Source: an optimization exercise on an open RTL-to-GDS flow (aim: small area). Production flows keep margins and buffers that such runs may drop.
RTL that was checked went through simulation tests only; none was proved equivalent to the original.
Some runs may be left out. An edit can pass the tests and still lose a function that they never use.
Only the layout flow was run in run 2; the RTL was not checked for function there.
The flow treats the clock pin as an ideal source, which a real chip does not have.
Power is estimated from default activity; no workload was simulated.

<file path="run.sh">
#!/bin/bash
# synth_recipe.tcl (not shown) runs the flow's synth.tcl, then flattens the netlist and writes it again
# the make line also repeats each setting of config.mk as NAME=value (left out here)
make -C /OpenROAD-flow-scripts/flow DESIGN_CONFIG=/design/flow/config.mk WORK_HOME=/design/flow/orfs CLKGATE_MAP_FILE= SYNTH_SCRIPT=/design/flow/synth_recipe.tcl finish
</file>
<file path="config.mk">
export PLATFORM = sky130hd
export DESIGN_NAME = IDStage
export DESIGN_NICKNAME = IDStage
export VERILOG_FILES = /design/flow/design.v
export SDC_FILE = /design/flow/constraint.sdc
export NUM_CORES = 8
export LEC_CHECK = 0
export CAP_MARGIN = 20
export CORE_MARGIN = 2
export CORE_UTILIZATION = 30
export SETUP_SLACK_MARGIN = 1.0
export SLEW_MARGIN = 20
</file>
<file path="constraint.sdc">
create_clock -name core_clock -period 12.5 [get_ports {clock}]
set_input_delay 2.5000 -clock core_clock [delete_from_list [all_inputs] [get_ports {clock}]]
set_output_delay 2.5000 -clock core_clock [all_outputs]
set_load 0.01 [all_outputs]
</file>
<file path="design.v">
module Decoder(
  input  [31:0] io_IF_Instr,
  output [2:0]  io_ID_ImmCtrl,
  output [3:0]  io_ID_JumpCtrl,
  output [3:0]  io_EX_A_ALUOP,
  output [2:0]  io_EX_A_ALUSrc1Ctrl,
  output [2:0]  io_EX_A_ALUSrc2Ctrl,
  output        io_EX_A_WordALUEn,
  output [2:0]  io_EX_A_WordALUOP,
  output        io_EX_B_MEMREn,
  output [2:0]  io_EX_B_MEMRCtrl,
  output        io_EX_B_MEMWEn,
  output [2:0]  io_EX_B_MEMWCtrl,
  output        io_EX_C_RegWEn,
  output [1:0]  io_EX_C_RegWSrc,
  output [4:0]  io_EX_C_Rd,
  output        io_EX_D_Rs1REn,
  output        io_EX_D_Rs2REn,
  output [4:0]  io_EX_D_Rs1,
  output [4:0]  io_EX_D_Rs2
);
  wire [6:0] Opcode = io_IF_Instr[6:0];  
  wire [2:0] Funct3 = io_IF_Instr[14:12];  
  wire [6:0] Funct7 = io_IF_Instr[31:25];  
  wire  _T_3 = 3'h0 == Funct3;  
  wire  _T_4 = 3'h1 == Funct3;  
  wire  _T_5 = 3'h4 == Funct3;  
  wire  _T_6 = 3'h5 == Funct3;  
  wire  _T_7 = 3'h6 == Funct3;  
  wire  _T_8 = 3'h7 == Funct3;  
  wire [3:0] _GEN_0 = 3'h7 == Funct3 ? 4'h6 : 4'h0;  
  wire [3:0] _GEN_1 = 3'h6 == Funct3 ? 4'h5 : _GEN_0;  
  wire [3:0] _GEN_2 = 3'h5 == Funct3 ? 4'h4 : _GEN_1;  
  wire [3:0] _GEN_3 = 3'h4 == Funct3 ? 4'h3 : _GEN_2;  
  wire [3:0] _GEN_4 = 3'h1 == Funct3 ? 4'h2 : _GEN_3;  
  wire [3:0] _GEN_5 = 3'h0 == Funct3 ? 4'h1 : _GEN_4;  
  wire  _T_12 = 3'h2 == Funct3;  
  wire  _T_13 = 3'h3 == Funct3;  
  wire [2:0] _GEN_6 = _T_7 ? 3'h6 : 3'h0;  
  wire [2:0] _GEN_7 = _T_6 ? 3'h5 : _GEN_6;  
  wire [2:0] _GEN_8 = _T_5 ? 3'h4 : _GEN_7;  
  wire [2:0] _GEN_9 = 3'h3 == Funct3 ? 3'h7 : _GEN_8;  
  wire [2:0] _GEN_10 = 3'h2 == Funct3 ? 3'h3 : _GEN_9;  
  wire [2:0] _GEN_11 = _T_4 ? 3'h2 : _GEN_10;  
  wire [2:0] _GEN_12 = _T_3 ? 3'h1 : _GEN_11;  
  wire [2:0] _GEN_13 = _T_13 ? 3'h4 : 3'h0;  
  wire [2:0] _GEN_14 = _T_12 ? 3'h3 : _GEN_13;  
  wire [2:0] _GEN_15 = _T_4 ? 3'h2 : _GEN_14;  
  wire [2:0] _GEN_16 = _T_3 ? 3'h1 : _GEN_15;  
  wire [6:0] _T_30 = Funct7 & 7'h7e;  
  wire  _T_31 = 7'h0 == _T_30;  
  wire [3:0] _GEN_17 = 7'h0 == _T_30 ? 4'h7 : 4'h0;  
  wire [3:0] _GEN_18 = 7'h20 == _T_30 ? 4'h9 : 4'h0;  
  wire [3:0] _GEN_19 = _T_31 ? 4'h8 : _GEN_18;  
  wire [3:0] _GEN_20 = _T_6 ? _GEN_19 : 4'h0;  
  wire [3:0] _GEN_21 = _T_4 ? _GEN_17 : _GEN_20;  
  wire [3:0] _GEN_22 = _T_8 ? 4'h6 : _GEN_21;  
  wire [3:0] _GEN_23 = _T_7 ? 4'h5 : _GEN_22;  
  wire [3:0] _GEN_24 = _T_5 ? 4'h4 : _GEN_23;  
  wire [3:0] _GEN_25 = _T_13 ? 4'h3 : _GEN_24;  
  wire [3:0] _GEN_26 = _T_12 ? 4'h2 : _GEN_25;  
  wire [3:0] _GEN_27 = _T_3 ? 4'h0 : _GEN_26;  
  wire [2:0] _GEN_28 = Funct7 == 7'h20 ? 3'h5 : 3'h0;  
  wire [2:0] _GEN_29 = Funct7 == 7'h0 ? 3'h4 : _GEN_28;  
  wire [2:0] _GEN_30 = _T_6 ? _GEN_29 : 3'h0;  
  wire [2:0] _GEN_31 = _T_4 ? 3'h3 : _GEN_30;  
  wire [2:0] _GEN_32 = _T_3 ? 3'h1 : _GEN_31;  
  wire  _T_44 = 7'h0 == Funct7;  
  wire [3:0] _GEN_35 = _T_6 ? 4'h8 : _GEN_1;  
  wire [3:0] _GEN_36 = _T_5 ? 4'h4 : _GEN_35;  
  wire [3:0] _GEN_37 = _T_13 ? 4'h3 : _GEN_36;  
  wire [3:0] _GEN_38 = _T_12 ? 4'h2 : _GEN_37;  
  wire [3:0] _GEN_39 = _T_4 ? 4'h7 : _GEN_38;  
  wire [3:0] _GEN_40 = _T_3 ? 4'h0 : _GEN_39;  
  wire  _T_53 = 7'h20 == Funct7;  
  wire [3:0] _GEN_41 = _T_6 ? 4'h9 : 4'h0;  
  wire [3:0] _GEN_42 = _T_3 ? 4'h1 : _GEN_41;  
  wire [3:0] _GEN_43 = 7'h20 == Funct7 ? _GEN_42 : 4'h0;  
  wire [3:0] _GEN_44 = 7'h0 == Funct7 ? _GEN_40 : _GEN_43;  
  wire [2:0] _GEN_45 = _T_53 ? 3'h2 : 3'h0;  
  wire [2:0] _GEN_46 = _T_44 ? 3'h1 : _GEN_45;  
  wire [2:0] _GEN_47 = _T_44 ? 3'h3 : 3'h0;  
  wire [2:0] _GEN_48 = _T_53 ? 3'h5 : 3'h0;  
  wire [2:0] _GEN_49 = _T_44 ? 3'h4 : _GEN_48;  
  wire [2:0] _GEN_50 = _T_6 ? _GEN_49 : 3'h0;  
  wire [2:0] _GEN_51 = _T_4 ? _GEN_47 : _GEN_50;  
  wire [2:0] _GEN_52 = _T_3 ? _GEN_46 : _GEN_51;  
  wire [2:0] _GEN_53 = 7'h67 == Opcode ? 3'h1 : 3'h0;  
  wire [3:0] _GEN_54 = 7'h67 == Opcode ? 4'h8 : 4'h0;  
  wire [1:0] _GEN_56 = 7'h67 == Opcode ? 2'h2 : 2'h0;  
  wire [2:0] _GEN_57 = 7'h67 == Opcode ? 3'h3 : 3'h0;  
  wire [1:0] _GEN_59 = 7'h67 == Opcode ? 2'h1 : 2'h0;  
  wire [2:0] _GEN_60 = 7'h6f == Opcode ? 3'h5 : _GEN_53;  
  wire [3:0] _GEN_61 = 7'h6f == Opcode ? 4'h7 : _GEN_54;  
  wire [1:0] _GEN_63 = 7'h6f == Opcode ? 2'h2 : _GEN_56;  
  wire [2:0] _GEN_64 = 7'h6f == Opcode ? 3'h3 : _GEN_57;  
  wire  _GEN_65 = 7'h6f == Opcode | 7'h67 == Opcode;  
  wire [1:0] _GEN_66 = 7'h6f == Opcode ? 2'h1 : _GEN_59;  
  wire  _GEN_67 = 7'h6f == Opcode ? 1'h0 : 7'h67 == Opcode;  
  wire [1:0] _GEN_68 = 7'h3b == Opcode ? 2'h3 : _GEN_63;  
  wire [2:0] _GEN_69 = 7'h3b == Opcode ? 3'h2 : _GEN_64;  
  wire  _GEN_70 = 7'h3b == Opcode | _GEN_65;  
  wire [1:0] _GEN_71 = 7'h3b == Opcode ? 2'h1 : _GEN_66;  
  wire  _GEN_72 = 7'h3b == Opcode | _GEN_67;  
  wire [2:0] _GEN_74 = 7'h3b == Opcode ? _GEN_52 : 3'h0;  
  wire [2:0] _GEN_75 = 7'h3b == Opcode ? 3'h0 : _GEN_60;  
  wire [3:0] _GEN_76 = 7'h3b == Opcode ? 4'h0 : _GEN_61;  
  wire [1:0] _GEN_78 = 7'h33 == Opcode ? 2'h3 : _GEN_68;  
  wire [2:0] _GEN_79 = 7'h33 == Opcode ? 3'h2 : _GEN_69;  
  wire  _GEN_80 = 7'h33 == Opcode | _GEN_70;  
  wire [1:0] _GEN_81 = 7'h33 == Opcode ? 2'h1 : _GEN_71;  
  wire  _GEN_82 = 7'h33 == Opcode | _GEN_72;  
  wire  _GEN_83 = 7'h33 == Opcode | 7'h3b == Opcode;  
  wire [3:0] _GEN_84 = 7'h33 == Opcode ? _GEN_44 : 4'h0;  
  wire  _GEN_85 = 7'h33 == Opcode ? 1'h0 : 7'h3b == Opcode;  
  wire [2:0] _GEN_86 = 7'h33 == Opcode ? 3'h0 : _GEN_74;  
  wire [2:0] _GEN_87 = 7'h33 == Opcode ? 3'h0 : _GEN_75;  
  wire [3:0] _GEN_88 = 7'h33 == Opcode ? 4'h0 : _GEN_76;  
  wire [2:0] _GEN_89 = 7'h1b == Opcode ? 3'h1 : _GEN_87;  
  wire [1:0] _GEN_90 = 7'h1b == Opcode ? 2'h3 : _GEN_78;  
  wire [2:0] _GEN_91 = 7'h1b == Opcode ? 3'h1 : _GEN_79;  
  wire  _GEN_92 = 7'h1b == Opcode | _GEN_80;  
  wire [1:0] _GEN_93 = 7'h1b == Opcode ? 2'h1 : _GEN_81;  
  wire  _GEN_94 = 7'h1b == Opcode | _GEN_82;  
  wire [2:0] _GEN_95 = 7'h1b == Opcode ? _GEN_32 : _GEN_86;  
  wire  _GEN_96 = 7'h1b == Opcode ? 1'h0 : _GEN_83;  
  wire [3:0] _GEN_97 = 7'h1b == Opcode ? 4'h0 : _GEN_84;  
  wire  _GEN_98 = 7'h1b == Opcode ? 1'h0 : _GEN_85;  
  wire [3:0] _GEN_99 = 7'h1b == Opcode ? 4'h0 : _GEN_88;  
  wire [2:0] _GEN_100 = 7'h13 == Opcode ? 3'h1 : _GEN_89;  
  wire [1:0] _GEN_101 = 7'h13 == Opcode ? 2'h3 : _GEN_90;  
  wire [2:0] _GEN_102 = 7'h13 == Opcode ? 3'h1 : _GEN_91;  
  wire  _GEN_103 = 7'h13 == Opcode | _GEN_92;  
  wire [1:0] _GEN_104 = 7'h13 == Opcode ? 2'h1 : _GEN_93;  
  wire  _GEN_105 = 7'h13 == Opcode | _GEN_94;  
  wire [3:0] _GEN_106 = 7'h13 == Opcode ? _GEN_27 : _GEN_97;  
  wire [2:0] _GEN_107 = 7'h13 == Opcode ? 3'h0 : _GEN_95;  
  wire  _GEN_108 = 7'h13 == Opcode ? 1'h0 : _GEN_96;  
  wire  _GEN_109 = 7'h13 == Opcode ? 1'h0 : _GEN_98;  
  wire [3:0] _GEN_110 = 7'h13 == Opcode ? 4'h0 : _GEN_99;  
  wire [2:0] _GEN_111 = 7'h23 == Opcode ? 3'h2 : _GEN_100;  
  wire [3:0] _GEN_112 = 7'h23 == Opcode ? 4'h0 : _GEN_106;  
  wire [1:0] _GEN_113 = 7'h23 == Opcode ? 2'h3 : _GEN_101;  
  wire [2:0] _GEN_114 = 7'h23 == Opcode ? 3'h1 : _GEN_102;  
  wire  _GEN_116 = 7'h23 == Opcode | _GEN_105;  
  wire [2:0] _GEN_117 = 7'h23 == Opcode ? _GEN_16 : 3'h0;  
  wire  _GEN_118 = 7'h23 == Opcode ? 1'h0 : _GEN_103;  
  wire [1:0] _GEN_119 = 7'h23 == Opcode ? 2'h0 : _GEN_104;  
  wire [2:0] _GEN_120 = 7'h23 == Opcode ? 3'h0 : _GEN_107;  
  wire  _GEN_121 = 7'h23 == Opcode ? 1'h0 : _GEN_108;  
  wire  _GEN_122 = 7'h23 == Opcode ? 1'h0 : _GEN_109;  
  wire [3:0] _GEN_123 = 7'h23 == Opcode ? 4'h0 : _GEN_110;  
  wire [2:0] _GEN_124 = 7'h3 == Opcode ? 3'h1 : _GEN_111;  
  wire [3:0] _GEN_125 = 7'h3 == Opcode ? 4'h0 : _GEN_112;  
  wire [1:0] _GEN_126 = 7'h3 == Opcode ? 2'h3 : _GEN_113;  
  wire [2:0] _GEN_127 = 7'h3 == Opcode ? 3'h1 : _GEN_114;  
  wire  _GEN_129 = 7'h3 == Opcode | _GEN_118;  
  wire [1:0] _GEN_130 = 7'h3 == Opcode ? 2'h2 : _GEN_119;  
  wire  _GEN_131 = 7'h3 == Opcode | _GEN_116;  
  wire [2:0] _GEN_132 = 7'h3 == Opcode ? _GEN_12 : 3'h0;  
  wire  _GEN_133 = 7'h3 == Opcode ? 1'h0 : 7'h23 == Opcode;  
  wire [2:0] _GEN_134 = 7'h3 == Opcode ? 3'h0 : _GEN_117;  
  wire [2:0] _GEN_135 = 7'h3 == Opcode ? 3'h0 : _GEN_120;  
  wire  _GEN_136 = 7'h3 == Opcode ? 1'h0 : _GEN_121;  
  wire  _GEN_137 = 7'h3 == Opcode ? 1'h0 : _GEN_122;  
  wire [3:0] _GEN_138 = 7'h3 == Opcode ? 4'h0 : _GEN_123;  
  wire [2:0] _GEN_139 = 7'h63 == Opcode ? 3'h3 : _GEN_124;  
  wire  _GEN_140 = 7'h63 == Opcode | _GEN_131;  
  wire  _GEN_141 = 7'h63 == Opcode | _GEN_136;  
  wire [3:0] _GEN_142 = 7'h63 == Opcode ? _GEN_5 : _GEN_138;  
  wire [3:0] _GEN_143 = 7'h63 == Opcode ? 4'h0 : _GEN_125;  
  wire [1:0] _GEN_144 = 7'h63 == Opcode ? 2'h0 : _GEN_126;  
  wire [2:0] _GEN_145 = 7'h63 == Opcode ? 3'h0 : _GEN_127;  
  wire  _GEN_146 = 7'h63 == Opcode ? 1'h0 : 7'h3 == Opcode;  
  wire  _GEN_147 = 7'h63 == Opcode ? 1'h0 : _GEN_129;  
  wire [1:0] _GEN_148 = 7'h63 == Opcode ? 2'h0 : _GEN_130;  
  wire [2:0] _GEN_149 = 7'h63 == Opcode ? 3'h0 : _GEN_132;  
  wire  _GEN_150 = 7'h63 == Opcode ? 1'h0 : _GEN_133;  
  wire [2:0] _GEN_151 = 7'h63 == Opcode ? 3'h0 : _GEN_134;  
  wire [2:0] _GEN_152 = 7'h63 == Opcode ? 3'h0 : _GEN_135;  
  wire  _GEN_153 = 7'h63 == Opcode ? 1'h0 : _GEN_137;  
  wire [2:0] _GEN_154 = 7'h17 == Opcode ? 3'h4 : _GEN_139;  
  wire [3:0] _GEN_155 = 7'h17 == Opcode ? 4'h0 : _GEN_143;  
  wire [1:0] _GEN_156 = 7'h17 == Opcode ? 2'h2 : _GEN_144;  
  wire [2:0] _GEN_157 = 7'h17 == Opcode ? 3'h1 : _GEN_145;  
  wire  _GEN_158 = 7'h17 == Opcode | _GEN_147;  
  wire [1:0] _GEN_159 = 7'h17 == Opcode ? 2'h1 : _GEN_148;  
  wire  _GEN_160 = 7'h17 == Opcode ? 1'h0 : _GEN_140;  
  wire  _GEN_161 = 7'h17 == Opcode ? 1'h0 : _GEN_141;  
  wire [3:0] _GEN_162 = 7'h17 == Opcode ? 4'h0 : _GEN_142;  
  wire  _GEN_163 = 7'h17 == Opcode ? 1'h0 : _GEN_146;  
  wire [2:0] _GEN_164 = 7'h17 == Opcode ? 3'h0 : _GEN_149;  
  wire  _GEN_165 = 7'h17 == Opcode ? 1'h0 : _GEN_150;  
  wire [2:0] _GEN_166 = 7'h17 == Opcode ? 3'h0 : _GEN_151;  
  wire [2:0] _GEN_167 = 7'h17 == Opcode ? 3'h0 : _GEN_152;  
  wire  _GEN_168 = 7'h17 == Opcode ? 1'h0 : _GEN_153;  
  wire [1:0] ALUSrc1Ctrl = 7'h37 == Opcode ? 2'h1 : _GEN_156;  
  assign io_ID_ImmCtrl = 7'h37 == Opcode ? 3'h4 : _GEN_154;  
  assign io_ID_JumpCtrl = 7'h37 == Opcode ? 4'h0 : _GEN_162;  
  assign io_EX_A_ALUOP = 7'h37 == Opcode ? 4'h0 : _GEN_155;  
  assign io_EX_A_ALUSrc1Ctrl = {{1'd0}, ALUSrc1Ctrl};  
  assign io_EX_A_ALUSrc2Ctrl = 7'h37 == Opcode ? 3'h1 : _GEN_157;  
  assign io_EX_A_WordALUEn = 7'h37 == Opcode ? 1'h0 : _GEN_168;  
  assign io_EX_A_WordALUOP = 7'h37 == Opcode ? 3'h0 : _GEN_167;  
  assign io_EX_B_MEMREn = 7'h37 == Opcode ? 1'h0 : _GEN_163;  
  assign io_EX_B_MEMRCtrl = 7'h37 == Opcode ? 3'h0 : _GEN_164;  
  assign io_EX_B_MEMWEn = 7'h37 == Opcode ? 1'h0 : _GEN_165;  
  assign io_EX_B_MEMWCtrl = 7'h37 == Opcode ? 3'h0 : _GEN_166;  
  assign io_EX_C_RegWEn = 7'h37 == Opcode | _GEN_158;  
  assign io_EX_C_RegWSrc = 7'h37 == Opcode ? 2'h1 : _GEN_159;  
  assign io_EX_C_Rd = io_IF_Instr[11:7];  
  assign io_EX_D_Rs1REn = 7'h37 == Opcode ? 1'h0 : _GEN_160;  
  assign io_EX_D_Rs2REn = 7'h37 == Opcode ? 1'h0 : _GEN_161;  
  assign io_EX_D_Rs1 = io_IF_Instr[19:15];  
  assign io_EX_D_Rs2 = io_IF_Instr[24:20];  
endmodule
module RegFile(
  input         clock,
  input         reset,
  input  [4:0]  io_ID_Rs1,
  input  [4:0]  io_ID_Rs2,
  input         io_WB_RegWEn,
  input  [63:0] io_WB_WData,
  input  [4:0]  io_WB_Rd,
  output [63:0] io_EX_RData1,
  output [63:0] io_EX_RData2
);
  reg [63:0] gprFile_1;  
  reg [63:0] gprFile_2;  
  reg [63:0] gprFile_3;  
  reg [63:0] gprFile_4;  
  reg [63:0] gprFile_5;  
  reg [63:0] gprFile_6;  
  reg [63:0] gprFile_7;  
  reg [63:0] gprFile_8;  
  reg [63:0] gprFile_9;  
  reg [63:0] gprFile_10;  
  reg [63:0] gprFile_11;  
  reg [63:0] gprFile_12;  
  reg [63:0] gprFile_13;  
  reg [63:0] gprFile_14;  
  reg [63:0] gprFile_15;  
  reg [63:0] gprFile_16;  
  reg [63:0] gprFile_17;  
  reg [63:0] gprFile_18;  
  reg [63:0] gprFile_19;  
  reg [63:0] gprFile_20;  
  reg [63:0] gprFile_21;  
  reg [63:0] gprFile_22;  
  reg [63:0] gprFile_23;  
  reg [63:0] gprFile_24;  
  reg [63:0] gprFile_25;  
  reg [63:0] gprFile_26;  
  reg [63:0] gprFile_27;  
  reg [63:0] gprFile_28;  
  reg [63:0] gprFile_29;  
  reg [63:0] gprFile_30;  
  reg [63:0] gprFile_31;  
  wire [63:0] _GEN_1 = 5'h1 == io_ID_Rs1 ? gprFile_1 : 64'h0;  
  wire [63:0] _GEN_2 = 5'h2 == io_ID_Rs1 ? gprFile_2 : _GEN_1;  
  wire [63:0] _GEN_3 = 5'h3 == io_ID_Rs1 ? gprFile_3 : _GEN_2;  
  wire [63:0] _GEN_4 = 5'h4 == io_ID_Rs1 ? gprFile_4 : _GEN_3;  
  wire [63:0] _GEN_5 = 5'h5 == io_ID_Rs1 ? gprFile_5 : _GEN_4;  
  wire [63:0] _GEN_6 = 5'h6 == io_ID_Rs1 ? gprFile_6 : _GEN_5;  
  wire [63:0] _GEN_7 = 5'h7 == io_ID_Rs1 ? gprFile_7 : _GEN_6;  
  wire [63:0] _GEN_8 = 5'h8 == io_ID_Rs1 ? gprFile_8 : _GEN_7;  
  wire [63:0] _GEN_9 = 5'h9 == io_ID_Rs1 ? gprFile_9 : _GEN_8;  
  wire [63:0] _GEN_10 = 5'ha == io_ID_Rs1 ? gprFile_10 : _GEN_9;  
  wire [63:0] _GEN_11 = 5'hb == io_ID_Rs1 ? gprFile_11 : _GEN_10;  
  wire [63:0] _GEN_12 = 5'hc == io_ID_Rs1 ? gprFile_12 : _GEN_11;  
  wire [63:0] _GEN_13 = 5'hd == io_ID_Rs1 ? gprFile_13 : _GEN_12;  
  wire [63:0] _GEN_14 = 5'he == io_ID_Rs1 ? gprFile_14 : _GEN_13;  
  wire [63:0] _GEN_15 = 5'hf == io_ID_Rs1 ? gprFile_15 : _GEN_14;  
  wire [63:0] _GEN_16 = 5'h10 == io_ID_Rs1 ? gprFile_16 : _GEN_15;  
  wire [63:0] _GEN_17 = 5'h11 == io_ID_Rs1 ? gprFile_17 : _GEN_16;  
  wire [63:0] _GEN_18 = 5'h12 == io_ID_Rs1 ? gprFile_18 : _GEN_17;  
  wire [63:0] _GEN_19 = 5'h13 == io_ID_Rs1 ? gprFile_19 : _GEN_18;  
  wire [63:0] _GEN_20 = 5'h14 == io_ID_Rs1 ? gprFile_20 : _GEN_19;  
  wire [63:0] _GEN_21 = 5'h15 == io_ID_Rs1 ? gprFile_21 : _GEN_20;  
  wire [63:0] _GEN_22 = 5'h16 == io_ID_Rs1 ? gprFile_22 : _GEN_21;  
  wire [63:0] _GEN_23 = 5'h17 == io_ID_Rs1 ? gprFile_23 : _GEN_22;  
  wire [63:0] _GEN_24 = 5'h18 == io_ID_Rs1 ? gprFile_24 : _GEN_23;  
  wire [63:0] _GEN_25 = 5'h19 == io_ID_Rs1 ? gprFile_25 : _GEN_24;  
  wire [63:0] _GEN_26 = 5'h1a == io_ID_Rs1 ? gprFile_26 : _GEN_25;  
  wire [63:0] _GEN_27 = 5'h1b == io_ID_Rs1 ? gprFile_27 : _GEN_26;  
  wire [63:0] _GEN_28 = 5'h1c == io_ID_Rs1 ? gprFile_28 : _GEN_27;  
  wire [63:0] _GEN_29 = 5'h1d == io_ID_Rs1 ? gprFile_29 : _GEN_28;  
  wire [63:0] _GEN_30 = 5'h1e == io_ID_Rs1 ? gprFile_30 : _GEN_29;  
  wire [63:0] _GEN_31 = 5'h1f == io_ID_Rs1 ? gprFile_31 : _GEN_30;  
  wire [63:0] _GEN_33 = 5'h1 == io_ID_Rs2 ? gprFile_1 : 64'h0;  
  wire [63:0] _GEN_34 = 5'h2 == io_ID_Rs2 ? gprFile_2 : _GEN_33;  
  wire [63:0] _GEN_35 = 5'h3 == io_ID_Rs2 ? gprFile_3 : _GEN_34;  
  wire [63:0] _GEN_36 = 5'h4 == io_ID_Rs2 ? gprFile_4 : _GEN_35;  
  wire [63:0] _GEN_37 = 5'h5 == io_ID_Rs2 ? gprFile_5 : _GEN_36;  
  wire [63:0] _GEN_38 = 5'h6 == io_ID_Rs2 ? gprFile_6 : _GEN_37;  
  wire [63:0] _GEN_39 = 5'h7 == io_ID_Rs2 ? gprFile_7 : _GEN_38;  
  wire [63:0] _GEN_40 = 5'h8 == io_ID_Rs2 ? gprFile_8 : _GEN_39;  
  wire [63:0] _GEN_41 = 5'h9 == io_ID_Rs2 ? gprFile_9 : _GEN_40;  
  wire [63:0] _GEN_42 = 5'ha == io_ID_Rs2 ? gprFile_10 : _GEN_41;  
  wire [63:0] _GEN_43 = 5'hb == io_ID_Rs2 ? gprFile_11 : _GEN_42;  
  wire [63:0] _GEN_44 = 5'hc == io_ID_Rs2 ? gprFile_12 : _GEN_43;  
  wire [63:0] _GEN_45 = 5'hd == io_ID_Rs2 ? gprFile_13 : _GEN_44;  
  wire [63:0] _GEN_46 = 5'he == io_ID_Rs2 ? gprFile_14 : _GEN_45;  
  wire [63:0] _GEN_47 = 5'hf == io_ID_Rs2 ? gprFile_15 : _GEN_46;  
  wire [63:0] _GEN_48 = 5'h10 == io_ID_Rs2 ? gprFile_16 : _GEN_47;  
  wire [63:0] _GEN_49 = 5'h11 == io_ID_Rs2 ? gprFile_17 : _GEN_48;  
  wire [63:0] _GEN_50 = 5'h12 == io_ID_Rs2 ? gprFile_18 : _GEN_49;  
  wire [63:0] _GEN_51 = 5'h13 == io_ID_Rs2 ? gprFile_19 : _GEN_50;  
  wire [63:0] _GEN_52 = 5'h14 == io_ID_Rs2 ? gprFile_20 : _GEN_51;  
  wire [63:0] _GEN_53 = 5'h15 == io_ID_Rs2 ? gprFile_21 : _GEN_52;  
  wire [63:0] _GEN_54 = 5'h16 == io_ID_Rs2 ? gprFile_22 : _GEN_53;  
  wire [63:0] _GEN_55 = 5'h17 == io_ID_Rs2 ? gprFile_23 : _GEN_54;  
  wire [63:0] _GEN_56 = 5'h18 == io_ID_Rs2 ? gprFile_24 : _GEN_55;  
  wire [63:0] _GEN_57 = 5'h19 == io_ID_Rs2 ? gprFile_25 : _GEN_56;  
  wire [63:0] _GEN_58 = 5'h1a == io_ID_Rs2 ? gprFile_26 : _GEN_57;  
  wire [63:0] _GEN_59 = 5'h1b == io_ID_Rs2 ? gprFile_27 : _GEN_58;  
  wire [63:0] _GEN_60 = 5'h1c == io_ID_Rs2 ? gprFile_28 : _GEN_59;  
  wire [63:0] _GEN_61 = 5'h1d == io_ID_Rs2 ? gprFile_29 : _GEN_60;  
  wire [63:0] _GEN_62 = 5'h1e == io_ID_Rs2 ? gprFile_30 : _GEN_61;  
  wire [63:0] _GEN_63 = 5'h1f == io_ID_Rs2 ? gprFile_31 : _GEN_62;  
  wire  _T_2 = io_WB_Rd != 5'h0;  
  assign io_EX_RData1 = io_ID_Rs1 == io_WB_Rd & io_WB_RegWEn & io_WB_Rd != 5'h0 ? io_WB_WData : _GEN_31;  
  assign io_EX_RData2 = io_ID_Rs2 == io_WB_Rd & io_WB_RegWEn & _T_2 ? io_WB_WData : _GEN_63;  
  always @(posedge clock) begin
    if (reset) begin  
      gprFile_1 <= 64'h0;  
    end else if (io_WB_RegWEn) begin  
      if (5'h1 == io_WB_Rd) begin  
        gprFile_1 <= io_WB_WData;  
      end
    end
    if (reset) begin  
      gprFile_2 <= 64'h0;  
    end else if (io_WB_RegWEn) begin  
      if (5'h2 == io_WB_Rd) begin  
        gprFile_2 <= io_WB_WData;  
      end
    end
    if (reset) begin  
      gprFile_3 <= 64'h0;  
    end else if (io_WB_RegWEn) begin  
      if (5'h3 == io_WB_Rd) begin  
        gprFile_3 <= io_WB_WData;  
      end
    end
    if (reset) begin  
      gprFile_4 <= 64'h0;  
    end else if (io_WB_RegWEn) begin  
      if (5'h4 == io_WB_Rd) begin  
        gprFile_4 <= io_WB_WData;  
      end
    end
    if (reset) begin  
      gprFile_5 <= 64'h0;  
    end else if (io_WB_RegWEn) begin  
      if (5'h5 == io_WB_Rd) begin  
        gprFile_5 <= io_WB_WData;  
      end
    end
    if (reset) begin  
      gprFile_6 <= 64'h0;  
    end else if (io_WB_RegWEn) begin  
      if (5'h6 == io_WB_Rd) begin  
        gprFile_6 <= io_WB_WData;  
      end
    end
    if (reset) begin  
      gprFile_7 <= 64'h0;  
    end else if (io_WB_RegWEn) begin  
      if (5'h7 == io_WB_Rd) begin  
        gprFile_7 <= io_WB_WData;  
      end
    end
    if (reset) begin  
      gprFile_8 <= 64'h0;  
    end else if (io_WB_RegWEn) begin  
      if (5'h8 == io_WB_Rd) begin  
        gprFile_8 <= io_WB_WData;  
      end
    end
    if (reset) begin  
      gprFile_9 <= 64'h0;  
    end else if (io_WB_RegWEn) begin  
      if (5'h9 == io_WB_Rd) begin  
        gprFile_9 <= io_WB_WData;  
      end
    end
    if (reset) begin  
      gprFile_10 <= 64'h0;  
    end else if (io_WB_RegWEn) begin  
      if (5'ha == io_WB_Rd) begin  
        gprFile_10 <= io_WB_WData;  
      end
    end
    if (reset) begin  
      gprFile_11 <= 64'h0;  
    end else if (io_WB_RegWEn) begin  
      if (5'hb == io_WB_Rd) begin  
        gprFile_11 <= io_WB_WData;  
      end
    end
    if (reset) begin  
      gprFile_12 <= 64'h0;  
    end else if (io_WB_RegWEn) begin  
      if (5'hc == io_WB_Rd) begin  
        gprFile_12 <= io_WB_WData;  
      end
    end
    if (reset) begin  
      gprFile_13 <= 64'h0;  
    end else if (io_WB_RegWEn) begin  
      if (5'hd == io_WB_Rd) begin  
        gprFile_13 <= io_WB_WData;  
      end
    end
    if (reset) begin  
      gprFile_14 <= 64'h0;  
    end else if (io_WB_RegWEn) begin  
      if (5'he == io_WB_Rd) begin  
        gprFile_14 <= io_WB_WData;  
      end
    end
    if (reset) begin  
      gprFile_15 <= 64'h0;  
    end else if (io_WB_RegWEn) begin  
      if (5'hf == io_WB_Rd) begin  
        gprFile_15 <= io_WB_WData;  
      end
    end
    if (reset) begin  
      gprFile_16 <= 64'h0;  
    end else if (io_WB_RegWEn) begin  
      if (5'h10 == io_WB_Rd) begin  
        gprFile_16 <= io_WB_WData;  
      end
    end
    if (reset) begin  
      gprFile_17 <= 64'h0;  
    end else if (io_WB_RegWEn) begin  
      if (5'h11 == io_WB_Rd) begin  
        gprFile_17 <= io_WB_WData;  
      end
    end
    if (reset) begin  
      gprFile_18 <= 64'h0;  
    end else if (io_WB_RegWEn) begin  
      if (5'h12 == io_WB_Rd) begin  
        gprFile_18 <= io_WB_WData;  
      end
    end
    if (reset) begin  
      gprFile_19 <= 64'h0;  
    end else if (io_WB_RegWEn) begin  
      if (5'h13 == io_WB_Rd) begin  
        gprFile_19 <= io_WB_WData;  
      end
    end
    if (reset) begin  
      gprFile_20 <= 64'h0;  
    end else if (io_WB_RegWEn) begin  
      if (5'h14 == io_WB_Rd) begin  
        gprFile_20 <= io_WB_WData;  
      end
    end
    if (reset) begin  
      gprFile_21 <= 64'h0;  
    end else if (io_WB_RegWEn) begin  
      if (5'h15 == io_WB_Rd) begin  
        gprFile_21 <= io_WB_WData;  
      end
    end
    if (reset) begin  
      gprFile_22 <= 64'h0;  
    end else if (io_WB_RegWEn) begin  
      if (5'h16 == io_WB_Rd) begin  
        gprFile_22 <= io_WB_WData;  
      end
    end
    if (reset) begin  
      gprFile_23 <= 64'h0;  
    end else if (io_WB_RegWEn) begin  
      if (5'h17 == io_WB_Rd) begin  
        gprFile_23 <= io_WB_WData;  
      end
    end
    if (reset) begin  
      gprFile_24 <= 64'h0;  
    end else if (io_WB_RegWEn) begin  
      if (5'h18 == io_WB_Rd) begin  
        gprFile_24 <= io_WB_WData;  
      end
    end
    if (reset) begin  
      gprFile_25 <= 64'h0;  
    end else if (io_WB_RegWEn) begin  
      if (5'h19 == io_WB_Rd) begin  
        gprFile_25 <= io_WB_WData;  
      end
    end
    if (reset) begin  
      gprFile_26 <= 64'h0;  
    end else if (io_WB_RegWEn) begin  
      if (5'h1a == io_WB_Rd) begin  
        gprFile_26 <= io_WB_WData;  
      end
    end
    if (reset) begin  
      gprFile_27 <= 64'h0;  
    end else if (io_WB_RegWEn) begin  
      if (5'h1b == io_WB_Rd) begin  
        gprFile_27 <= io_WB_WData;  
      end
    end
    if (reset) begin  
      gprFile_28 <= 64'h0;  
    end else if (io_WB_RegWEn) begin  
      if (5'h1c == io_WB_Rd) begin  
        gprFile_28 <= io_WB_WData;  
      end
    end
    if (reset) begin  
      gprFile_29 <= 64'h0;  
    end else if (io_WB_RegWEn) begin  
      if (5'h1d == io_WB_Rd) begin  
        gprFile_29 <= io_WB_WData;  
      end
    end
    if (reset) begin  
      gprFile_30 <= 64'h0;  
    end else if (io_WB_RegWEn) begin  
      if (5'h1e == io_WB_Rd) begin  
        gprFile_30 <= io_WB_WData;  
      end
    end
    if (reset) begin  
      gprFile_31 <= 64'h0;  
    end else if (io_WB_RegWEn) begin  
      if (5'h1f == io_WB_Rd) begin  
        gprFile_31 <= io_WB_WData;  
      end
    end
  end
endmodule
module ImmSext(
  input  [24:0] io_i31To7,
  input  [2:0]  io_immCtrl,
  output [63:0] io_imm64
);
  wire [51:0] _out_T_2 = io_i31To7[24] ? 52'hfffffffffffff : 52'h0;  
  wire [63:0] _out_T_4 = {_out_T_2,io_i31To7[24:13]};  
  wire [63:0] _out_T_10 = {_out_T_2,io_i31To7[24:18],io_i31To7[4:0]};  
  wire [50:0] _out_T_13 = io_i31To7[24] ? 51'h7ffffffffffff : 51'h0;  
  wire [63:0] _out_T_18 = {_out_T_13,io_i31To7[24],io_i31To7[0],io_i31To7[23:18],io_i31To7[4:1],1'h0};  
  wire [31:0] _out_T_21 = io_i31To7[24] ? 32'hffffffff : 32'h0;  
  wire [63:0] _out_T_23 = {_out_T_21,io_i31To7[24:5],12'h0};  
  wire [42:0] _out_T_26 = io_i31To7[24] ? 43'h7ffffffffff : 43'h0;  
  wire [63:0] _out_T_31 = {_out_T_26,io_i31To7[24],io_i31To7[12:5],io_i31To7[13],io_i31To7[23:14],1'h0};  
  wire [63:0] _out_T_34 = {59'h0,io_i31To7[12:8]};  
  wire [63:0] _GEN_0 = 3'h6 == io_immCtrl ? _out_T_34 : 64'h0;  
  wire [63:0] _GEN_1 = 3'h5 == io_immCtrl ? _out_T_31 : _GEN_0;  
  wire [63:0] _GEN_2 = 3'h4 == io_immCtrl ? _out_T_23 : _GEN_1;  
  wire [63:0] _GEN_3 = 3'h3 == io_immCtrl ? _out_T_18 : _GEN_2;  
  wire [63:0] _GEN_4 = 3'h2 == io_immCtrl ? _out_T_10 : _GEN_3;  
  assign io_imm64 = 3'h1 == io_immCtrl ? _out_T_4 : _GEN_4;  
endmodule
module Transfer(
  input  [3:0]  io_ID_A_JumpCtrl,
  input  [31:0] io_ID_B_PC,
  input  [63:0] io_ID_B_Imm,
  input  [63:0] io_ID_B_Rs1Data,
  input  [63:0] io_ID_B_Rs2Data,
  output        io_PC_JumpEn,
  output [31:0] io_PC_PC
);
  wire [31:0] Rs1Data32 = io_ID_B_Rs1Data[31:0];  
  wire [63:0] _GEN_28 = {{32'd0}, io_ID_B_PC};  
  wire [63:0] _PCADDImm_T_1 = _GEN_28 + io_ID_B_Imm;  
  wire [63:0] _GEN_29 = {{32'd0}, Rs1Data32};  
  wire [63:0] _Rs1ADDImm_T_1 = _GEN_29 + io_ID_B_Imm;  
  wire [63:0] _Rs1ADDImm_T_2 = _Rs1ADDImm_T_1 & 64'hfffffffe;  
  wire [31:0] PCADD4 = io_ID_B_PC + 32'h4;  
  wire  _T_1 = io_ID_B_Rs1Data == io_ID_B_Rs2Data;  
  wire [31:0] PCADDImm = _PCADDImm_T_1[31:0];
  wire [31:0] _GEN_1 = io_ID_B_Rs1Data == io_ID_B_Rs2Data ? PCADDImm : PCADD4;  
  wire  _T_3 = io_ID_B_Rs1Data != io_ID_B_Rs2Data;  
  wire [31:0] _GEN_3 = io_ID_B_Rs1Data != io_ID_B_Rs2Data ? PCADDImm : PCADD4;  
  wire  _T_7 = $signed(io_ID_B_Rs1Data) < $signed(io_ID_B_Rs2Data);  
  wire [31:0] _GEN_5 = $signed(io_ID_B_Rs1Data) < $signed(io_ID_B_Rs2Data) ? PCADDImm : PCADD4;  
  wire  _T_11 = $signed(io_ID_B_Rs1Data) >= $signed(io_ID_B_Rs2Data);  
  wire [31:0] _GEN_7 = $signed(io_ID_B_Rs1Data) >= $signed(io_ID_B_Rs2Data) ? PCADDImm : PCADD4;  
  wire  _T_13 = io_ID_B_Rs1Data < io_ID_B_Rs2Data;  
  wire [31:0] _GEN_9 = io_ID_B_Rs1Data < io_ID_B_Rs2Data ? PCADDImm : PCADD4;  
  wire  _T_15 = io_ID_B_Rs1Data >= io_ID_B_Rs2Data;  
  wire [31:0] _GEN_11 = io_ID_B_Rs1Data >= io_ID_B_Rs2Data ? PCADDImm : PCADD4;  
  wire [31:0] Rs1ADDImm = _Rs1ADDImm_T_2[31:0];
  wire [31:0] _GEN_13 = 4'h8 == io_ID_A_JumpCtrl ? Rs1ADDImm : PCADD4;  
  wire  _GEN_14 = 4'h7 == io_ID_A_JumpCtrl | 4'h8 == io_ID_A_JumpCtrl;  
  wire [31:0] _GEN_15 = 4'h7 == io_ID_A_JumpCtrl ? PCADDImm : _GEN_13;  
  wire  _GEN_16 = 4'h6 == io_ID_A_JumpCtrl ? _T_15 : _GEN_14;  
  wire [31:0] _GEN_17 = 4'h6 == io_ID_A_JumpCtrl ? _GEN_11 : _GEN_15;  
  wire  _GEN_18 = 4'h5 == io_ID_A_JumpCtrl ? _T_13 : _GEN_16;  
  wire [31:0] _GEN_19 = 4'h5 == io_ID_A_JumpCtrl ? _GEN_9 : _GEN_17;  
  wire  _GEN_20 = 4'h4 == io_ID_A_JumpCtrl ? _T_11 : _GEN_18;  
  wire [31:0] _GEN_21 = 4'h4 == io_ID_A_JumpCtrl ? _GEN_7 : _GEN_19;  
  wire  _GEN_22 = 4'h3 == io_ID_A_JumpCtrl ? _T_7 : _GEN_20;  
  wire [31:0] _GEN_23 = 4'h3 == io_ID_A_JumpCtrl ? _GEN_5 : _GEN_21;  
  wire  _GEN_24 = 4'h2 == io_ID_A_JumpCtrl ? _T_3 : _GEN_22;  
  wire [31:0] _GEN_25 = 4'h2 == io_ID_A_JumpCtrl ? _GEN_3 : _GEN_23;  
  assign io_PC_JumpEn = 4'h1 == io_ID_A_JumpCtrl ? _T_1 : _GEN_24;  
  assign io_PC_PC = 4'h1 == io_ID_A_JumpCtrl ? _GEN_1 : _GEN_25;  
endmodule
module IDStage(
  input         clock,
  input         reset,
  input  [31:0] io_IF_Instr,
  input  [31:0] io_IF_PC,
  output [3:0]  io_EX_A_ALUOP,
  output [2:0]  io_EX_A_ALUSrc1Ctrl,
  output [2:0]  io_EX_A_ALUSrc2Ctrl,
  output        io_EX_A_WordALUEn,
  output [2:0]  io_EX_A_WordALUOP,
  output        io_EX_B_MEMREn,
  output [2:0]  io_EX_B_MEMRCtrl,
  output        io_EX_B_MEMWEn,
  output [2:0]  io_EX_B_MEMWCtrl,
  output        io_EX_C_RegWEn,
  output [1:0]  io_EX_C_RegWSrc,
  output [4:0]  io_EX_C_Rd,
  output        io_EX_D_Rs1REn,
  output        io_EX_D_Rs2REn,
  output [4:0]  io_EX_D_Rs1,
  output [4:0]  io_EX_D_Rs2,
  output [31:0] io_EX_E_PC,
  output [63:0] io_EX_E_Imm,
  output [63:0] io_EX_E_RData1,
  output [63:0] io_EX_E_RData2,
  input         io_WB_RegWEn,
  input  [63:0] io_WB_WData,
  input  [4:0]  io_WB_Rd,
  output [31:0] io_PC_PC,
  output        io_HAZARD_JumpEn,
  input  [1:0]  io_DATAPATH_Rs1Ctrl,
  input  [1:0]  io_DATAPATH_Rs2Ctrl,
  input  [63:0] io_DATAPATH_MEMData,
  input  [63:0] io_DATAPATH_WBData
);
  wire [31:0] Decoder_io_IF_Instr;  
  wire [2:0] Decoder_io_ID_ImmCtrl;  
  wire [3:0] Decoder_io_ID_JumpCtrl;  
  wire [3:0] Decoder_io_EX_A_ALUOP;  
  wire [2:0] Decoder_io_EX_A_ALUSrc1Ctrl;  
  wire [2:0] Decoder_io_EX_A_ALUSrc2Ctrl;  
  wire  Decoder_io_EX_A_WordALUEn;  
  wire [2:0] Decoder_io_EX_A_WordALUOP;  
  wire  Decoder_io_EX_B_MEMREn;  
  wire [2:0] Decoder_io_EX_B_MEMRCtrl;  
  wire  Decoder_io_EX_B_MEMWEn;  
  wire [2:0] Decoder_io_EX_B_MEMWCtrl;  
  wire  Decoder_io_EX_C_RegWEn;  
  wire [1:0] Decoder_io_EX_C_RegWSrc;  
  wire [4:0] Decoder_io_EX_C_Rd;  
  wire  Decoder_io_EX_D_Rs1REn;  
  wire  Decoder_io_EX_D_Rs2REn;  
  wire [4:0] Decoder_io_EX_D_Rs1;  
  wire [4:0] Decoder_io_EX_D_Rs2;  
  wire  RegFile_clock;  
  wire  RegFile_reset;  
  wire [4:0] RegFile_io_ID_Rs1;  
  wire [4:0] RegFile_io_ID_Rs2;  
  wire  RegFile_io_WB_RegWEn;  
  wire [63:0] RegFile_io_WB_WData;  
  wire [4:0] RegFile_io_WB_Rd;  
  wire [63:0] RegFile_io_EX_RData1;  
  wire [63:0] RegFile_io_EX_RData2;  
  wire [24:0] ImmSext_io_i31To7;  
  wire [2:0] ImmSext_io_immCtrl;  
  wire [63:0] ImmSext_io_imm64;  
  wire [3:0] Transfer_io_ID_A_JumpCtrl;  
  wire [31:0] Transfer_io_ID_B_PC;  
  wire [63:0] Transfer_io_ID_B_Imm;  
  wire [63:0] Transfer_io_ID_B_Rs1Data;  
  wire [63:0] Transfer_io_ID_B_Rs2Data;  
  wire  Transfer_io_PC_JumpEn;  
  wire [31:0] Transfer_io_PC_PC;  
  wire [63:0] _GEN_0 = io_DATAPATH_Rs1Ctrl == 2'h2 ? io_DATAPATH_WBData : RegFile_io_EX_RData1;  
  wire [63:0] _GEN_2 = io_DATAPATH_Rs2Ctrl == 2'h2 ? io_DATAPATH_WBData : RegFile_io_EX_RData2;  
  Decoder Decoder (  
    .io_IF_Instr(Decoder_io_IF_Instr),
    .io_ID_ImmCtrl(Decoder_io_ID_ImmCtrl),
    .io_ID_JumpCtrl(Decoder_io_ID_JumpCtrl),
    .io_EX_A_ALUOP(Decoder_io_EX_A_ALUOP),
    .io_EX_A_ALUSrc1Ctrl(Decoder_io_EX_A_ALUSrc1Ctrl),
    .io_EX_A_ALUSrc2Ctrl(Decoder_io_EX_A_ALUSrc2Ctrl),
    .io_EX_A_WordALUEn(Decoder_io_EX_A_WordALUEn),
    .io_EX_A_WordALUOP(Decoder_io_EX_A_WordALUOP),
    .io_EX_B_MEMREn(Decoder_io_EX_B_MEMREn),
    .io_EX_B_MEMRCtrl(Decoder_io_EX_B_MEMRCtrl),
    .io_EX_B_MEMWEn(Decoder_io_EX_B_MEMWEn),
    .io_EX_B_MEMWCtrl(Decoder_io_EX_B_MEMWCtrl),
    .io_EX_C_RegWEn(Decoder_io_EX_C_RegWEn),
    .io_EX_C_RegWSrc(Decoder_io_EX_C_RegWSrc),
    .io_EX_C_Rd(Decoder_io_EX_C_Rd),
    .io_EX_D_Rs1REn(Decoder_io_EX_D_Rs1REn),
    .io_EX_D_Rs2REn(Decoder_io_EX_D_Rs2REn),
    .io_EX_D_Rs1(Decoder_io_EX_D_Rs1),
    .io_EX_D_Rs2(Decoder_io_EX_D_Rs2)
  );
  RegFile RegFile (  
    .clock(RegFile_clock),
    .reset(RegFile_reset),
    .io_ID_Rs1(RegFile_io_ID_Rs1),
    .io_ID_Rs2(RegFile_io_ID_Rs2),
    .io_WB_RegWEn(RegFile_io_WB_RegWEn),
    .io_WB_WData(RegFile_io_WB_WData),
    .io_WB_Rd(RegFile_io_WB_Rd),
    .io_EX_RData1(RegFile_io_EX_RData1),
    .io_EX_RData2(RegFile_io_EX_RData2)
  );
  ImmSext ImmSext (  
    .io_i31To7(ImmSext_io_i31To7),
    .io_immCtrl(ImmSext_io_immCtrl),
    .io_imm64(ImmSext_io_imm64)
  );
  Transfer Transfer (  
    .io_ID_A_JumpCtrl(Transfer_io_ID_A_JumpCtrl),
    .io_ID_B_PC(Transfer_io_ID_B_PC),
    .io_ID_B_Imm(Transfer_io_ID_B_Imm),
    .io_ID_B_Rs1Data(Transfer_io_ID_B_Rs1Data),
    .io_ID_B_Rs2Data(Transfer_io_ID_B_Rs2Data),
    .io_PC_JumpEn(Transfer_io_PC_JumpEn),
    .io_PC_PC(Transfer_io_PC_PC)
  );
  assign io_EX_A_ALUOP = Decoder_io_EX_A_ALUOP;  
  assign io_EX_A_ALUSrc1Ctrl = Decoder_io_EX_A_ALUSrc1Ctrl;  
  assign io_EX_A_ALUSrc2Ctrl = Decoder_io_EX_A_ALUSrc2Ctrl;  
  assign io_EX_A_WordALUEn = Decoder_io_EX_A_WordALUEn;  
  assign io_EX_A_WordALUOP = Decoder_io_EX_A_WordALUOP;  
  assign io_EX_B_MEMREn = Decoder_io_EX_B_MEMREn;  
  assign io_EX_B_MEMRCtrl = Decoder_io_EX_B_MEMRCtrl;  
  assign io_EX_B_MEMWEn = Decoder_io_EX_B_MEMWEn;  
  assign io_EX_B_MEMWCtrl = Decoder_io_EX_B_MEMWCtrl;  
  assign io_EX_C_RegWEn = Decoder_io_EX_C_RegWEn;  
  assign io_EX_C_RegWSrc = Decoder_io_EX_C_RegWSrc;  
  assign io_EX_C_Rd = Decoder_io_EX_C_Rd;  
  assign io_EX_D_Rs1REn = Decoder_io_EX_D_Rs1REn;  
  assign io_EX_D_Rs2REn = Decoder_io_EX_D_Rs2REn;  
  assign io_EX_D_Rs1 = Decoder_io_EX_D_Rs1;  
  assign io_EX_D_Rs2 = Decoder_io_EX_D_Rs2;  
  assign io_EX_E_PC = io_IF_PC;  
  assign io_EX_E_Imm = ImmSext_io_imm64;  
  assign io_EX_E_RData1 = io_DATAPATH_Rs1Ctrl == 2'h1 ? io_DATAPATH_MEMData : _GEN_0;  
  assign io_EX_E_RData2 = io_DATAPATH_Rs2Ctrl == 2'h1 ? io_DATAPATH_MEMData : _GEN_2;  
  assign io_PC_PC = Transfer_io_PC_PC;  
  assign io_HAZARD_JumpEn = Transfer_io_PC_JumpEn;  
  assign Decoder_io_IF_Instr = io_IF_Instr;  
  assign RegFile_clock = clock;
  assign RegFile_reset = reset;
  assign RegFile_io_ID_Rs1 = io_IF_Instr[19:15];  
  assign RegFile_io_ID_Rs2 = io_IF_Instr[24:20];  
  assign RegFile_io_WB_RegWEn = io_WB_RegWEn;  
  assign RegFile_io_WB_WData = io_WB_WData;  
  assign RegFile_io_WB_Rd = io_WB_Rd;  
  assign ImmSext_io_i31To7 = io_IF_Instr[31:7];  
  assign ImmSext_io_immCtrl = Decoder_io_ID_ImmCtrl;  
  assign Transfer_io_ID_A_JumpCtrl = Decoder_io_ID_JumpCtrl;  
  assign Transfer_io_ID_B_PC = io_IF_PC;  
  assign Transfer_io_ID_B_Imm = ImmSext_io_imm64;  
  assign Transfer_io_ID_B_Rs1Data = io_DATAPATH_Rs1Ctrl == 2'h1 ? io_DATAPATH_MEMData : _GEN_0;  
  assign Transfer_io_ID_B_Rs2Data = io_DATAPATH_Rs2Ctrl == 2'h1 ? io_DATAPATH_MEMData : _GEN_2;  
endmodule
</file>
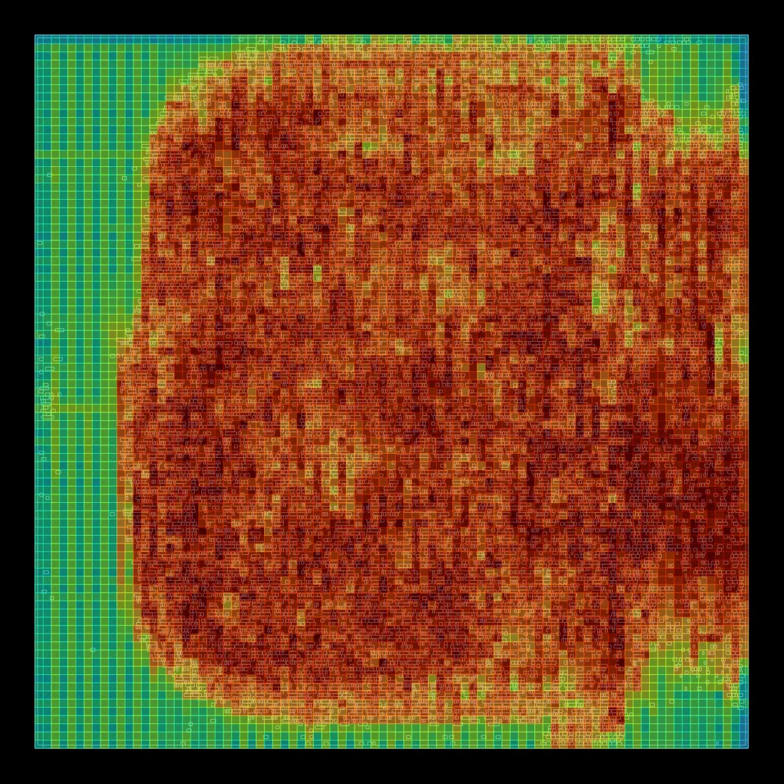
*Congestion heat map, run 1*
All-Layer GR Usage: 0.472
Final Util: 0.395
busiest grt layer: met2
per-cell routed wire length: 43.0 um

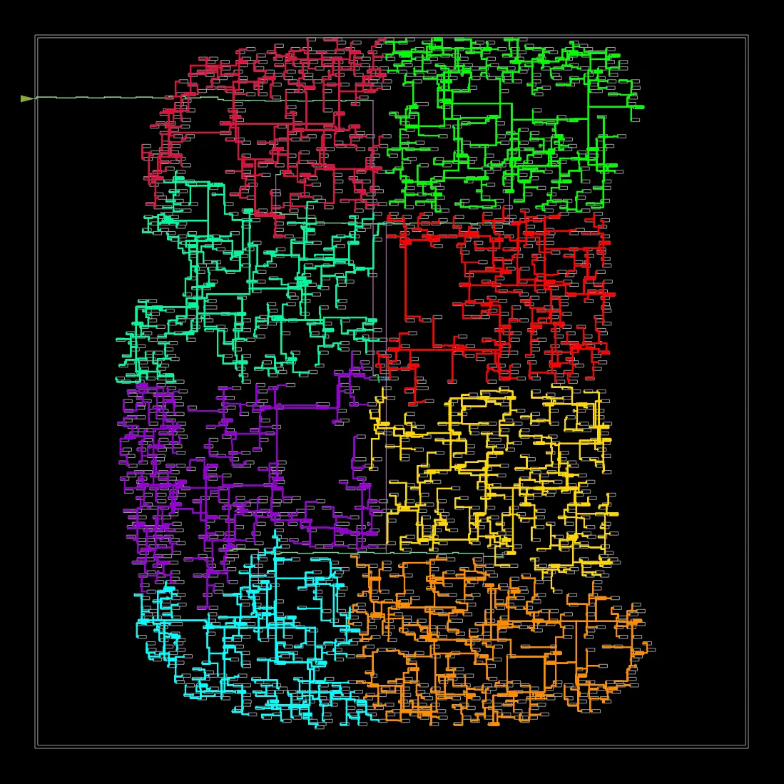
*Clock tree after CTS, run 1*
clock root cell: clkbuf_16
clk sinks: 1,984
num sequential: 1,984

==> flow_summary.ini, run 1 <==
[worst_setup_path]
ff2ff_path_depth = 2
path_class = input port to output pin
cp_common_cell = buf_4
worstSetupEndpointType = output pin
start_kind = input port
crit_fanout = 8

[finish]
seq_share = 0.283
largest_class = multi-input combinational cells
signal_buffers = 2246
layout_commonest_cell = nand2_1
num-multi-input-gates = 11411
diodes = 117
clkbuf_count = 320
seq_area_sq_um = 39700

[placement]
gp_congestion = 1.11
dp_hpwl_um = 584000
dp_slack_ns = -1.26
numPlacedInstances = 20201

[power]
totalPowerFinal_mw = 16.3

[min_path]
min-delay-start = RegFile.gprFile_12[50]

[clock_tree]
hold_buffers = 0
clockBufferDepth = 4
cts_tree = built

[sta]
period_needed_ns = 11.78
setup_viol = 0
finClkSkew_ns = 0
hold_violations = 0
timing.hold.ws_ns = 0.470
worstMarginPinSlew_ns = 1.41

[die]
num_io_pins = 567
coreArea_sq_um = 355000

[detailed_routing]
num_vias = 142844
routed_wl_um = 903000
drc_errors = 0
wl_met3_um = 151000
wl_met1_um = 304000
routed_via_density = 6.81

[status]
status = no timing/DRC/antenna violations

[run]
cap_violations = 0

[synthesis]
synth_top_area_frac = 0.372
synth_top_area_cell = dfxtp_1
netlist_area_sq_um = 107000
synthTopCellsByCount = 4,599 x nand2_1, 2,390 x a21oi_1, 1,984 x dfxtp_1, 1,338 x a22oi_1, 1,263 x clkbuf_1
synth.distinct_cells = 93
synth-seq-cells = 1984
yosys-top-cells-area = dfxtp_1 37%, nand2_1 16%, a21oi_1 11%
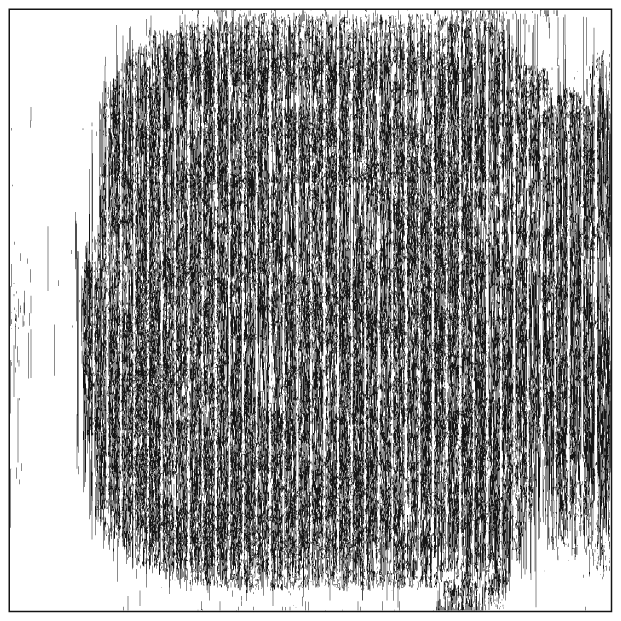
*Metal 2, run 1*
Scale: 1 px per um.
- main direction: vertical
- longest straight run: 201 um
- share of all routed wire: 38%
- nets with wire on the layer: 12,269

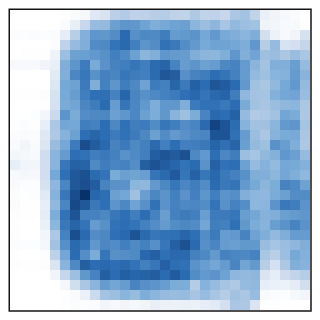
*Wire density map, run 1*
Scale: 0.5 px per um. 30 x 30 tiles, from white (low) to dark blue (high), scaled to the fullest tile. Values are wire area over tile area, all layers added.
- densest ninth of the die: centre
- nearly empty tiles: 11%
- fullest tile: 1.0

-- run 1: cells by family (layout without fill, tap and decap cells) --
family | after synthesis | after routing | share of synthesized area
and+or+nand+nor | 5966 | 5966 | 0.228
other | 1 | 119 | 0.0000351
DFF | 1984 | 1984 | 0.372
buffers and inverters | 1628 | 2719 | 0.0613
adders and majority gates | 128 | 128 | 0.0151
muxes | 242 | 242 | 0.0233
AOI/OAI and AO/OA | 4976 | 4976 | 0.293
xor gates and xnor gates | 97 | 97 | 0.00795
-- run 1: worst max-delay path, delay by kind of cell --
kind | cells | cell delay, ns
buffers and inverters | 15 | 2.45
AOI/OAI and AO/OA | 9 | 2.06
and+or+nand+nor | 10 | 1.65
adders and majority gates | 1 | 0.35
muxes | 1 | 0.16
-- run 1: timing repair --
action                     CTS  global route
pin swaps                  111           155
setup endpoints to repair   33            33
gates resized for setup    433           355
buffers inserted           145           101
cloned                      13             7
-- run 1: power breakdown --
group	internal [mW]	switching (mW)
registers	6.37	0.0516
clock network	4.10	3.08
logic	0.901	1.75
total	11.4	4.88
## Run 2: files that changed since run 1, shown whole
==> design.v <==
module IDStage(
  input         clock,
  input         reset,
  input  [31:0] io_IF_Instr,
  input  [31:0] io_IF_PC,
  output [3:0]  io_EX_A_ALUOP,
  output [2:0]  io_EX_A_ALUSrc1Ctrl,
  output [2:0]  io_EX_A_ALUSrc2Ctrl,
  output        io_EX_A_WordALUEn,
  output [2:0]  io_EX_A_WordALUOP,
  output        io_EX_B_MEMREn,
  output [2:0]  io_EX_B_MEMRCtrl,
  output        io_EX_B_MEMWEn,
  output [2:0]  io_EX_B_MEMWCtrl,
  output        io_EX_C_RegWEn,
  output [1:0]  io_EX_C_RegWSrc,
  output [4:0]  io_EX_C_Rd,
  output        io_EX_D_Rs1REn,
  output        io_EX_D_Rs2REn,
  output [4:0]  io_EX_D_Rs1,
  output [4:0]  io_EX_D_Rs2,
  output [31:0] io_EX_E_PC,
  output [63:0] io_EX_E_Imm,
  output [63:0] io_EX_E_RData1,
  output [63:0] io_EX_E_RData2,
  input         io_WB_RegWEn,
  input  [63:0] io_WB_WData,
  input  [4:0]  io_WB_Rd,
  output [31:0] io_PC_PC,
  output        io_HAZARD_JumpEn,
  input  [1:0]  io_DATAPATH_Rs1Ctrl,
  input  [1:0]  io_DATAPATH_Rs2Ctrl,
  input  [63:0] io_DATAPATH_MEMData,
  input  [63:0] io_DATAPATH_WBData
);
  wire [31:0] ins = io_IF_Instr;
  wire [6:0] op = ins[6:0];
  wire [2:0] f3 = ins[14:12];
  wire [6:0] f7 = ins[31:25];
  wire [4:0] rs1 = ins[19:15];
  wire [4:0] rs2 = ins[24:20];
  wire isLUI   = op == 7'h37;
  wire isAUIPC = op == 7'h17;
  wire isBR    = op == 7'h63;
  wire isLD    = op == 7'h03;
  wire isST    = op == 7'h23;
  wire isOPI   = op == 7'h13;
  wire isOPIW  = op == 7'h1b;
  wire isOP    = op == 7'h33;
  wire isOPW   = op == 7'h3b;
  wire isJAL   = op == 7'h6f;
  wire isJALR  = op == 7'h67;
  reg [3:0] aluop;
  reg [2:0] wop;
  reg [2:0] mrctl;
  reg [2:0] mwctl;
  wire f7z  = f7 == 7'h00;
  wire f7s  = f7 == 7'h20;
  wire f7hz = f7[6:1] == 6'h00;
  wire f7hs = f7[6:1] == 6'h10;
  always @* begin
    aluop = 4'h0;
    if (isOPI) begin
      case (f3)
        3'd1: aluop = f7hz ? 4'h7 : 4'h0;
        3'd2: aluop = 4'h2;
        3'd3: aluop = 4'h3;
        3'd4: aluop = 4'h4;
        3'd5: aluop = f7hz ? 4'h8 : (f7hs ? 4'h9 : 4'h0);
        3'd6: aluop = 4'h5;
        3'd7: aluop = 4'h6;
        default: aluop = 4'h0;
      endcase
    end else if (isOP) begin
      if (f7z) begin
        case (f3)
          3'd1: aluop = 4'h7;
          3'd2: aluop = 4'h2;
          3'd3: aluop = 4'h3;
          3'd4: aluop = 4'h4;
          3'd5: aluop = 4'h8;
          3'd6: aluop = 4'h5;
          3'd7: aluop = 4'h6;
          default: aluop = 4'h0;
        endcase
      end else if (f7s) begin
        case (f3)
          3'd0: aluop = 4'h1;
          3'd5: aluop = 4'h9;
          default: aluop = 4'h0;
        endcase
      end
    end
  end
  always @* begin
    wop = 3'h0;
    if (isOPIW) begin
      case (f3)
        3'd0: wop = 3'h1;
        3'd1: wop = 3'h3;
        3'd5: wop = f7z ? 3'h4 : (f7s ? 3'h5 : 3'h0);
        default: wop = 3'h0;
      endcase
    end else if (isOPW) begin
      case (f3)
        3'd0: wop = f7z ? 3'h1 : (f7s ? 3'h2 : 3'h0);
        3'd1: wop = f7z ? 3'h3 : 3'h0;
        3'd5: wop = f7z ? 3'h4 : (f7s ? 3'h5 : 3'h0);
        default: wop = 3'h0;
      endcase
    end
  end
  always @* begin
    case (f3)
      3'd0: mrctl = 3'h1;
      3'd1: mrctl = 3'h2;
      3'd2: mrctl = 3'h3;
      3'd3: mrctl = 3'h7;
      3'd4: mrctl = 3'h4;
      3'd5: mrctl = 3'h5;
      3'd6: mrctl = 3'h6;
      default: mrctl = 3'h0;
    endcase
    if (!isLD) mrctl = 3'h0;
  end
  always @* begin
    case (f3)
      3'd0: mwctl = 3'h1;
      3'd1: mwctl = 3'h2;
      3'd2: mwctl = 3'h3;
      3'd3: mwctl = 3'h4;
      default: mwctl = 3'h0;
    endcase
    if (!isST) mwctl = 3'h0;
  end
  wire isALUI = isLD | isST | isOPI | isOPIW;        
  wire isALUR = isOP | isOPW;                        
  wire isJ    = isJAL | isJALR;
  assign io_EX_A_ALUOP       = aluop;
  assign io_EX_A_ALUSrc1Ctrl = {1'b0, isALUI | isALUR | isAUIPC | isJ, isALUI | isALUR | isLUI};
  assign io_EX_A_ALUSrc2Ctrl = {1'b0, isALUR | isJ, isALUI | isLUI | isAUIPC | isJ};
  assign io_EX_A_WordALUEn   = isOPW;
  assign io_EX_A_WordALUOP   = wop;
  assign io_EX_B_MEMREn      = isLD;
  assign io_EX_B_MEMRCtrl    = mrctl;
  assign io_EX_B_MEMWEn      = isST;
  assign io_EX_B_MEMWCtrl    = mwctl;
  assign io_EX_C_RegWEn      = isLUI | isAUIPC | isLD | isOPI | isOPIW | isALUR | isJ;
  assign io_EX_C_RegWSrc     = {isLD, isLUI | isAUIPC | isOPI | isOPIW | isALUR | isJ};
  assign io_EX_C_Rd          = ins[11:7];
  assign io_EX_D_Rs1REn      = isBR | isLD | isST | isOPI | isOPIW | isALUR | isJALR;
  assign io_EX_D_Rs2REn      = isBR | isALUR;
  assign io_EX_D_Rs1         = rs1;
  assign io_EX_D_Rs2         = rs2;
  assign io_EX_E_PC          = io_IF_PC;
  wire isI = isLD | isOPI | isOPIW | isJALR;
  wire isU = isLUI | isAUIPC;
  wire immv = isI | isST | isBR | isU | isJAL;
  wire sgn = ins[31] & immv;
  wire [63:0] imm;
  assign imm[63:32] = {32{sgn}};
  assign imm[31:20] = isU ? ins[31:20] : {12{sgn}};
  assign imm[19:12] = (isU | isJAL) ? ins[19:12] : {8{sgn}};
  assign imm[11]    = isBR ? ins[7] : (isJAL ? ins[20] : ((isI | isST) & ins[31]));
  assign imm[10:5]  = (isI | isST | isBR | isJAL) ? ins[30:25] : 6'h0;
  assign imm[4:1]   = (isI | isJAL) ? ins[24:21] : ((isST | isBR) ? ins[11:8] : 4'h0);
  assign imm[0]     = isI ? ins[20] : (isST ? ins[7] : 1'b0);
  assign io_EX_E_Imm = imm;
  wire [4:0] wrd = io_WB_Rd;
  reg [31:1] valid;
  wire [31:1] we;
  wire [63:0] rq [0:31];
  assign rq[0] = 64'h0;
  genvar i;
  generate
    for (i = 1; i < 32; i = i + 1) begin : gr
      reg [63:0] q;
      assign we[i] = io_WB_RegWEn & (wrd == i);
      always @(posedge clock)
        if (we[i]) q <= io_WB_WData;
      always @(posedge clock)
        if (reset) valid[i] <= 1'b0;
        else if (we[i]) valid[i] <= 1'b1;
      assign rq[i] = q;
    end
  endgenerate
  wire wnz = io_WB_RegWEn & (wrd != 5'h0);
  wire byp1 = wnz & (wrd == rs1);
  wire byp2 = wnz & (wrd == rs2);
  wire rf1 = io_DATAPATH_Rs1Ctrl[0] == io_DATAPATH_Rs1Ctrl[1];
  wire rf2 = io_DATAPATH_Rs2Ctrl[0] == io_DATAPATH_Rs2Ctrl[1];
  wire s1m = io_DATAPATH_Rs1Ctrl == 2'd1;
  wire s1w = io_DATAPATH_Rs1Ctrl == 2'd2;
  wire s2m = io_DATAPATH_Rs2Ctrl == 2'd1;
  wire s2w = io_DATAPATH_Rs2Ctrl == 2'd2;
  wire s1b = rf1 & byp1;
  wire s2b = rf2 & byp2;
  wire rr1 = rf1 & ~byp1;
  wire rr2 = rf2 & ~byp2;
  reg [63:0] rd1, rd2;
  integer k;
  always @* begin
    rd1 = ({64{s1m}} & io_DATAPATH_MEMData) | ({64{s1w}} & io_DATAPATH_WBData) |
          ({64{s1b}} & io_WB_WData);
    rd2 = ({64{s2m}} & io_DATAPATH_MEMData) | ({64{s2w}} & io_DATAPATH_WBData) |
          ({64{s2b}} & io_WB_WData);
    for (k = 1; k < 32; k = k + 1) begin
      rd1 = rd1 | ({64{rr1 & valid[k] & (rs1 == k)}} & rq[k]);
      rd2 = rd2 | ({64{rr2 & valid[k] & (rs2 == k)}} & rq[k]);
    end
  end
  assign io_EX_E_RData1 = rd1;
  assign io_EX_E_RData2 = rd2;
  wire eq  = rd1 == rd2;
  wire ltu = rd1 < rd2;
  wire lt  = ltu ^ rd1[63] ^ rd2[63];
  reg cond;
  always @* begin
    case (f3)
      3'd0: cond = eq;
      3'd1: cond = ~eq;
      3'd4: cond = lt;
      3'd5: cond = ~lt;
      3'd6: cond = ltu;
      3'd7: cond = ~ltu;
      default: cond = 1'b0;
    endcase
  end
  wire taken = isJ | (isBR & cond);
  wire [31:0] base = isJALR ? rd1[31:0] : io_IF_PC;
  wire [31:0] tgt = base + imm[31:0];
  wire [31:0] pc4 = io_IF_PC + 32'd4;
  assign io_HAZARD_JumpEn = taken;
  assign io_PC_PC = taken ? {tgt[31:1], tgt[0] & ~isJALR} : pc4;
endmodule
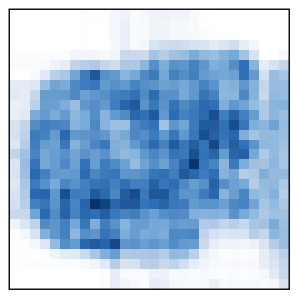
*Wire density map, run 2*
Scale: 0.5 px per um. 28 x 28 tiles, from white (low) to dark blue (high), scaled to the fullest tile. Values are wire area over tile area, all layers added.
- tiles over half the peak: 43%
- emptiest ninth of the die: upper left
- fullest tile: 0.95
- mean over tiles: 0.37
per-cell routed wire length: 49.4 um
drt total wl: 602,000 um
overall via count from detail_route: 87.1k
All-Layer GR Usage: 0.369

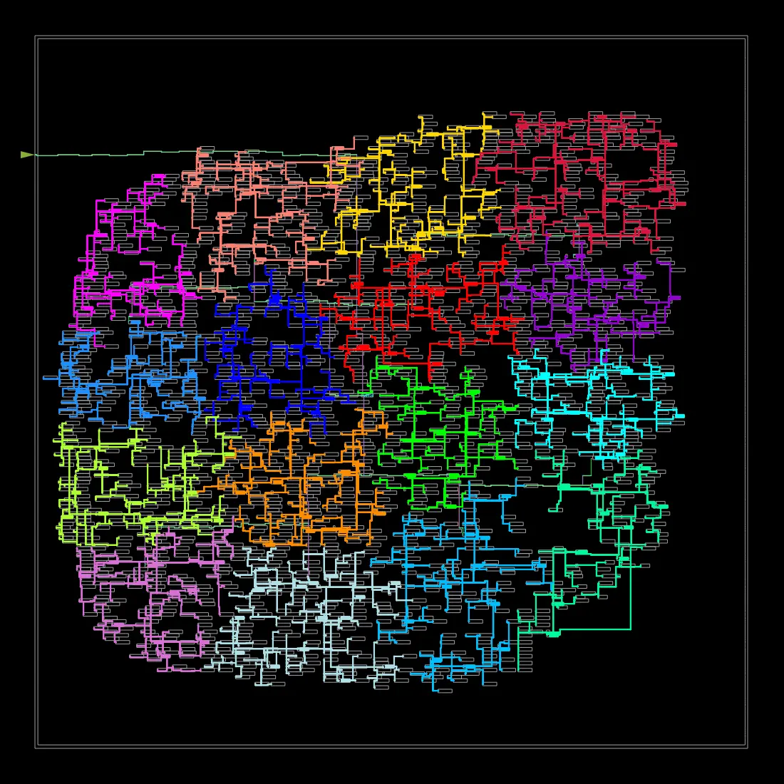
*Clock tree after CTS, run 2*
num sequential: 2,015
clk sinks: 2,015
htree depth: 4
CTS Buf Count: 212

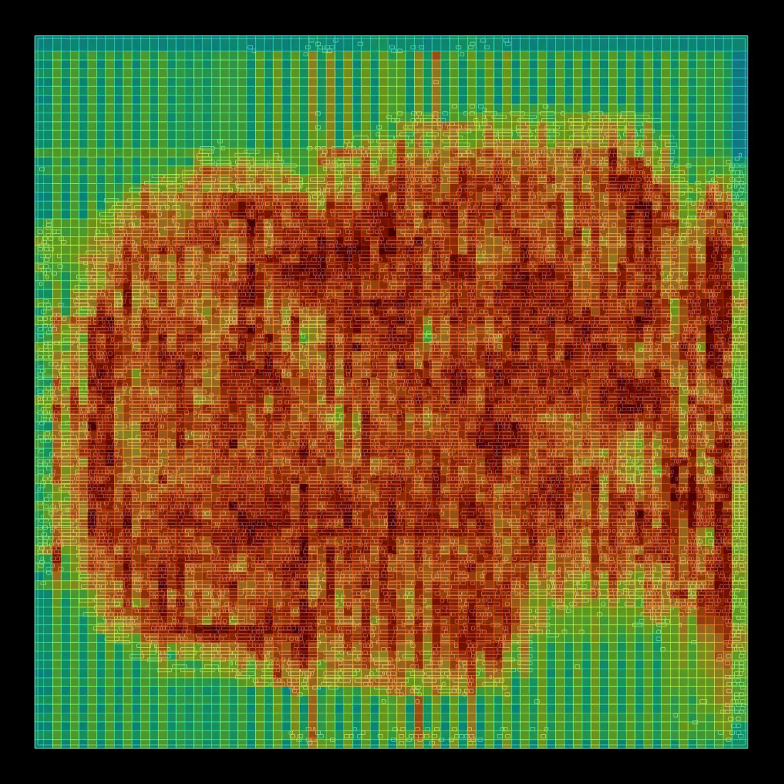
*Congestion heat map, run 2*
GR Layer Usage met2: 0.521
grt met1 use: 0.448
Final Util: 0.394
met3 usage: 0.159

==> run 2 against run 1 <==
Effect of this change: clock skew unchanged; combinational power is 55% lower; final area shrank 14%; non-clock buffer count down 572; utilization shrank 0.063 points; critical endpoint is now io_PC_PC[24]; highest routed layer unchanged.
==> flow_summary.ini, run 2 <==
[status]
status = no timing/DRC/antenna violations

[detailed_routing]
routed_via_density = 7.14

[power]
totalPowerFinal_mw = 15.4
p_int_mw = 11.6
p_sw_mw = 3.79
p_sw_frac = 0.246
top_power_group = registers
combPwrFrac = 0.078
seq_cell_power_mw = 7.56
pwr-share-seq = 0.489
power_clock_mw = 6.68
power.share.clock = 0.433

[placement]
numPlacedInstances = 11471
dp_hpwl_um = 365000
gp_congestion = 1.00
dp_slack_ns = -1.09

[clock_tree]
clockBufferDepth = 3
cts_tree = built
cts_resized = 257
hold_buffers = 0
cts-root-buf = clkbuf_16

[die]
num_io_pins = 567
coreArea_sq_um = 305000

[worst_setup_path]
worstPathBufferInverterCount = 13
worstSetupEndpointType = output pin
cpLargestDelayFamily = buffers and inverters
cp_common_cell = buf_6

[sta]
timing.hold.ws_ns = 0.568
period_needed_ns = 11.69
hold_violations = 0
finClkSkew_ns = 0

[synthesis]
synth_top_area_cell = edfxtp_1
synth-seq-cells = 2015
synth.distinct_cells = 87
synthTopCellsByCount = 1,984 x edfxtp_1, 757 x a22oi_1, 507 x a22o_1, 476 x a221oi_1, 299 x nand2_1

[finish]
diodes = 46
largest_class = flip-flops and latches
layout_commonest_cell = edfxtp_1
seq_share = 0.500
clkbuf_count = 244
num-multi-input-gates = 3932
seq_area_sq_um = 60200
signal_buffers = 1674

[run]
cap_violations = 0
[run 2: cell types whose count changed in the layout (fill, tap and decap cells not counted), sizes merged, moves of 357 or more]
cell	before	now
edfxtp	0	1984
a22o	96	507
dfxtp	1984	31
a22oi	1338	757
a21oi	2392	72
a221oi	121	478
nand2	4599	299
buf	1683	1122
[run 2: per-layer routing]
layer	share of wire	wire (um)	up-vias	global-route usage
li1	-	-	30654	-
met1	0.33	201000	42941	0.448
met2	0.40	240000	10625	0.521
met3	0.17	105000	2872	0.159
met4	0.094	56400	48	0.262
met5	0.00077	466	-	0
[run 2: cells by family (layout without fill, tap and decap cells)]
group,after synthesis,count (layout),synth area share
flops,2015,2015,0.656
simple gates,1465,1470,0.0835
fa+ha+maj,101,101,0.0138
other cells,1,48,0.0000408
buf+inv,632,2112,0.0337
mux,66,66,0.00811
compound gates,2225,2226,0.199
xor+xnor,67,67,0.00639
[run 2: worst paths after layout]
kind	from	to	slack, ns	cells past startpoint
max	io_WB_Rd[3]	io_PC_PC[24]	0.81	29
min	valid[29]	valid[29]	0.57	2
max reg2reg	valid[22]	valid[22]	11.40	2
min reg2reg	valid[29]	valid[29]	0.57	2
### Metal 2, run 2

Scale: 1 px per um.
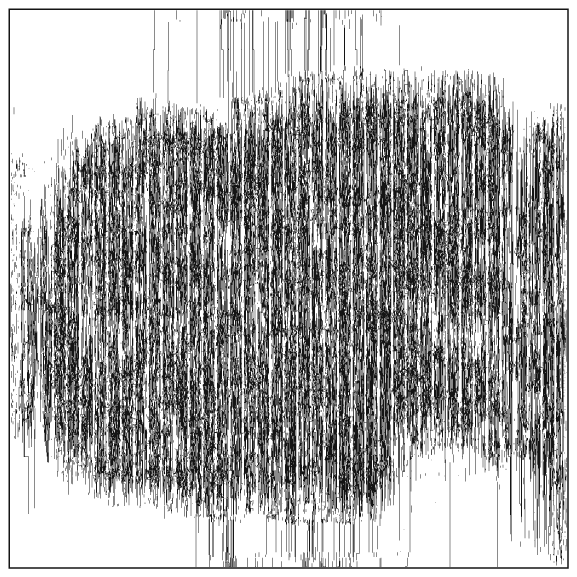

--- run 3 (diff from run 2) ---
--- a/design.v
+++ b/design.v
@@ -168,6 +168,5 @@
   assign io_EX_E_Imm = imm;
   wire [4:0] wrd = io_WB_Rd;
-  reg [31:1] valid;
-  wire [31:1] we;
+  wire [63:0] wdz = io_WB_WData & {64{~reset}};
   wire [63:0] rq [0:31];
   assign rq[0] = 64'h0;
@@ -176,10 +175,6 @@
     for (i = 1; i < 32; i = i + 1) begin : gr
       reg [63:0] q;
-      assign we[i] = io_WB_RegWEn & (wrd == i);
       always @(posedge clock)
-        if (we[i]) q <= io_WB_WData;
-      always @(posedge clock)
-        if (reset) valid[i] <= 1'b0;
-        else if (we[i]) valid[i] <= 1'b1;
+        if (reset | (io_WB_RegWEn & (wrd == i))) q <= wdz;
       assign rq[i] = q;
     end
@@ -206,25 +201,41 @@
           ({64{s2b}} & io_WB_WData);
     for (k = 1; k < 32; k = k + 1) begin
-      rd1 = rd1 | ({64{rr1 & valid[k] & (rs1 == k)}} & rq[k]);
-      rd2 = rd2 | ({64{rr2 & valid[k] & (rs2 == k)}} & rq[k]);
+      rd1 = rd1 | ({64{rr1 & (rs1 == k)}} & rq[k]);
+      rd2 = rd2 | ({64{rr2 & (rs2 == k)}} & rq[k]);
     end
   end
   assign io_EX_E_RData1 = rd1;
   assign io_EX_E_RData2 = rd2;
-  wire eq  = rd1 == rd2;
-  wire ltu = rd1 < rd2;
-  wire lt  = ltu ^ rd1[63] ^ rd2[63];
-  reg cond;
-  always @* begin
-    case (f3)
-      3'd0: cond = eq;
-      3'd1: cond = ~eq;
-      3'd4: cond = lt;
-      3'd5: cond = ~lt;
-      3'd6: cond = ltu;
-      3'd7: cond = ~ltu;
-      default: cond = 1'b0;
-    endcase
-  end
+  wire [63:0] ce = ~(rd1 ^ rd2);
+  wire [63:0] cl = ~rd1 & rd2;
+  wire [15:0] e1, l1;
+  generate
+    for (i = 0; i < 16; i = i + 1) begin : cmp1
+      if (i < 15) begin : full
+        assign e1[i] = &ce[4*i+3:4*i];
+        assign l1[i] = cl[4*i+3] | (ce[4*i+3] & cl[4*i+2]) | (ce[4*i+3] & ce[4*i+2] & cl[4*i+1]) |
+                       (ce[4*i+3] & ce[4*i+2] & ce[4*i+1] & cl[4*i]);
+      end else begin : top
+        assign e1[i] = &ce[62:60];
+        assign l1[i] = cl[62] | (ce[62] & cl[61]) | (ce[62] & ce[61] & cl[60]);
+      end
+    end
+  endgenerate
+  wire [3:0] e2, l2;
+  generate
+    for (i = 0; i < 4; i = i + 1) begin : cmp2
+      assign e2[i] = &e1[4*i+3:4*i];
+      assign l2[i] = l1[4*i+3] | (e1[4*i+3] & l1[4*i+2]) | (e1[4*i+3] & e1[4*i+2] & l1[4*i+1]) |
+                     (e1[4*i+3] & e1[4*i+2] & e1[4*i+1] & l1[4*i]);
+    end
+  endgenerate
+  wire e3 = &e2;
+  wire l3 = l2[3] | (e2[3] & l2[2]) | (e2[3] & e2[2] & l2[1]) | (e2[3] & e2[2] & e2[1] & l2[0]);
+  wire eq  = ce[63] & e3;
+  wire ltu = cl[63] | (ce[63] & l3);
+  wire lt  = (rd1[63] & ~rd2[63]) | (ce[63] & l3);
+  wire f3ok = f3[2] | ~f3[1];
+  wire cmp = f3[2] ? (f3[1] ? ltu : lt) : eq;
+  wire cond = f3ok & (cmp ^ f3[0]);
   wire taken = isJ | (isBR & cond);
   wire [31:0] base = isJALR ? rd1[31:0] : io_IF_PC;
==> flow/run.sh (new file) <==
#!/bin/bash
# Standard ORFS layout, except that the port buffers are the smallest buffer cell.
set -euo pipefail
bash standard.sh BUFFER_PORTS_ARGS="-buffer_cell sky130_fd_sc_hd__buf_1" finish > standard_flow.log 2>&1
==> standard.sh (new file) <==
#!/bin/bash
# synth_recipe.tcl (not shown) runs the flow's synth.tcl, then flattens the netlist and writes it again
# the make line also repeats each setting of config.mk as NAME=value (left out here)
make -C /OpenROAD-flow-scripts/flow DESIGN_CONFIG=/design/flow/config.mk WORK_HOME=/design/flow/orfs CLKGATE_MAP_FILE= SYNTH_SCRIPT=/design/flow/synth_recipe.tcl "${@:-finish}"
--- a/config.mk
+++ b/config.mk
@@ -8,5 +8,8 @@
 export CAP_MARGIN = 20
 export CORE_MARGIN = 2
-export CORE_UTILIZATION = 30
-export SETUP_SLACK_MARGIN = 1.0
+export CORE_UTILIZATION = 40
+export CTS_CLUSTER_DIAMETER = 100
+export CTS_CLUSTER_SIZE = 20
+export PLACE_DENSITY = 0.8
+export SETUP_SLACK_MARGIN = 0.5
 export SLEW_MARGIN = 20
removed: run.sh
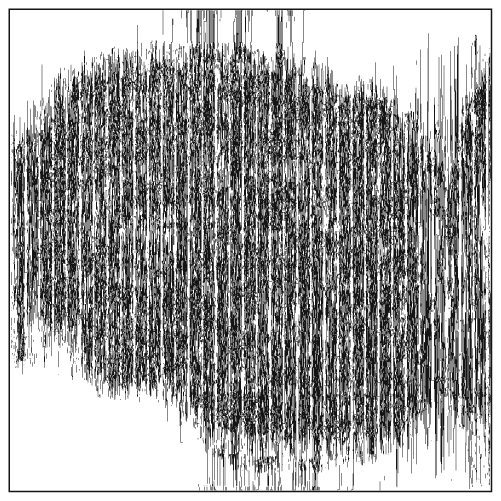
*Metal 2, run 3*
Scale: 1 px per um.
- wire length on this layer: 203 mm
- longest straight run: 198 um
drt total wl: 528,000 um
overall via count from detail_route: 84.6k
GR Layer Usage met2: 0.592

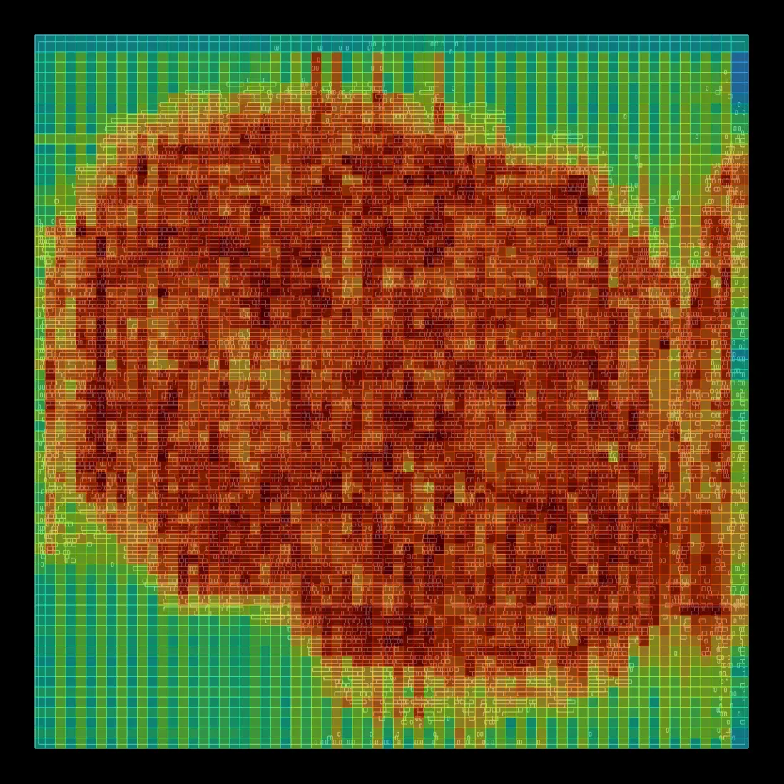
*Congestion heat map, run 3*
met3 usage: 0.249
grt met1 use: 0.495
Final Util: 0.461

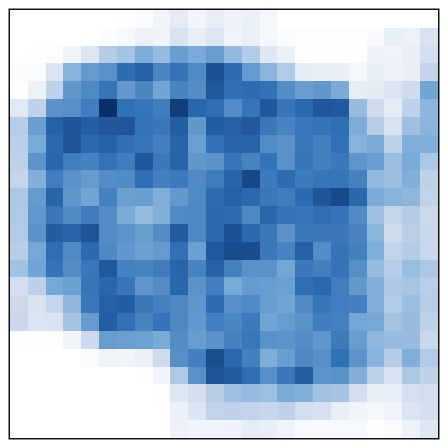
*Wire density map, run 3*
24 x 24 tiles, from white (low) to dark blue (high), scaled to the fullest tile. Values are wire area over tile area, all layers added.
- emptiest ninth of the die: lower left
- mean over tiles: 0.45
- densest ninth of the die: centre
- tiles over half the peak: 51%
- nearly empty tiles: 14%
- fullest tile: 1.0

==> run 3 against run 2 <==
Effect of this change: largest cell class unchanged; largest power group unchanged; die area decreased by 26%; critical path type unchanged; count of clock-buffer cells in the layout decreased by 131; final cell count decreased by 16%; final area decreased by 14%; utilization increased by 6.7 points; via count decreased by 3.0%.
==> flow_summary.ini, run 3 <==
[status]
status = no timing/DRC/antenna violations

[die]
num_io_pins = 567
initial_core_util = 0.403
coreArea_sq_um = 225000

[power]
totalPowerFinal_mw = 14.2
seq_cell_power_mw = 8.33
p_int_mw = 10.1
power.share.clock = 0.269
power_clock_mw = 3.83
comb-power_mw = 2.09
pwr-share-seq = 0.584
p_sw_mw = 4.19
top_power_group = registers
p_sw_frac = 0.294

[clock_tree]
hold_buffers = 0
htree_levels = 3
cts_tree = built
cts_resized = 12
numCtsBuffers = 110
clk_pin_slew_ns = 0.09
clockBufferDepth = 3
cts-root-buf = clkbuf_16
cts_sinks = 1984

[finish]
largest_class = flip-flops and latches
seq_cells = 1984
multi_input_area_sq_um = 29400
signal_buffers = 1151
num-multi-input-gates = 3898
seq_share = 0.574
seq_area_sq_um = 59600
layout_commonest_cell = edfxtp_1
diodes = 53

[placement]
dp_hpwl_um = 320000
gp_congestion = 1.03
numPlacedInstances = 10064
dp_slack_ns = -0.440

[sta]
fmax_mhz = 82.0
period_needed_ns = 12.20
hold_violations = 0
timing.hold.ws_ns = 2.20
slew_violations = 0

[synthesis]
synthTopCellsByCount = 1,984 x edfxtp_1, 1,012 x a22oi_1, 397 x a22o_1, 376 x a221oi_1, 325 x nand2_1
synth_top_area_cell = edfxtp_1
synth.distinct_cells = 82
synth-seq-cells = 1984

[detailed_routing]
wl_met3_um = 107000
routed_via_density = 8.22
wire_per_inst_um = 51.3
wl_met1_um = 158000
dr_wl_met2_um = 203000
routed.top_layer = met5

[grt]
grt-busiest-layer = met2
track_usage = 0.436

[min_path]
hold_path_class = input port to flop

[worst_setup_path]
worstSetupEndpointType = output pin
cp_common_cell = buf_4
cpLargestDelayFamily = compound AO/OA/AOI/OAI gates
path_class = input port to output pin
worstPathBufferInverterCount = 9

[run]
cap_violations = 0
run 3: changes by cell type in the layout (fill, tap and decap cells not counted), sizes merged, moves of 42 or more:
| cell | delta |
|---|---|
| nand3 | -56 |
| clkinv | -100 |
| nor2b | +66 |
| a22o | -110 |
| inv | +47 |
| clkdlybuf4s50 | -504 |
| or4 | +49 |
| clkbuf | -148 |
| a221oi | -101 |
| a22oi | +255 |
| nor2 | -150 |
| or2 | -56 |
| and4 | -42 |
| a222oi | -44 |
run 3: path summary, 6_finish.rpt:
check       startpoint           end  slack, ns  depth (start not counted)
max    io_IF_Instr[17]   io_PC_PC[7]       0.30                         26
min    io_WB_WData[15]  gr[19].q[15]       2.20                          2
run 3: cells by family (layout without fill, tap and decap cells):
logic type               Yosys count  after routing  synth area share
adder cells (fa/ha/maj)          102            102            0.0141
AND/OR/NAND/NOR                 1311           1315            0.0757
multiplexers                      80             80           0.00940
flip-flops                      1984           1984             0.656
buffers and inverters            678           1364            0.0335
AO/OA/AOI/OAI                   2337           2337             0.206
XOR/XNOR                          62             62           0.00598
other                              1             55         0.0000413
--- run 4 (diff from run 3) ---
--- a/design.v
+++ b/design.v
@@ -193,16 +193,35 @@
   wire rr1 = rf1 & ~byp1;
   wire rr2 = rf2 & ~byp2;
-  reg [63:0] rd1, rd2;
-  integer k;
-  always @* begin
-    rd1 = ({64{s1m}} & io_DATAPATH_MEMData) | ({64{s1w}} & io_DATAPATH_WBData) |
-          ({64{s1b}} & io_WB_WData);
-    rd2 = ({64{s2m}} & io_DATAPATH_MEMData) | ({64{s2w}} & io_DATAPATH_WBData) |
-          ({64{s2b}} & io_WB_WData);
-    for (k = 1; k < 32; k = k + 1) begin
-      rd1 = rd1 | ({64{rr1 & (rs1 == k)}} & rq[k]);
-      rd2 = rd2 | ({64{rr2 & (rs2 == k)}} & rq[k]);
-    end
-  end
+  wire [33:0] sel1, sel2;
+  wire [63:0] src [0:33];
+  generate
+    for (i = 1; i < 32; i = i + 1) begin : gs
+      assign sel1[i-1] = rr1 & (rs1 == i);
+      assign sel2[i-1] = rr2 & (rs2 == i);
+      assign src[i-1] = rq[i];
+    end
+  endgenerate
+  assign sel1[33:31] = {s1b, s1w, s1m};
+  assign sel2[33:31] = {s2b, s2w, s2m};
+  assign src[31] = io_DATAPATH_MEMData;
+  assign src[32] = io_DATAPATH_WBData;
+  assign src[33] = io_WB_WData;
+  wire [63:0] rd1, rd2;
+  genvar b, g;
+  generate
+    for (b = 0; b < 64; b = b + 1) begin : gb
+      wire [11:0] n1, n2;
+      for (g = 0; g < 11; g = g + 1) begin : gg
+        IDStage_aoi222 u1 (.a1(sel1[3*g]), .a2(src[3*g][b]), .b1(sel1[3*g+1]), .b2(src[3*g+1][b]),
+                           .c1(sel1[3*g+2]), .c2(src[3*g+2][b]), .y(n1[g]));
+        IDStage_aoi222 u2 (.a1(sel2[3*g]), .a2(src[3*g][b]), .b1(sel2[3*g+1]), .b2(src[3*g+1][b]),
+                           .c1(sel2[3*g+2]), .c2(src[3*g+2][b]), .y(n2[g]));
+      end
+      assign n1[11] = ~(sel1[33] & src[33][b]);
+      assign n2[11] = ~(sel2[33] & src[33][b]);
+      assign rd1[b] = ~&n1;
+      assign rd2[b] = ~&n2;
+    end
+  endgenerate
   assign io_EX_E_RData1 = rd1;
   assign io_EX_E_RData2 = rd2;
@@ -245,2 +264,8 @@
   assign io_PC_PC = taken ? {tgt[31:1], tgt[0] & ~isJALR} : pc4;
 endmodule
+module IDStage_aoi222(
+  input  a1, a2, b1, b2, c1, c2,
+  output y
+);
+  assign y = ~((a1 & a2) | (b1 & b2) | (c1 & c2));
+endmodule
--- a/config.mk
+++ b/config.mk
@@ -11,5 +11,6 @@
 export CTS_CLUSTER_DIAMETER = 100
 export CTS_CLUSTER_SIZE = 20
-export PLACE_DENSITY = 0.8
+export PLACE_DENSITY = 0.65
 export SETUP_SLACK_MARGIN = 0.5
 export SLEW_MARGIN = 20
+export SYNTH_HIERARCHICAL = 1
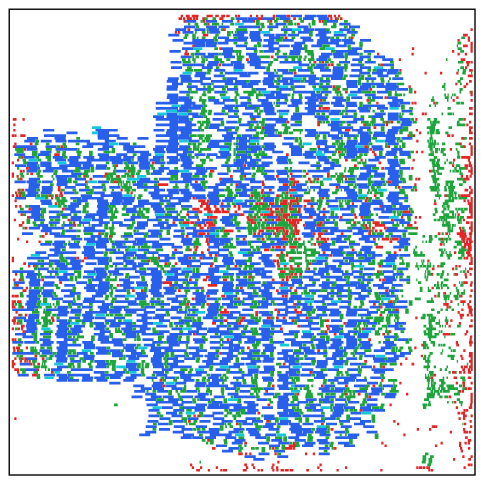
*Placement by cell class, run 4*
Scale: 1 px per um.
- clock drivers and dummy loads: cyan (cells 121; share of their area 3.1%)
- remaining logic cells: green (cells 2,969; share of their area 27%)
- remaining buffers and delay cells: red (cells 1,050; share of their area 6.8%)
- registers: blue (cells 1,984; share of their area 63%)

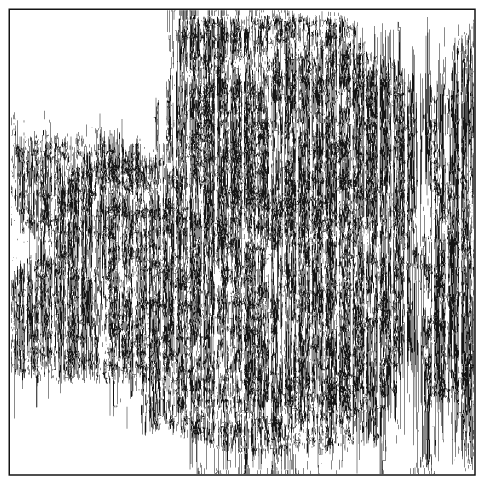
*Metal 2, run 4*
Scale: 1 px per um.
- wire length on this layer: 173 mm
- share of all routed wire: 43%
- nets with wire on the layer: 6,046
- main direction: vertical
drt total wl: 405,000 um
GR Layer Usage met2: 0.529
overall via count from detail_route: 70.9k

==> run 4 against run 3 <==
Effect of this change: still clean; count of clock-buffer cells in the layout decreased by 1; combinational power decreased by 14%; sequential share of layout area increased by 3.2 points; final cell count decreased by 13%; final area decreased by 5.3%; maximum frequency about the same; largest cell class unchanged.
==> flow_summary.ini, run 4 <==
[status]
status = no timing/DRC/antenna violations

[min_path]
hold_path_class = input port to flop

[grt]
track_usage = 0.356
met1_usage = 0.437
use_met3 = 0.161

[worst_setup_path]
cpLargestDelayFamily = simple AND/OR/NAND/NOR gates
path_class = input port to output pin
cp_common_cell = buf_4
worstPathBufferInverterCount = 10
worstSetupEndpointType = output pin

[placement]
dp_slack_ns = -0.542
gp_congestion = 1.04

[power]
totalPowerFinal_mw = 13.8
pwr-share-seq = 0.598
power.share.clock = 0.272
top_power_group = registers
p_sw_mw = 3.77
comb-power_mw = 1.79

[sta]
hold_violations = 0
period_needed_ns = 12.20
slew_violations = 0
timing.hold.ws_ns = 2.15

[detailed_routing]
routed.top_layer = met5
wire_per_inst_um = 45.3
routed_via_density = 7.91
dr_wl_met2_um = 173000

[finish]
final_util = 0.467

[synthesis]
synth_top_area_cell = edfxtp_1
synth.distinct_cells = 67
synth-seq-cells = 1984
synthTopCellsByCount = 1,984 x edfxtp_1, 1,408 x a222oi_1, 267 x nand4_1, 181 x nand3_1, 158 x nor2_1

[clock_tree]
clockBufferDepth = 3
hold_buffers = 0
htree_levels = 3
cts-root-buf = clkbuf_16
clk_pin_slew_ns = 0.08

[die]
coreArea_sq_um = 210000
initial_core_util = 0.403
num_io_pins = 567
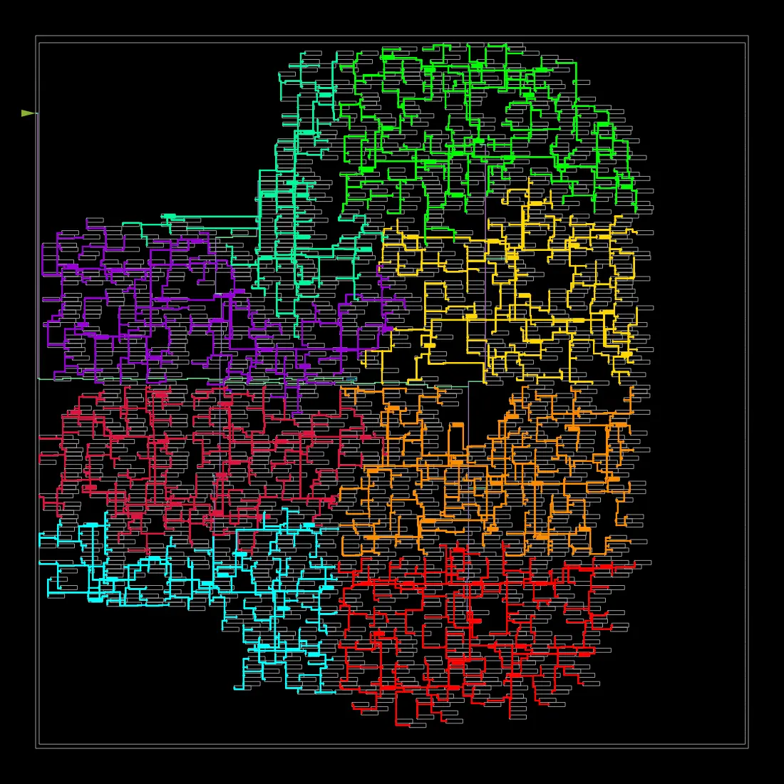
*Clock tree after CTS, run 4*
clk sinks: 1,984
CTS Buf Count: 110

run 4: repair_timing:
item                       CTS  global route
pin swaps                   66            77
setup endpoints to repair   33            33
setup buffers               70            66
resized for setup           38            81
cloned                      33            10
run 4: kinds of logic after synthesis:
kind of cell | share of synthesized area
flip-flops | 0.703
AO/OA/AOI/OAI | 0.202
AND/OR/NAND/NOR | 0.0546
buffers and inverters | 0.0145
adder cells (fa/ha/maj) | 0.0151
XOR/XNOR | 0.00703
multiplexers | 0.00406
other | 0.0000442
run 4: per-module statistics from Yosys (local to each module, per instance):
module / times used / cells inside / area (sq um)
IDStage: 1 / 3654 / 70700
IDStage_aoi222: 1408 / 1 / 10.0
run 4: path summary, 6_finish.rpt:
kind | start | endpoint | slack (ns) | cells past startpoint
max | io_WB_Rd[4] | io_PC_PC[1] | 0.30 | 30
min | io_WB_WData[55] | gr[31].q[55] | 2.15 | 2
run 4: area by class of cell:
type,instances,area (sq um),area share
Tap cell,2805,3510,0.0357
Sequential cell,1984,59600,0.606
Clock buffer,112,2800,0.0285
Clock inverter,9,129,0.00131
Multi-Input combinational cell,2881,25400,0.258
Timing Repair Buffer,1050,6460,0.0658
Antenna cell,26,65.1,0.000662
Inverter,88,330,0.00336
--- run 5 (diff from run 4) ---
--- a/design.v
+++ b/design.v
@@ -171,10 +171,12 @@
   wire [63:0] rq [0:31];
   assign rq[0] = 64'h0;
+  wire [31:1] we;                
   genvar i;
   generate
     for (i = 1; i < 32; i = i + 1) begin : gr
       reg [63:0] q;
+      assign we[i] = io_WB_RegWEn & (wrd == i);
       always @(posedge clock)
-        if (reset | (io_WB_RegWEn & (wrd == i))) q <= wdz;
+        if (reset | we[i]) q <= wdz;
       assign rq[i] = q;
     end
@@ -191,12 +193,10 @@
   wire s1b = rf1 & byp1;
   wire s2b = rf2 & byp2;
-  wire rr1 = rf1 & ~byp1;
-  wire rr2 = rf2 & ~byp2;
   wire [33:0] sel1, sel2;
   wire [63:0] src [0:33];
   generate
     for (i = 1; i < 32; i = i + 1) begin : gs
-      assign sel1[i-1] = rr1 & (rs1 == i);
-      assign sel2[i-1] = rr2 & (rs2 == i);
+      assign sel1[i-1] = rf1 & ~we[i] & (rs1 == i);
+      assign sel2[i-1] = rf2 & ~we[i] & (rs2 == i);
       assign src[i-1] = rq[i];
     end
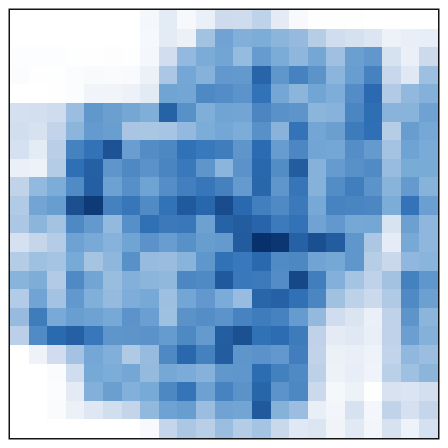
*Wire density map, run 5*
23 x 23 tiles, from white (low) to dark blue (high), scaled to the fullest tile. Values are wire area over tile area, all layers added.
All-Layer GR Usage: 0.349
drt total wl: 394,000 um

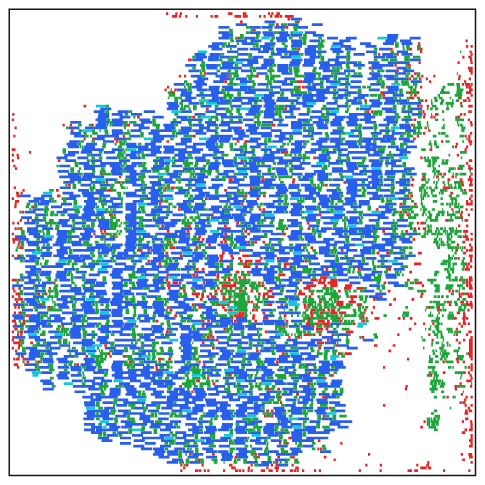
*Placement by cell class, run 5*
Scale: 1 px per um.
Final Cell Area: 97,700 sq um
FP Rows: 169
Core Area: 211,000 sq um

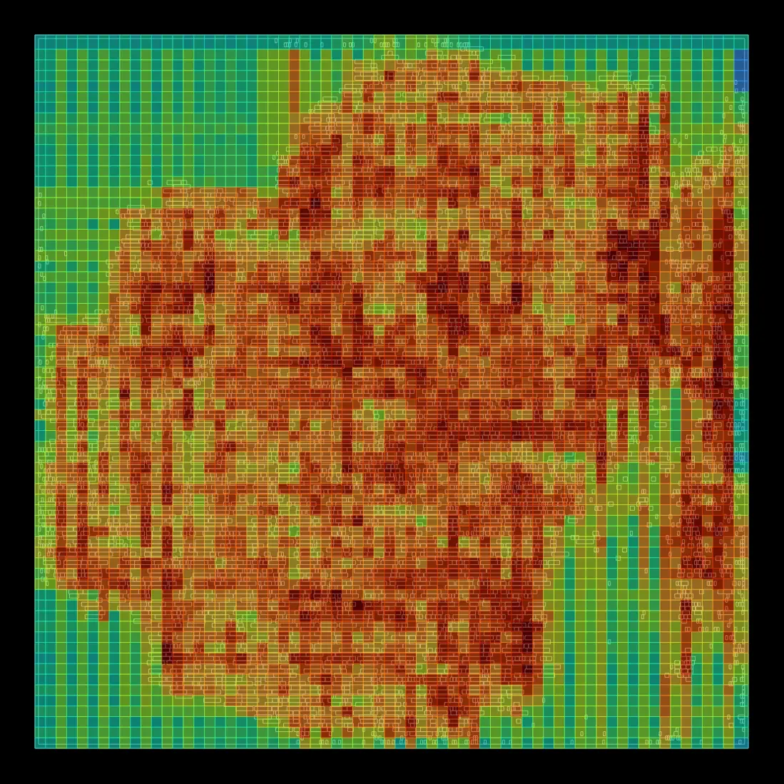
*Congestion heat map, run 5*
met3 usage: 0.129
grt met1 use: 0.430
GR Layer Usage met2: 0.532

==> run 5 against run 4 <==
Effect of this change: via count decreased by 1.2%; combinational power decreased by 3%; global-route usage decreased by 0.73 points; routed wire length decreased by 2.7%; utilization decreased by 0.56 points; synthesized area increased by 0.17%; largest power group unchanged; highest routed layer unchanged.
==> flow_summary.ini, run 5 <==
[clock_tree]
cts_resized = 29
post_cts_buffers = 20
clk_pin_slew_ns = 0.08
numCtsBuffers = 111
cts_sinks = 1984
cts-root-buf = clkbuf_16
htree_levels = 3
hold_buffers = 0

[synthesis]
synthAdderAreaFrac = 0.0151
synth_top_family_by_area = compound AO/OA/AOI/OAI gates
synth_xor_xnor_area_share = 0.00701
synth.area.mux_share = 0.00311
synth-compound-area-share = 0.201
synth-seq-cells = 1984
synthCells = 5094
synth_top_area_cell = edfxtp_1
synthTopCellsByCount = 1,984 x edfxtp_1, 1,408 x a222oi_1, 280 x nand4_1, 166 x nand3_1, 110 x nor2_1
synth.distinct_cells = 74
synth-simple-area-share = 0.0582

[detailed_routing]
routed_via_density = 7.87
num_vias = 69982

[worst_setup_path]
cp_common_cell = buf_4
path_class = input port to output pin
worstSetupEndpointType = output pin
cpLargestDelayFamily = compound AO/OA/AOI/OAI gates
worstPathBufferInverterCount = 6

[power]
comb-power_mw = 1.73
top_power_group = registers
power.share.clock = 0.276
totalPowerFinal_mw = 13.8
pwr-share-seq = 0.598
p_sw_mw = 3.73

[placement]
dp_hpwl_um = 257000
gp_congestion = 1.03
dp_slack_ns = -0.700

[min_path]
hold_path_class = input port to flop

[sta]
period_share = 0.968
slew_headroom = 0.180
fin_ws_ns = 0.400
hold_violations = 0
setup_viol = 0
period_needed_ns = 12.10
timing.hold.ws_ns = 2.16

[finish]
final_util = 0.462
top_regs = gr.q (1984)

[die]
num_io_pins = 567
initial_core_util = 0.402

[status]
status = no timing/DRC/antenna violations
[run 5: final timing paths]
path | from | to | cells past startpoint
worst max-delay path | io_IF_Instr[23] | io_PC_PC[28] | 21
worst min-delay path | io_WB_WData[8] | gr[26].q[8] | 2
[run 5: area by class of cell]
cell class | instances | area, sq um
clock buffer | 112 | 2800
inverter | 86 | 325
clock inverter | 12 | 220
fill | 18351 | 114000
multi-input combinational | 2878 | 25400
antenna | 8 | 20.0
sequential | 1984 | 59600
timing repair buffer | 994 | 5830
tap | 2821 | 3530
[run 5: kinds of logic after synthesis]
family	Yosys count
mux	26
other cells	1
xor+xnor	68
buf+inv	233
fa+ha+maj	102
flops	1984
compound gates	1783
simple gates	897
[run 5: modules after synthesis (local to each module, per instance)]
module | flops+latches | cells inside | copies in the design | cell area (sq um)
IDStage | 1984 | 3686 | 1 | 70800
IDStage_aoi222 | 0 | 1 | 1408 | 10.0
[run 5: per-layer routing]
layer	routed length, um	track usage	share of wire
met5	323	0.000668	0.00082
met4	27300	0.190	0.069
met3	69200	0.129	0.18
met2	171000	0.532	0.43
met1	127000	0.430	0.32
--- run 6 (diff from run 5) ---
--- a/design.v
+++ b/design.v
@@ -226,32 +226,7 @@
   assign io_EX_E_RData1 = rd1;
   assign io_EX_E_RData2 = rd2;
-  wire [63:0] ce = ~(rd1 ^ rd2);
-  wire [63:0] cl = ~rd1 & rd2;
-  wire [15:0] e1, l1;
-  generate
-    for (i = 0; i < 16; i = i + 1) begin : cmp1
-      if (i < 15) begin : full
-        assign e1[i] = &ce[4*i+3:4*i];
-        assign l1[i] = cl[4*i+3] | (ce[4*i+3] & cl[4*i+2]) | (ce[4*i+3] & ce[4*i+2] & cl[4*i+1]) |
-                       (ce[4*i+3] & ce[4*i+2] & ce[4*i+1] & cl[4*i]);
-      end else begin : top
-        assign e1[i] = &ce[62:60];
-        assign l1[i] = cl[62] | (ce[62] & cl[61]) | (ce[62] & ce[61] & cl[60]);
-      end
-    end
-  endgenerate
-  wire [3:0] e2, l2;
-  generate
-    for (i = 0; i < 4; i = i + 1) begin : cmp2
-      assign e2[i] = &e1[4*i+3:4*i];
-      assign l2[i] = l1[4*i+3] | (e1[4*i+3] & l1[4*i+2]) | (e1[4*i+3] & e1[4*i+2] & l1[4*i+1]) |
-                     (e1[4*i+3] & e1[4*i+2] & e1[4*i+1] & l1[4*i]);
-    end
-  endgenerate
-  wire e3 = &e2;
-  wire l3 = l2[3] | (e2[3] & l2[2]) | (e2[3] & e2[2] & l2[1]) | (e2[3] & e2[2] & e2[1] & l2[0]);
-  wire eq  = ce[63] & e3;
-  wire ltu = cl[63] | (ce[63] & l3);
-  wire lt  = (rd1[63] & ~rd2[63]) | (ce[63] & l3);
+  wire eq  = rd1 == rd2;
+  wire ltu = rd1 < rd2;
+  wire lt  = ltu ^ rd1[63] ^ rd2[63];
   wire f3ok = f3[2] | ~f3[1];
   wire cmp = f3[2] ? (f3[1] ? ltu : lt) : eq;
@@ -259,5 +234,24 @@
   wire taken = isJ | (isBR & cond);
   wire [31:0] base = isJALR ? rd1[31:0] : io_IF_PC;
-  wire [31:0] tgt = base + imm[31:0];
+  reg [31:0] cg, cp, tgt;
+  integer l, n, d;
+  always @* begin
+    cg = base & imm[31:0];
+    cp = base ^ imm[31:0];
+    for (l = 1; l <= 5; l = l + 1)
+      for (n = 0; n < 32; n = n + 1)
+        if ((n + 1) % (1 << l) == 0) begin
+          d = n - (1 << (l - 1));
+          cg[n] = cg[n] | (cp[n] & cg[d]);
+          cp[n] = cp[n] & cp[d];
+        end
+    for (l = 4; l >= 1; l = l - 1)
+      for (n = 0; n < 32; n = n + 1)
+        if ((n + 1) % (1 << l) == (1 << (l - 1)) && n >= (1 << l)) begin
+          d = n - (1 << (l - 1));
+          cg[n] = cg[n] | (cp[n] & cg[d]);
+        end
+    tgt = (base ^ imm[31:0]) ^ {cg[30:0], 1'b0};
+  end
   wire [31:0] pc4 = io_IF_PC + 32'd4;
   assign io_HAZARD_JumpEn = taken;
--- a/config.mk
+++ b/config.mk
@@ -10,6 +10,6 @@
 export CORE_UTILIZATION = 40
 export CTS_CLUSTER_DIAMETER = 100
-export CTS_CLUSTER_SIZE = 20
-export PLACE_DENSITY = 0.65
+export CTS_CLUSTER_SIZE = 24
+export PLACE_DENSITY = 0.72
 export SETUP_SLACK_MARGIN = 0.5
 export SLEW_MARGIN = 20
==> run 6 against run 5 <==
Effect of this change: still clean on timing, DRC and antenna; first-iteration DRC count increased by 6.0%; maximum frequency decreased by 0.16%; power decreased by 2.5%; combinational power decreased by 2%; setup slack got worse by 0.020 ns; sequential power about the same; worst hold slack got worse by 0.015 ns; critical endpoint is now io_PC_PC[0].
==> flow_summary.ini, run 6 <==
[status]
status = no timing/DRC/antenna violations

[clock_tree]
cts_sinks = 1984
htree_levels = 3
hold_buffers = 0
cts-root-buf = clkbuf_16

[sta]
slew_headroom = 0.0804
period_needed_ns = 12.12
setup_viol = 0
period_share = 0.970

[min_path]
whs_endpoint = gr[31].q[5]
hold_path_class = input port to flop
min-delay-start = io_WB_WData[5]

[die]
taps = 2805
coreArea_sq_um = 210000

[synthesis]
synthCells = 4994
synth-seq-cells = 1984
synth.distinct_cells = 70
synth-compound-area-share = 0.195

[worst_setup_path]
worstSetupEndpointType = output pin
worstPathBufferInverterCount = 8
cpLargestDelayFamily = simple AND/OR/NAND/NOR gates

[finish]
top_regs = gr.q (1984)
buffer_area_frac = 0.0566
non_clock_inverter_count = 105
seq_cells = 1984
signal_buffers = 925

[power]
top_power_group = registers

[detailed_routing]
wl_met3_um = 67600
==> run 6: cell types whose count changed in the layout (fill, tap and decap cells not counted), sizes merged, moves of 14 or more <==
| cell | previous run | this run |
|---|---|---|
| inv | 91 | 110 |
| buf | 989 | 924 |
| diode | 8 | 27 |
| nor4 | 20 | 6 |
| fa | 1 | 16 |
| clkbuf | 115 | 96 |
| a21oi | 94 | 52 |
| a21o | 43 | 27 |
| nor2 | 111 | 80 |
| mux2 | 3 | 37 |
==> run 6: how the worst max path moves through the flow <==
stage	depth (start not counted)	slack, ns	start	end
finish	23	0.38	io_IF_Instr[22]	io_PC_PC[0]
global route	25	0.42	io_DATAPATH_Rs1Ctrl[0]	io_PC_PC[3]
CTS	21	0.53	io_IF_Instr[23]	io_PC_PC[6]
detailed placement	20	0.34	io_IF_Instr[23]	io_PC_PC[6]
global placement	23	-0.32	io_DATAPATH_Rs1Ctrl[0]	io_PC_PC[0]
floorplan	22	1.38	io_DATAPATH_Rs1Ctrl[0]	io_PC_PC[25]
==> run 6: what timing repair did <==
| item | CTS | global route |
|---|---|---|
| pin swaps | 2 | 6 |
| gates resized for setup | 4 | 17 |
| endpoints found under the setup margin | 32 | 33 |
| buffers inserted | 3 | 7 |
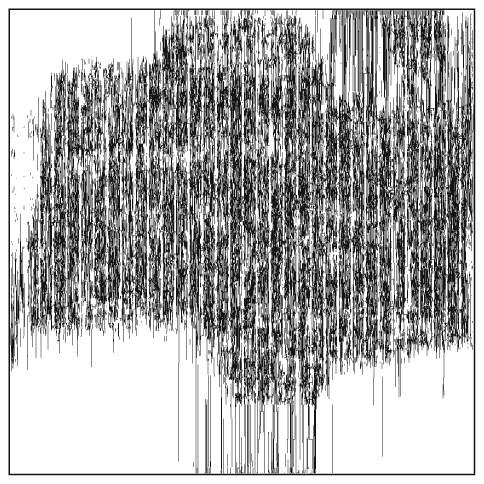
*Metal 2, run 6*
Scale: 1 px per um.
- wire length on this layer: 162 mm
- longest straight run: 151 um
GR Layer Usage met2: 0.504
overall via count from detail_route: 69.8k
drt total wl: 379,000 um

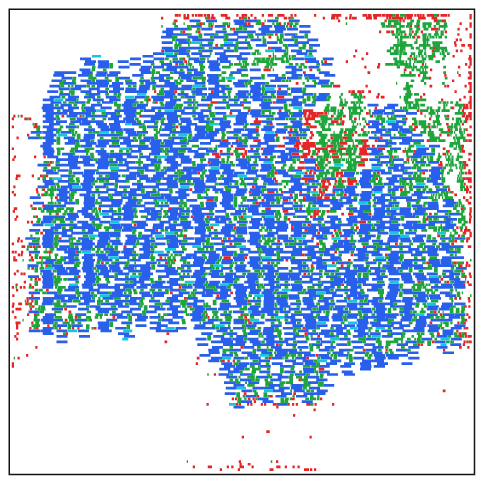
*Placement by cell class, run 6*
Scale: 1 px per um.
- clock drivers and dummy loads: cyan (cells 104; share of their area 2.7%)
- remaining buffers and delay cells: red (cells 925; share of their area 5.9%)
- registers: blue (cells 1,984; share of their area 64%)
- remaining logic cells: green (cells 2,872; share of their area 27%)
Final Util: 0.459
Final Cell Area: 96,300 sq um
sequential share of cell area: 0.619

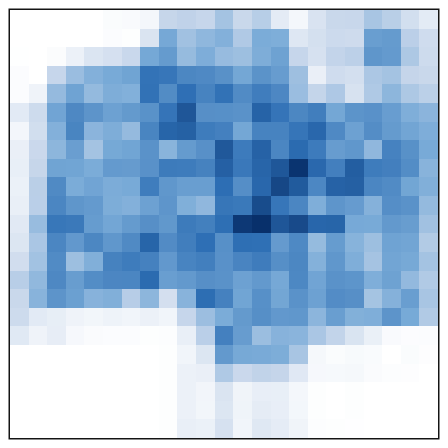
*Wire density map, run 6*
23 x 23 tiles, from white (low) to dark blue (high), scaled to the fullest tile. Values are wire area over tile area, all layers added.
- densest ninth of the die: centre
- nearly empty tiles: 18%
- fullest tile: 0.89
- tiles over half the peak: 42%
- emptiest ninth of the die: lower left
All-Layer GR Usage: 0.336
per-cell routed wire length: 43.5 um

--- run 7 (diff from run 6) ---
==> flow/run.sh (replaced) <==
#!/bin/bash
# Standard ORFS layout with two changes: the port buffers are the smallest buffer cell, and
# before clock tree synthesis each large buffer tree left by placement is replaced by a single
# buffer (flow/rebuf_hook.tcl).
set -euo pipefail
export RB_MINBUFS=2 RB_MINSINKS=40 RB_BUF=buf_8
bash standard.sh BUFFER_PORTS_ARGS="-buffer_cell sky130_fd_sc_hd__buf_1" \
  PRE_CTS_TCL="$PWD/flow/rebuf_hook.tcl" finish > standard_flow.log 2>&1
==> flow/rebuf_hook.tcl (new file) <==
# Re-buffer large fanout nets: a buffer tree rooted at a logic gate that reaches many sinks is
# replaced by one buffer placed at the sinks' centroid, and the root gate is set to its
# smallest drive strength. Later stages legalize the placement and repair timing.
proc rb_isbuf {inst} { return [regexp {__buf_[0-9]+$} [[$inst getMaster] getName]] }
set rb_block [ord::get_db_block]
set rb_trees {}
foreach net [$rb_block getNets] {
  set drv ""; set dpin ""
  foreach it [$net getITerms] { if {[$it isOutputSignal]} { set drv [$it getInst]; set dpin [[$it getMTerm] getName] } }
  if {$drv == "" || [rb_isbuf $drv]} continue
  set bufs {}; set sinks 0; set frontier [list $net]
  while {[llength $frontier]} {
    set n [lindex $frontier 0]; set frontier [lrange $frontier 1 end]
    foreach it [$n getITerms] {
      if {[$it isOutputSignal]} continue
      set inst [$it getInst]
      if {[rb_isbuf $inst] && ![regexp {^(input|output)} [$inst getName]]} {
        lappend bufs [$inst getName]
        foreach o [$inst getITerms] { if {[$o isOutputSignal]} { lappend frontier [$o getNet] } }
      } else { incr sinks }
    }
  }
  if {[llength $bufs] >= $::env(RB_MINBUFS) && $sinks >= $::env(RB_MINSINKS)} { lappend rb_trees [list $dpin [$drv getName] $bufs $sinks] }
}
set rb_all {}
foreach t $rb_trees { lappend rb_all {*}[lindex $t 2] }
puts "rebuffer: [llength $rb_trees] trees, [llength $rb_all] buffers"
if {[llength $rb_all]} {
  set rb_keep {}
  foreach inst [$rb_block getInsts] { if {[rb_isbuf $inst] && [lsearch -exact $rb_all [$inst getName]] < 0} { lappend rb_keep [$inst getName] } }
  if {[llength $rb_keep]} { set_dont_touch [get_cells $rb_keep] }
  remove_buffers [get_cells $rb_all]
  if {[llength $rb_keep]} { unset_dont_touch [get_cells $rb_keep] }
  foreach t $rb_trees {
    set drv [$rb_block findInst [lindex $t 1]]
    set net [[$drv findITerm [lindex $t 0]] getNet]
    set xs 0; set ys 0; set k 0
    foreach it [$net getITerms] { if {[$it isInputSignal]} { set b [[$it getInst] getBBox]; set xs [expr {$xs + [$b xMin]}]; set ys [expr {$ys + [$b yMin]}]; incr k } }
    insert_buffer -net [get_nets [$net getName]] -buffer_cell sky130_fd_sc_hd__$::env(RB_BUF) -location [list [expr {$xs/$k/1000.0}] [expr {$ys/$k/1000.0}]]
    set m [[$drv getMaster] getName]
    if {[regsub {_[0-9]+$} $m {_1} m1] && $m1 ne $m && [llength [get_lib_cells -quiet $m1]]} { replace_cell [get_cells [lindex $t 1]] [get_lib_cells $m1] }
  }
}
==> run 7 against run 6 <==
Effect of this change: final cell count shrank 1.9%; sequential power is essentially flat; critical endpoint unchanged; maximum frequency shrank 0.96%; synthesized cell count is the same; power grew 0.14%; largest cell class unchanged; routed wire length grew 1.3%; highest routed layer unchanged; global-route usage grew 0.47 points; die area is the same.
==> flow_summary.ini, run 7 <==
[clock_tree]
hold_buffers = 0
clk_pin_slew_ns = 0.10
post_cts_buffers = 0
cts_sinks = 1984

[detailed_routing]
routed_via_density = 8.11
wl_met1_um = 116000
wl_met3_um = 71800
drt-initial-drc-count = 23355
drc_errors = 0
dr_wl_met2_um = 162000

[power]
p_sw_mw = 3.69
top_power_group = registers
seq_cell_power_mw = 8.25
power.share.clock = 0.261
comb-power_mw = 1.68
leakage_nw = 30.2
pwr-share-seq = 0.614
p_int_mw = 9.77
irDropWorstVdd_mv = 0.114

[status]
status = no timing/DRC/antenna violations

[synthesis]
synthCells = 4994
yosys-top-cells-area = edfxtp_1 70%, a222oi_1 17%, nand4_1 2.0%
synth-compound-area-share = 0.195
synth-simple-area-share = 0.0543
yosysWarnings = 7
netlist_area_sq_um = 84600
synth.distinct_cells = 70
synth-seq-cells = 1984
synth_ff_type = edfxtp_1
syn_area_per_cell_sq_um = 16.9
synth_xor_xnor_area_share = 0.00559
ys_seq_area_frac = 0.705
synth_top_family_by_area = compound AO/OA/AOI/OAI gates

[sta]
setup_viol = 0
period_share = 0.979
period_needed_ns = 12.24
slew_headroom = 0.137

[worst_setup_path]
start_kind = input port
slowest_stage = buf_8
cpLargestDelayFamily = simple AND/OR/NAND/NOR gates
path_cells = buf_1 > nand2b_1 > buf_4 > nor3_2 > buf_8 > a222oi_1 > nand4_1 > a2111o_1 > inv_1 > ha_1 > nand4_1 > nor2_2 > nand2_1 > o2bb2ai_2 > buf_4 > and4b_1 > a32o_1 > o21a_1 > o31a_2 > inv_4 > mux2_1 > buf_1
required_ns = 10.00
worstPathBufferInverterCount = 7
worstSetupEndpointType = output pin
crit_fanout = 64

[placement]
gp_congestion = 0.994
port_buffers = 564
numPlacedInstances = 8575
dp_slack_ns = 0.343

[die]
initial_core_util = 0.403
coreArea_sq_um = 210000
rows = 168
die_y_um = 464

[min_path]
hold_path_class = input port to flop

[finish]
drive_gt1_frac = 0.0849
final_cells = 8553
top_regs = gr.q (1984)
synthToLayoutAreaGrowth_pct = 12.1
layout_commonest_cell = edfxtp_1

[grt]
use_met2 = 0.506
run 7: per-stage QoR:
step	instance area (sq um)	utilization	hold WS (ns)	TNS, ns
final	94800	0.452	2.13	0
after global routing	94800	0.452	2.14	0
after CTS	94500	0.451	2.12	0
after detailed placement	93500	0.446	2.92	0
after global placement	93400	0.445	2.92	-7.69
after floorplan	84900	-	3.04	0
run 7: Yosys stat by module, one instance, submodules excluded:
module          cells  times used  cell area, sq um
IDStage          3586           1             70500
IDStage_aoi222      1        1408              10.0
run 7: repair_timing:
item,in CTS,in global routing
endpoints found under the setup margin,33,33
pin swaps,0,13
endpoints found under the hold margin,0,0
gates resized for setup,48,46
run 7: final timing paths:
path	startpoint	slack [ns]	endpoint	cells after the start
worst max-delay path	io_IF_Instr[22]	0.26	io_PC_PC[0]	22
worst min-delay path	io_WB_WData[5]	2.13	gr[31].q[5]	2
run 7: final cells by class, without the clock buffers:
cell class | count | area [sq um] | area share
multi-input cells | 2767 | 24400 | 0.258
well taps | 2805 | 3510 | 0.0370
inverters | 105 | 397 | 0.00418
flip-flops and latches | 1984 | 59600 | 0.629
repair buffers | 779 | 4330 | 0.0457
diodes | 9 | 22.5 | 0.000238
clock inverters | 9 | 159 | 0.00168
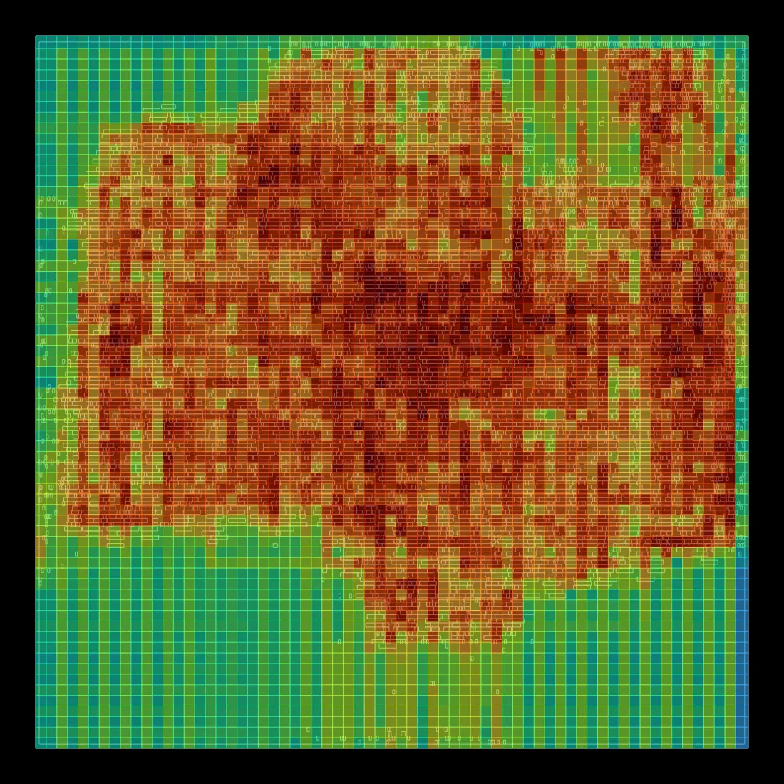
*Congestion heat map, run 7*
All-Layer GR Usage: 0.341
met3 usage: 0.154
grt met1 use: 0.398
Final Util: 0.452

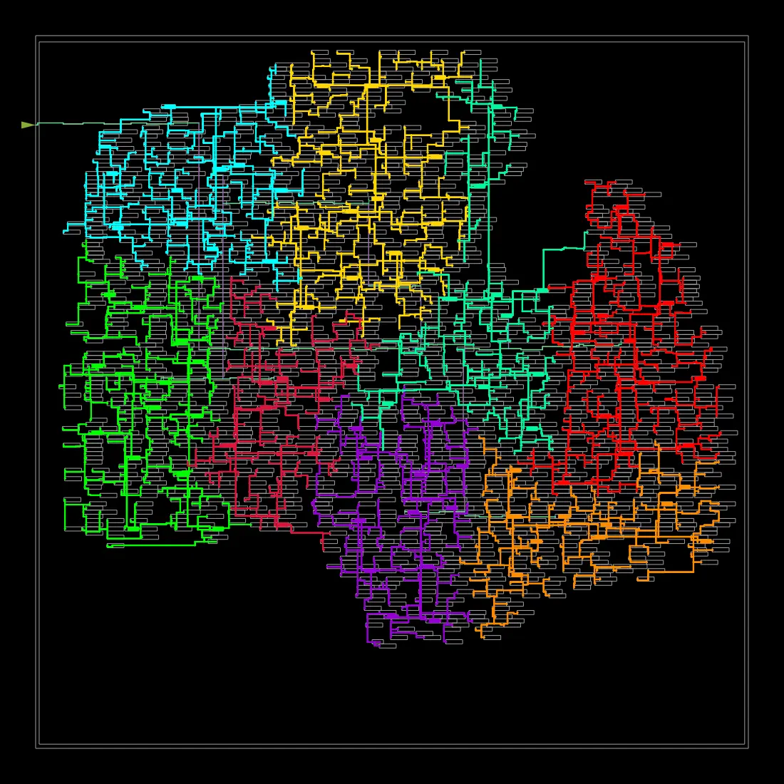
*Clock tree after CTS, run 7*
CTS Buf Count: 94
num sequential: 1,984

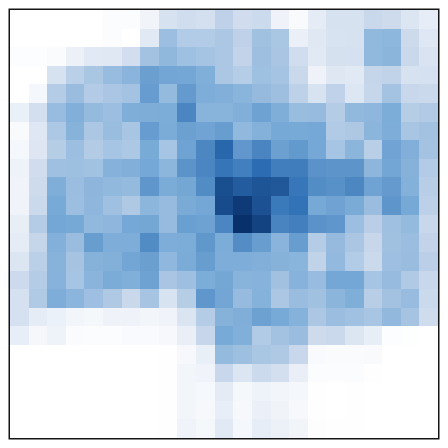
*Wire density map, run 7*
23 x 23 tiles, from white (low) to dark blue (high), scaled to the fullest tile. Values are wire area over tile area, all layers added.
- mean over tiles: 0.34
- densest ninth of the die: centre
- tiles over half the peak: 17%
- fullest tile: 1.2
drt total wl: 384,000 um
overall via count from detail_route: 69.3k
per-cell routed wire length: 44.9 um


==> notes/layouts.md <==
Pictures saved along the way, in no particular order.

Placement by cell class.
Scale: 1 px per um.
Plate I
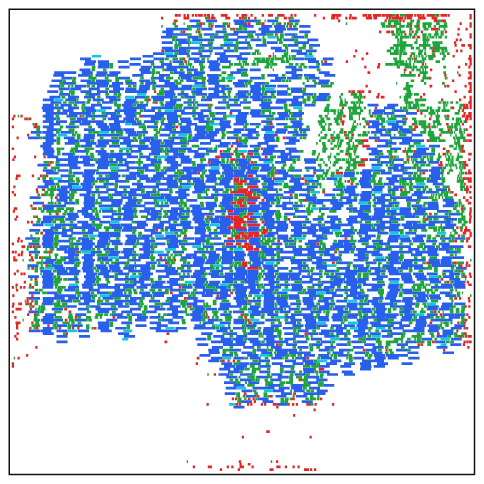
Plate II
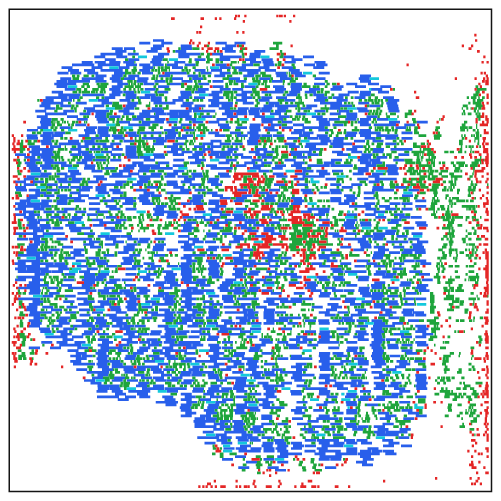
Plate III
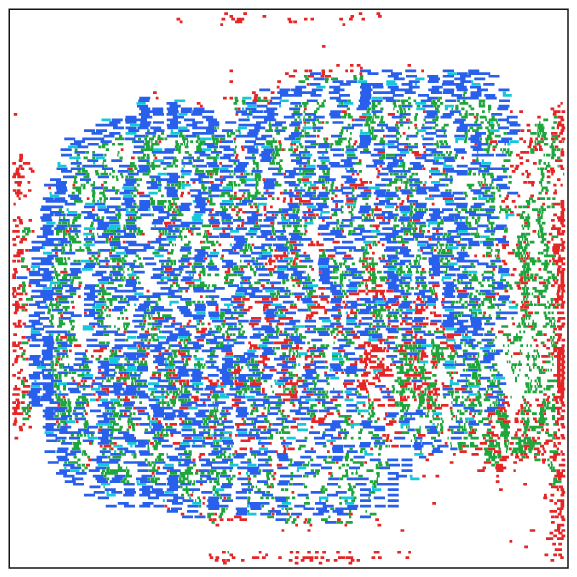
Plate IV
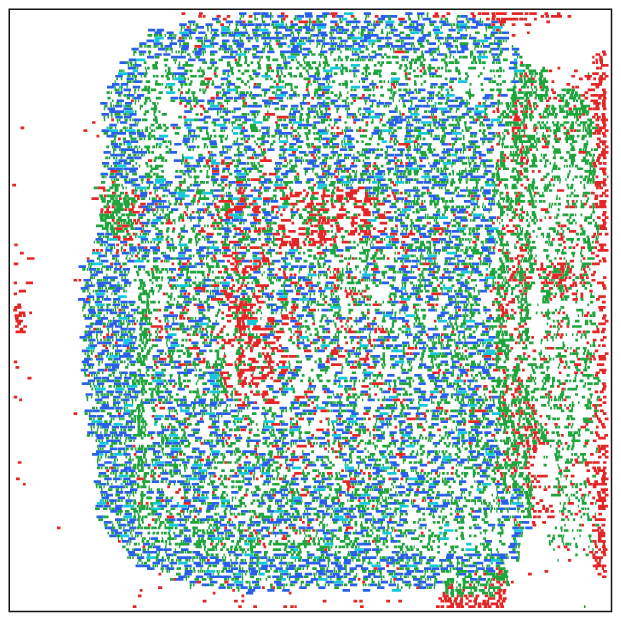
The one with the fewest cells is Plate I.
Plate IV comes from run 1.
Plate II comes from run 3.
Plate III comes from run 2.
Plate I comes from run 7.

Key to Plate II:
- remaining buffers and delay cells: red (cells 1,151; share of their area 7.7%)
- registers: blue (cells 1,984; share of their area 60%)
- remaining logic cells: green (cells 3,989; share of their area 30%)
- clock drivers and dummy loads: cyan (cells 122; share of their area 2.9%)

what the ideal ports hide:
The results above use ideal ports. As a check the final layouts listed here were re-extracted and re-timed, cells and wires unchanged. Step 1: set_driving_cell puts a clkbuf_16 on clock and a buf_2 on each other input, an assumption about the parent block. Step 2 moves the port delays by t, midway between the first and last clock arrival at a register: inputs arrive t later, outputs are due t later. That takes back most of the time a late clock gives input paths. Three values: ideal ports, drivers, drivers and shift; two values: the first two.
| run | shift t [ns] | slack for setup (ns) | latest minus earliest clock arrival (ns) | slew at the worst register clock pin (ns) |
|---|---|---|---|---|
| run 1 | 1.059 | 0.721 / 0.300 / 0.300 | 0.091 / 0.092 | 0.07 / 0.07 |
| run 2 | 0.994 | 0.813 / 0.770 / 0.770 | 0.066 / 0.066 | 0.07 / 0.07 |
| run 3 | 0.923 | 0.300 / 0.269 / 0.269 | 0.044 / 0.045 | 0.10 / 0.10 |
| run 4 | 0.859 | 0.296 / 0.253 / 0.253 | 0.087 / 0.088 | 0.10 / 0.10 |
| run 5 | 0.866 | 0.400 / 0.277 / 0.277 | 0.080 / 0.080 | 0.09 / 0.09 |
| run 6 | 0.861 | 0.380 / 0.338 / 0.338 | 0.055 / 0.055 | 0.10 / 0.10 |
| run 7 | 0.881 | 0.262 / 0.236 / 0.236 | 0.065 / 0.065 | 0.11 / 0.11 |
After both steps setup and hold are still met in every run listed. The setup slack of run 1, which loses most, moves by -0.421 ns with the drivers and by -0.421 ns with both steps.
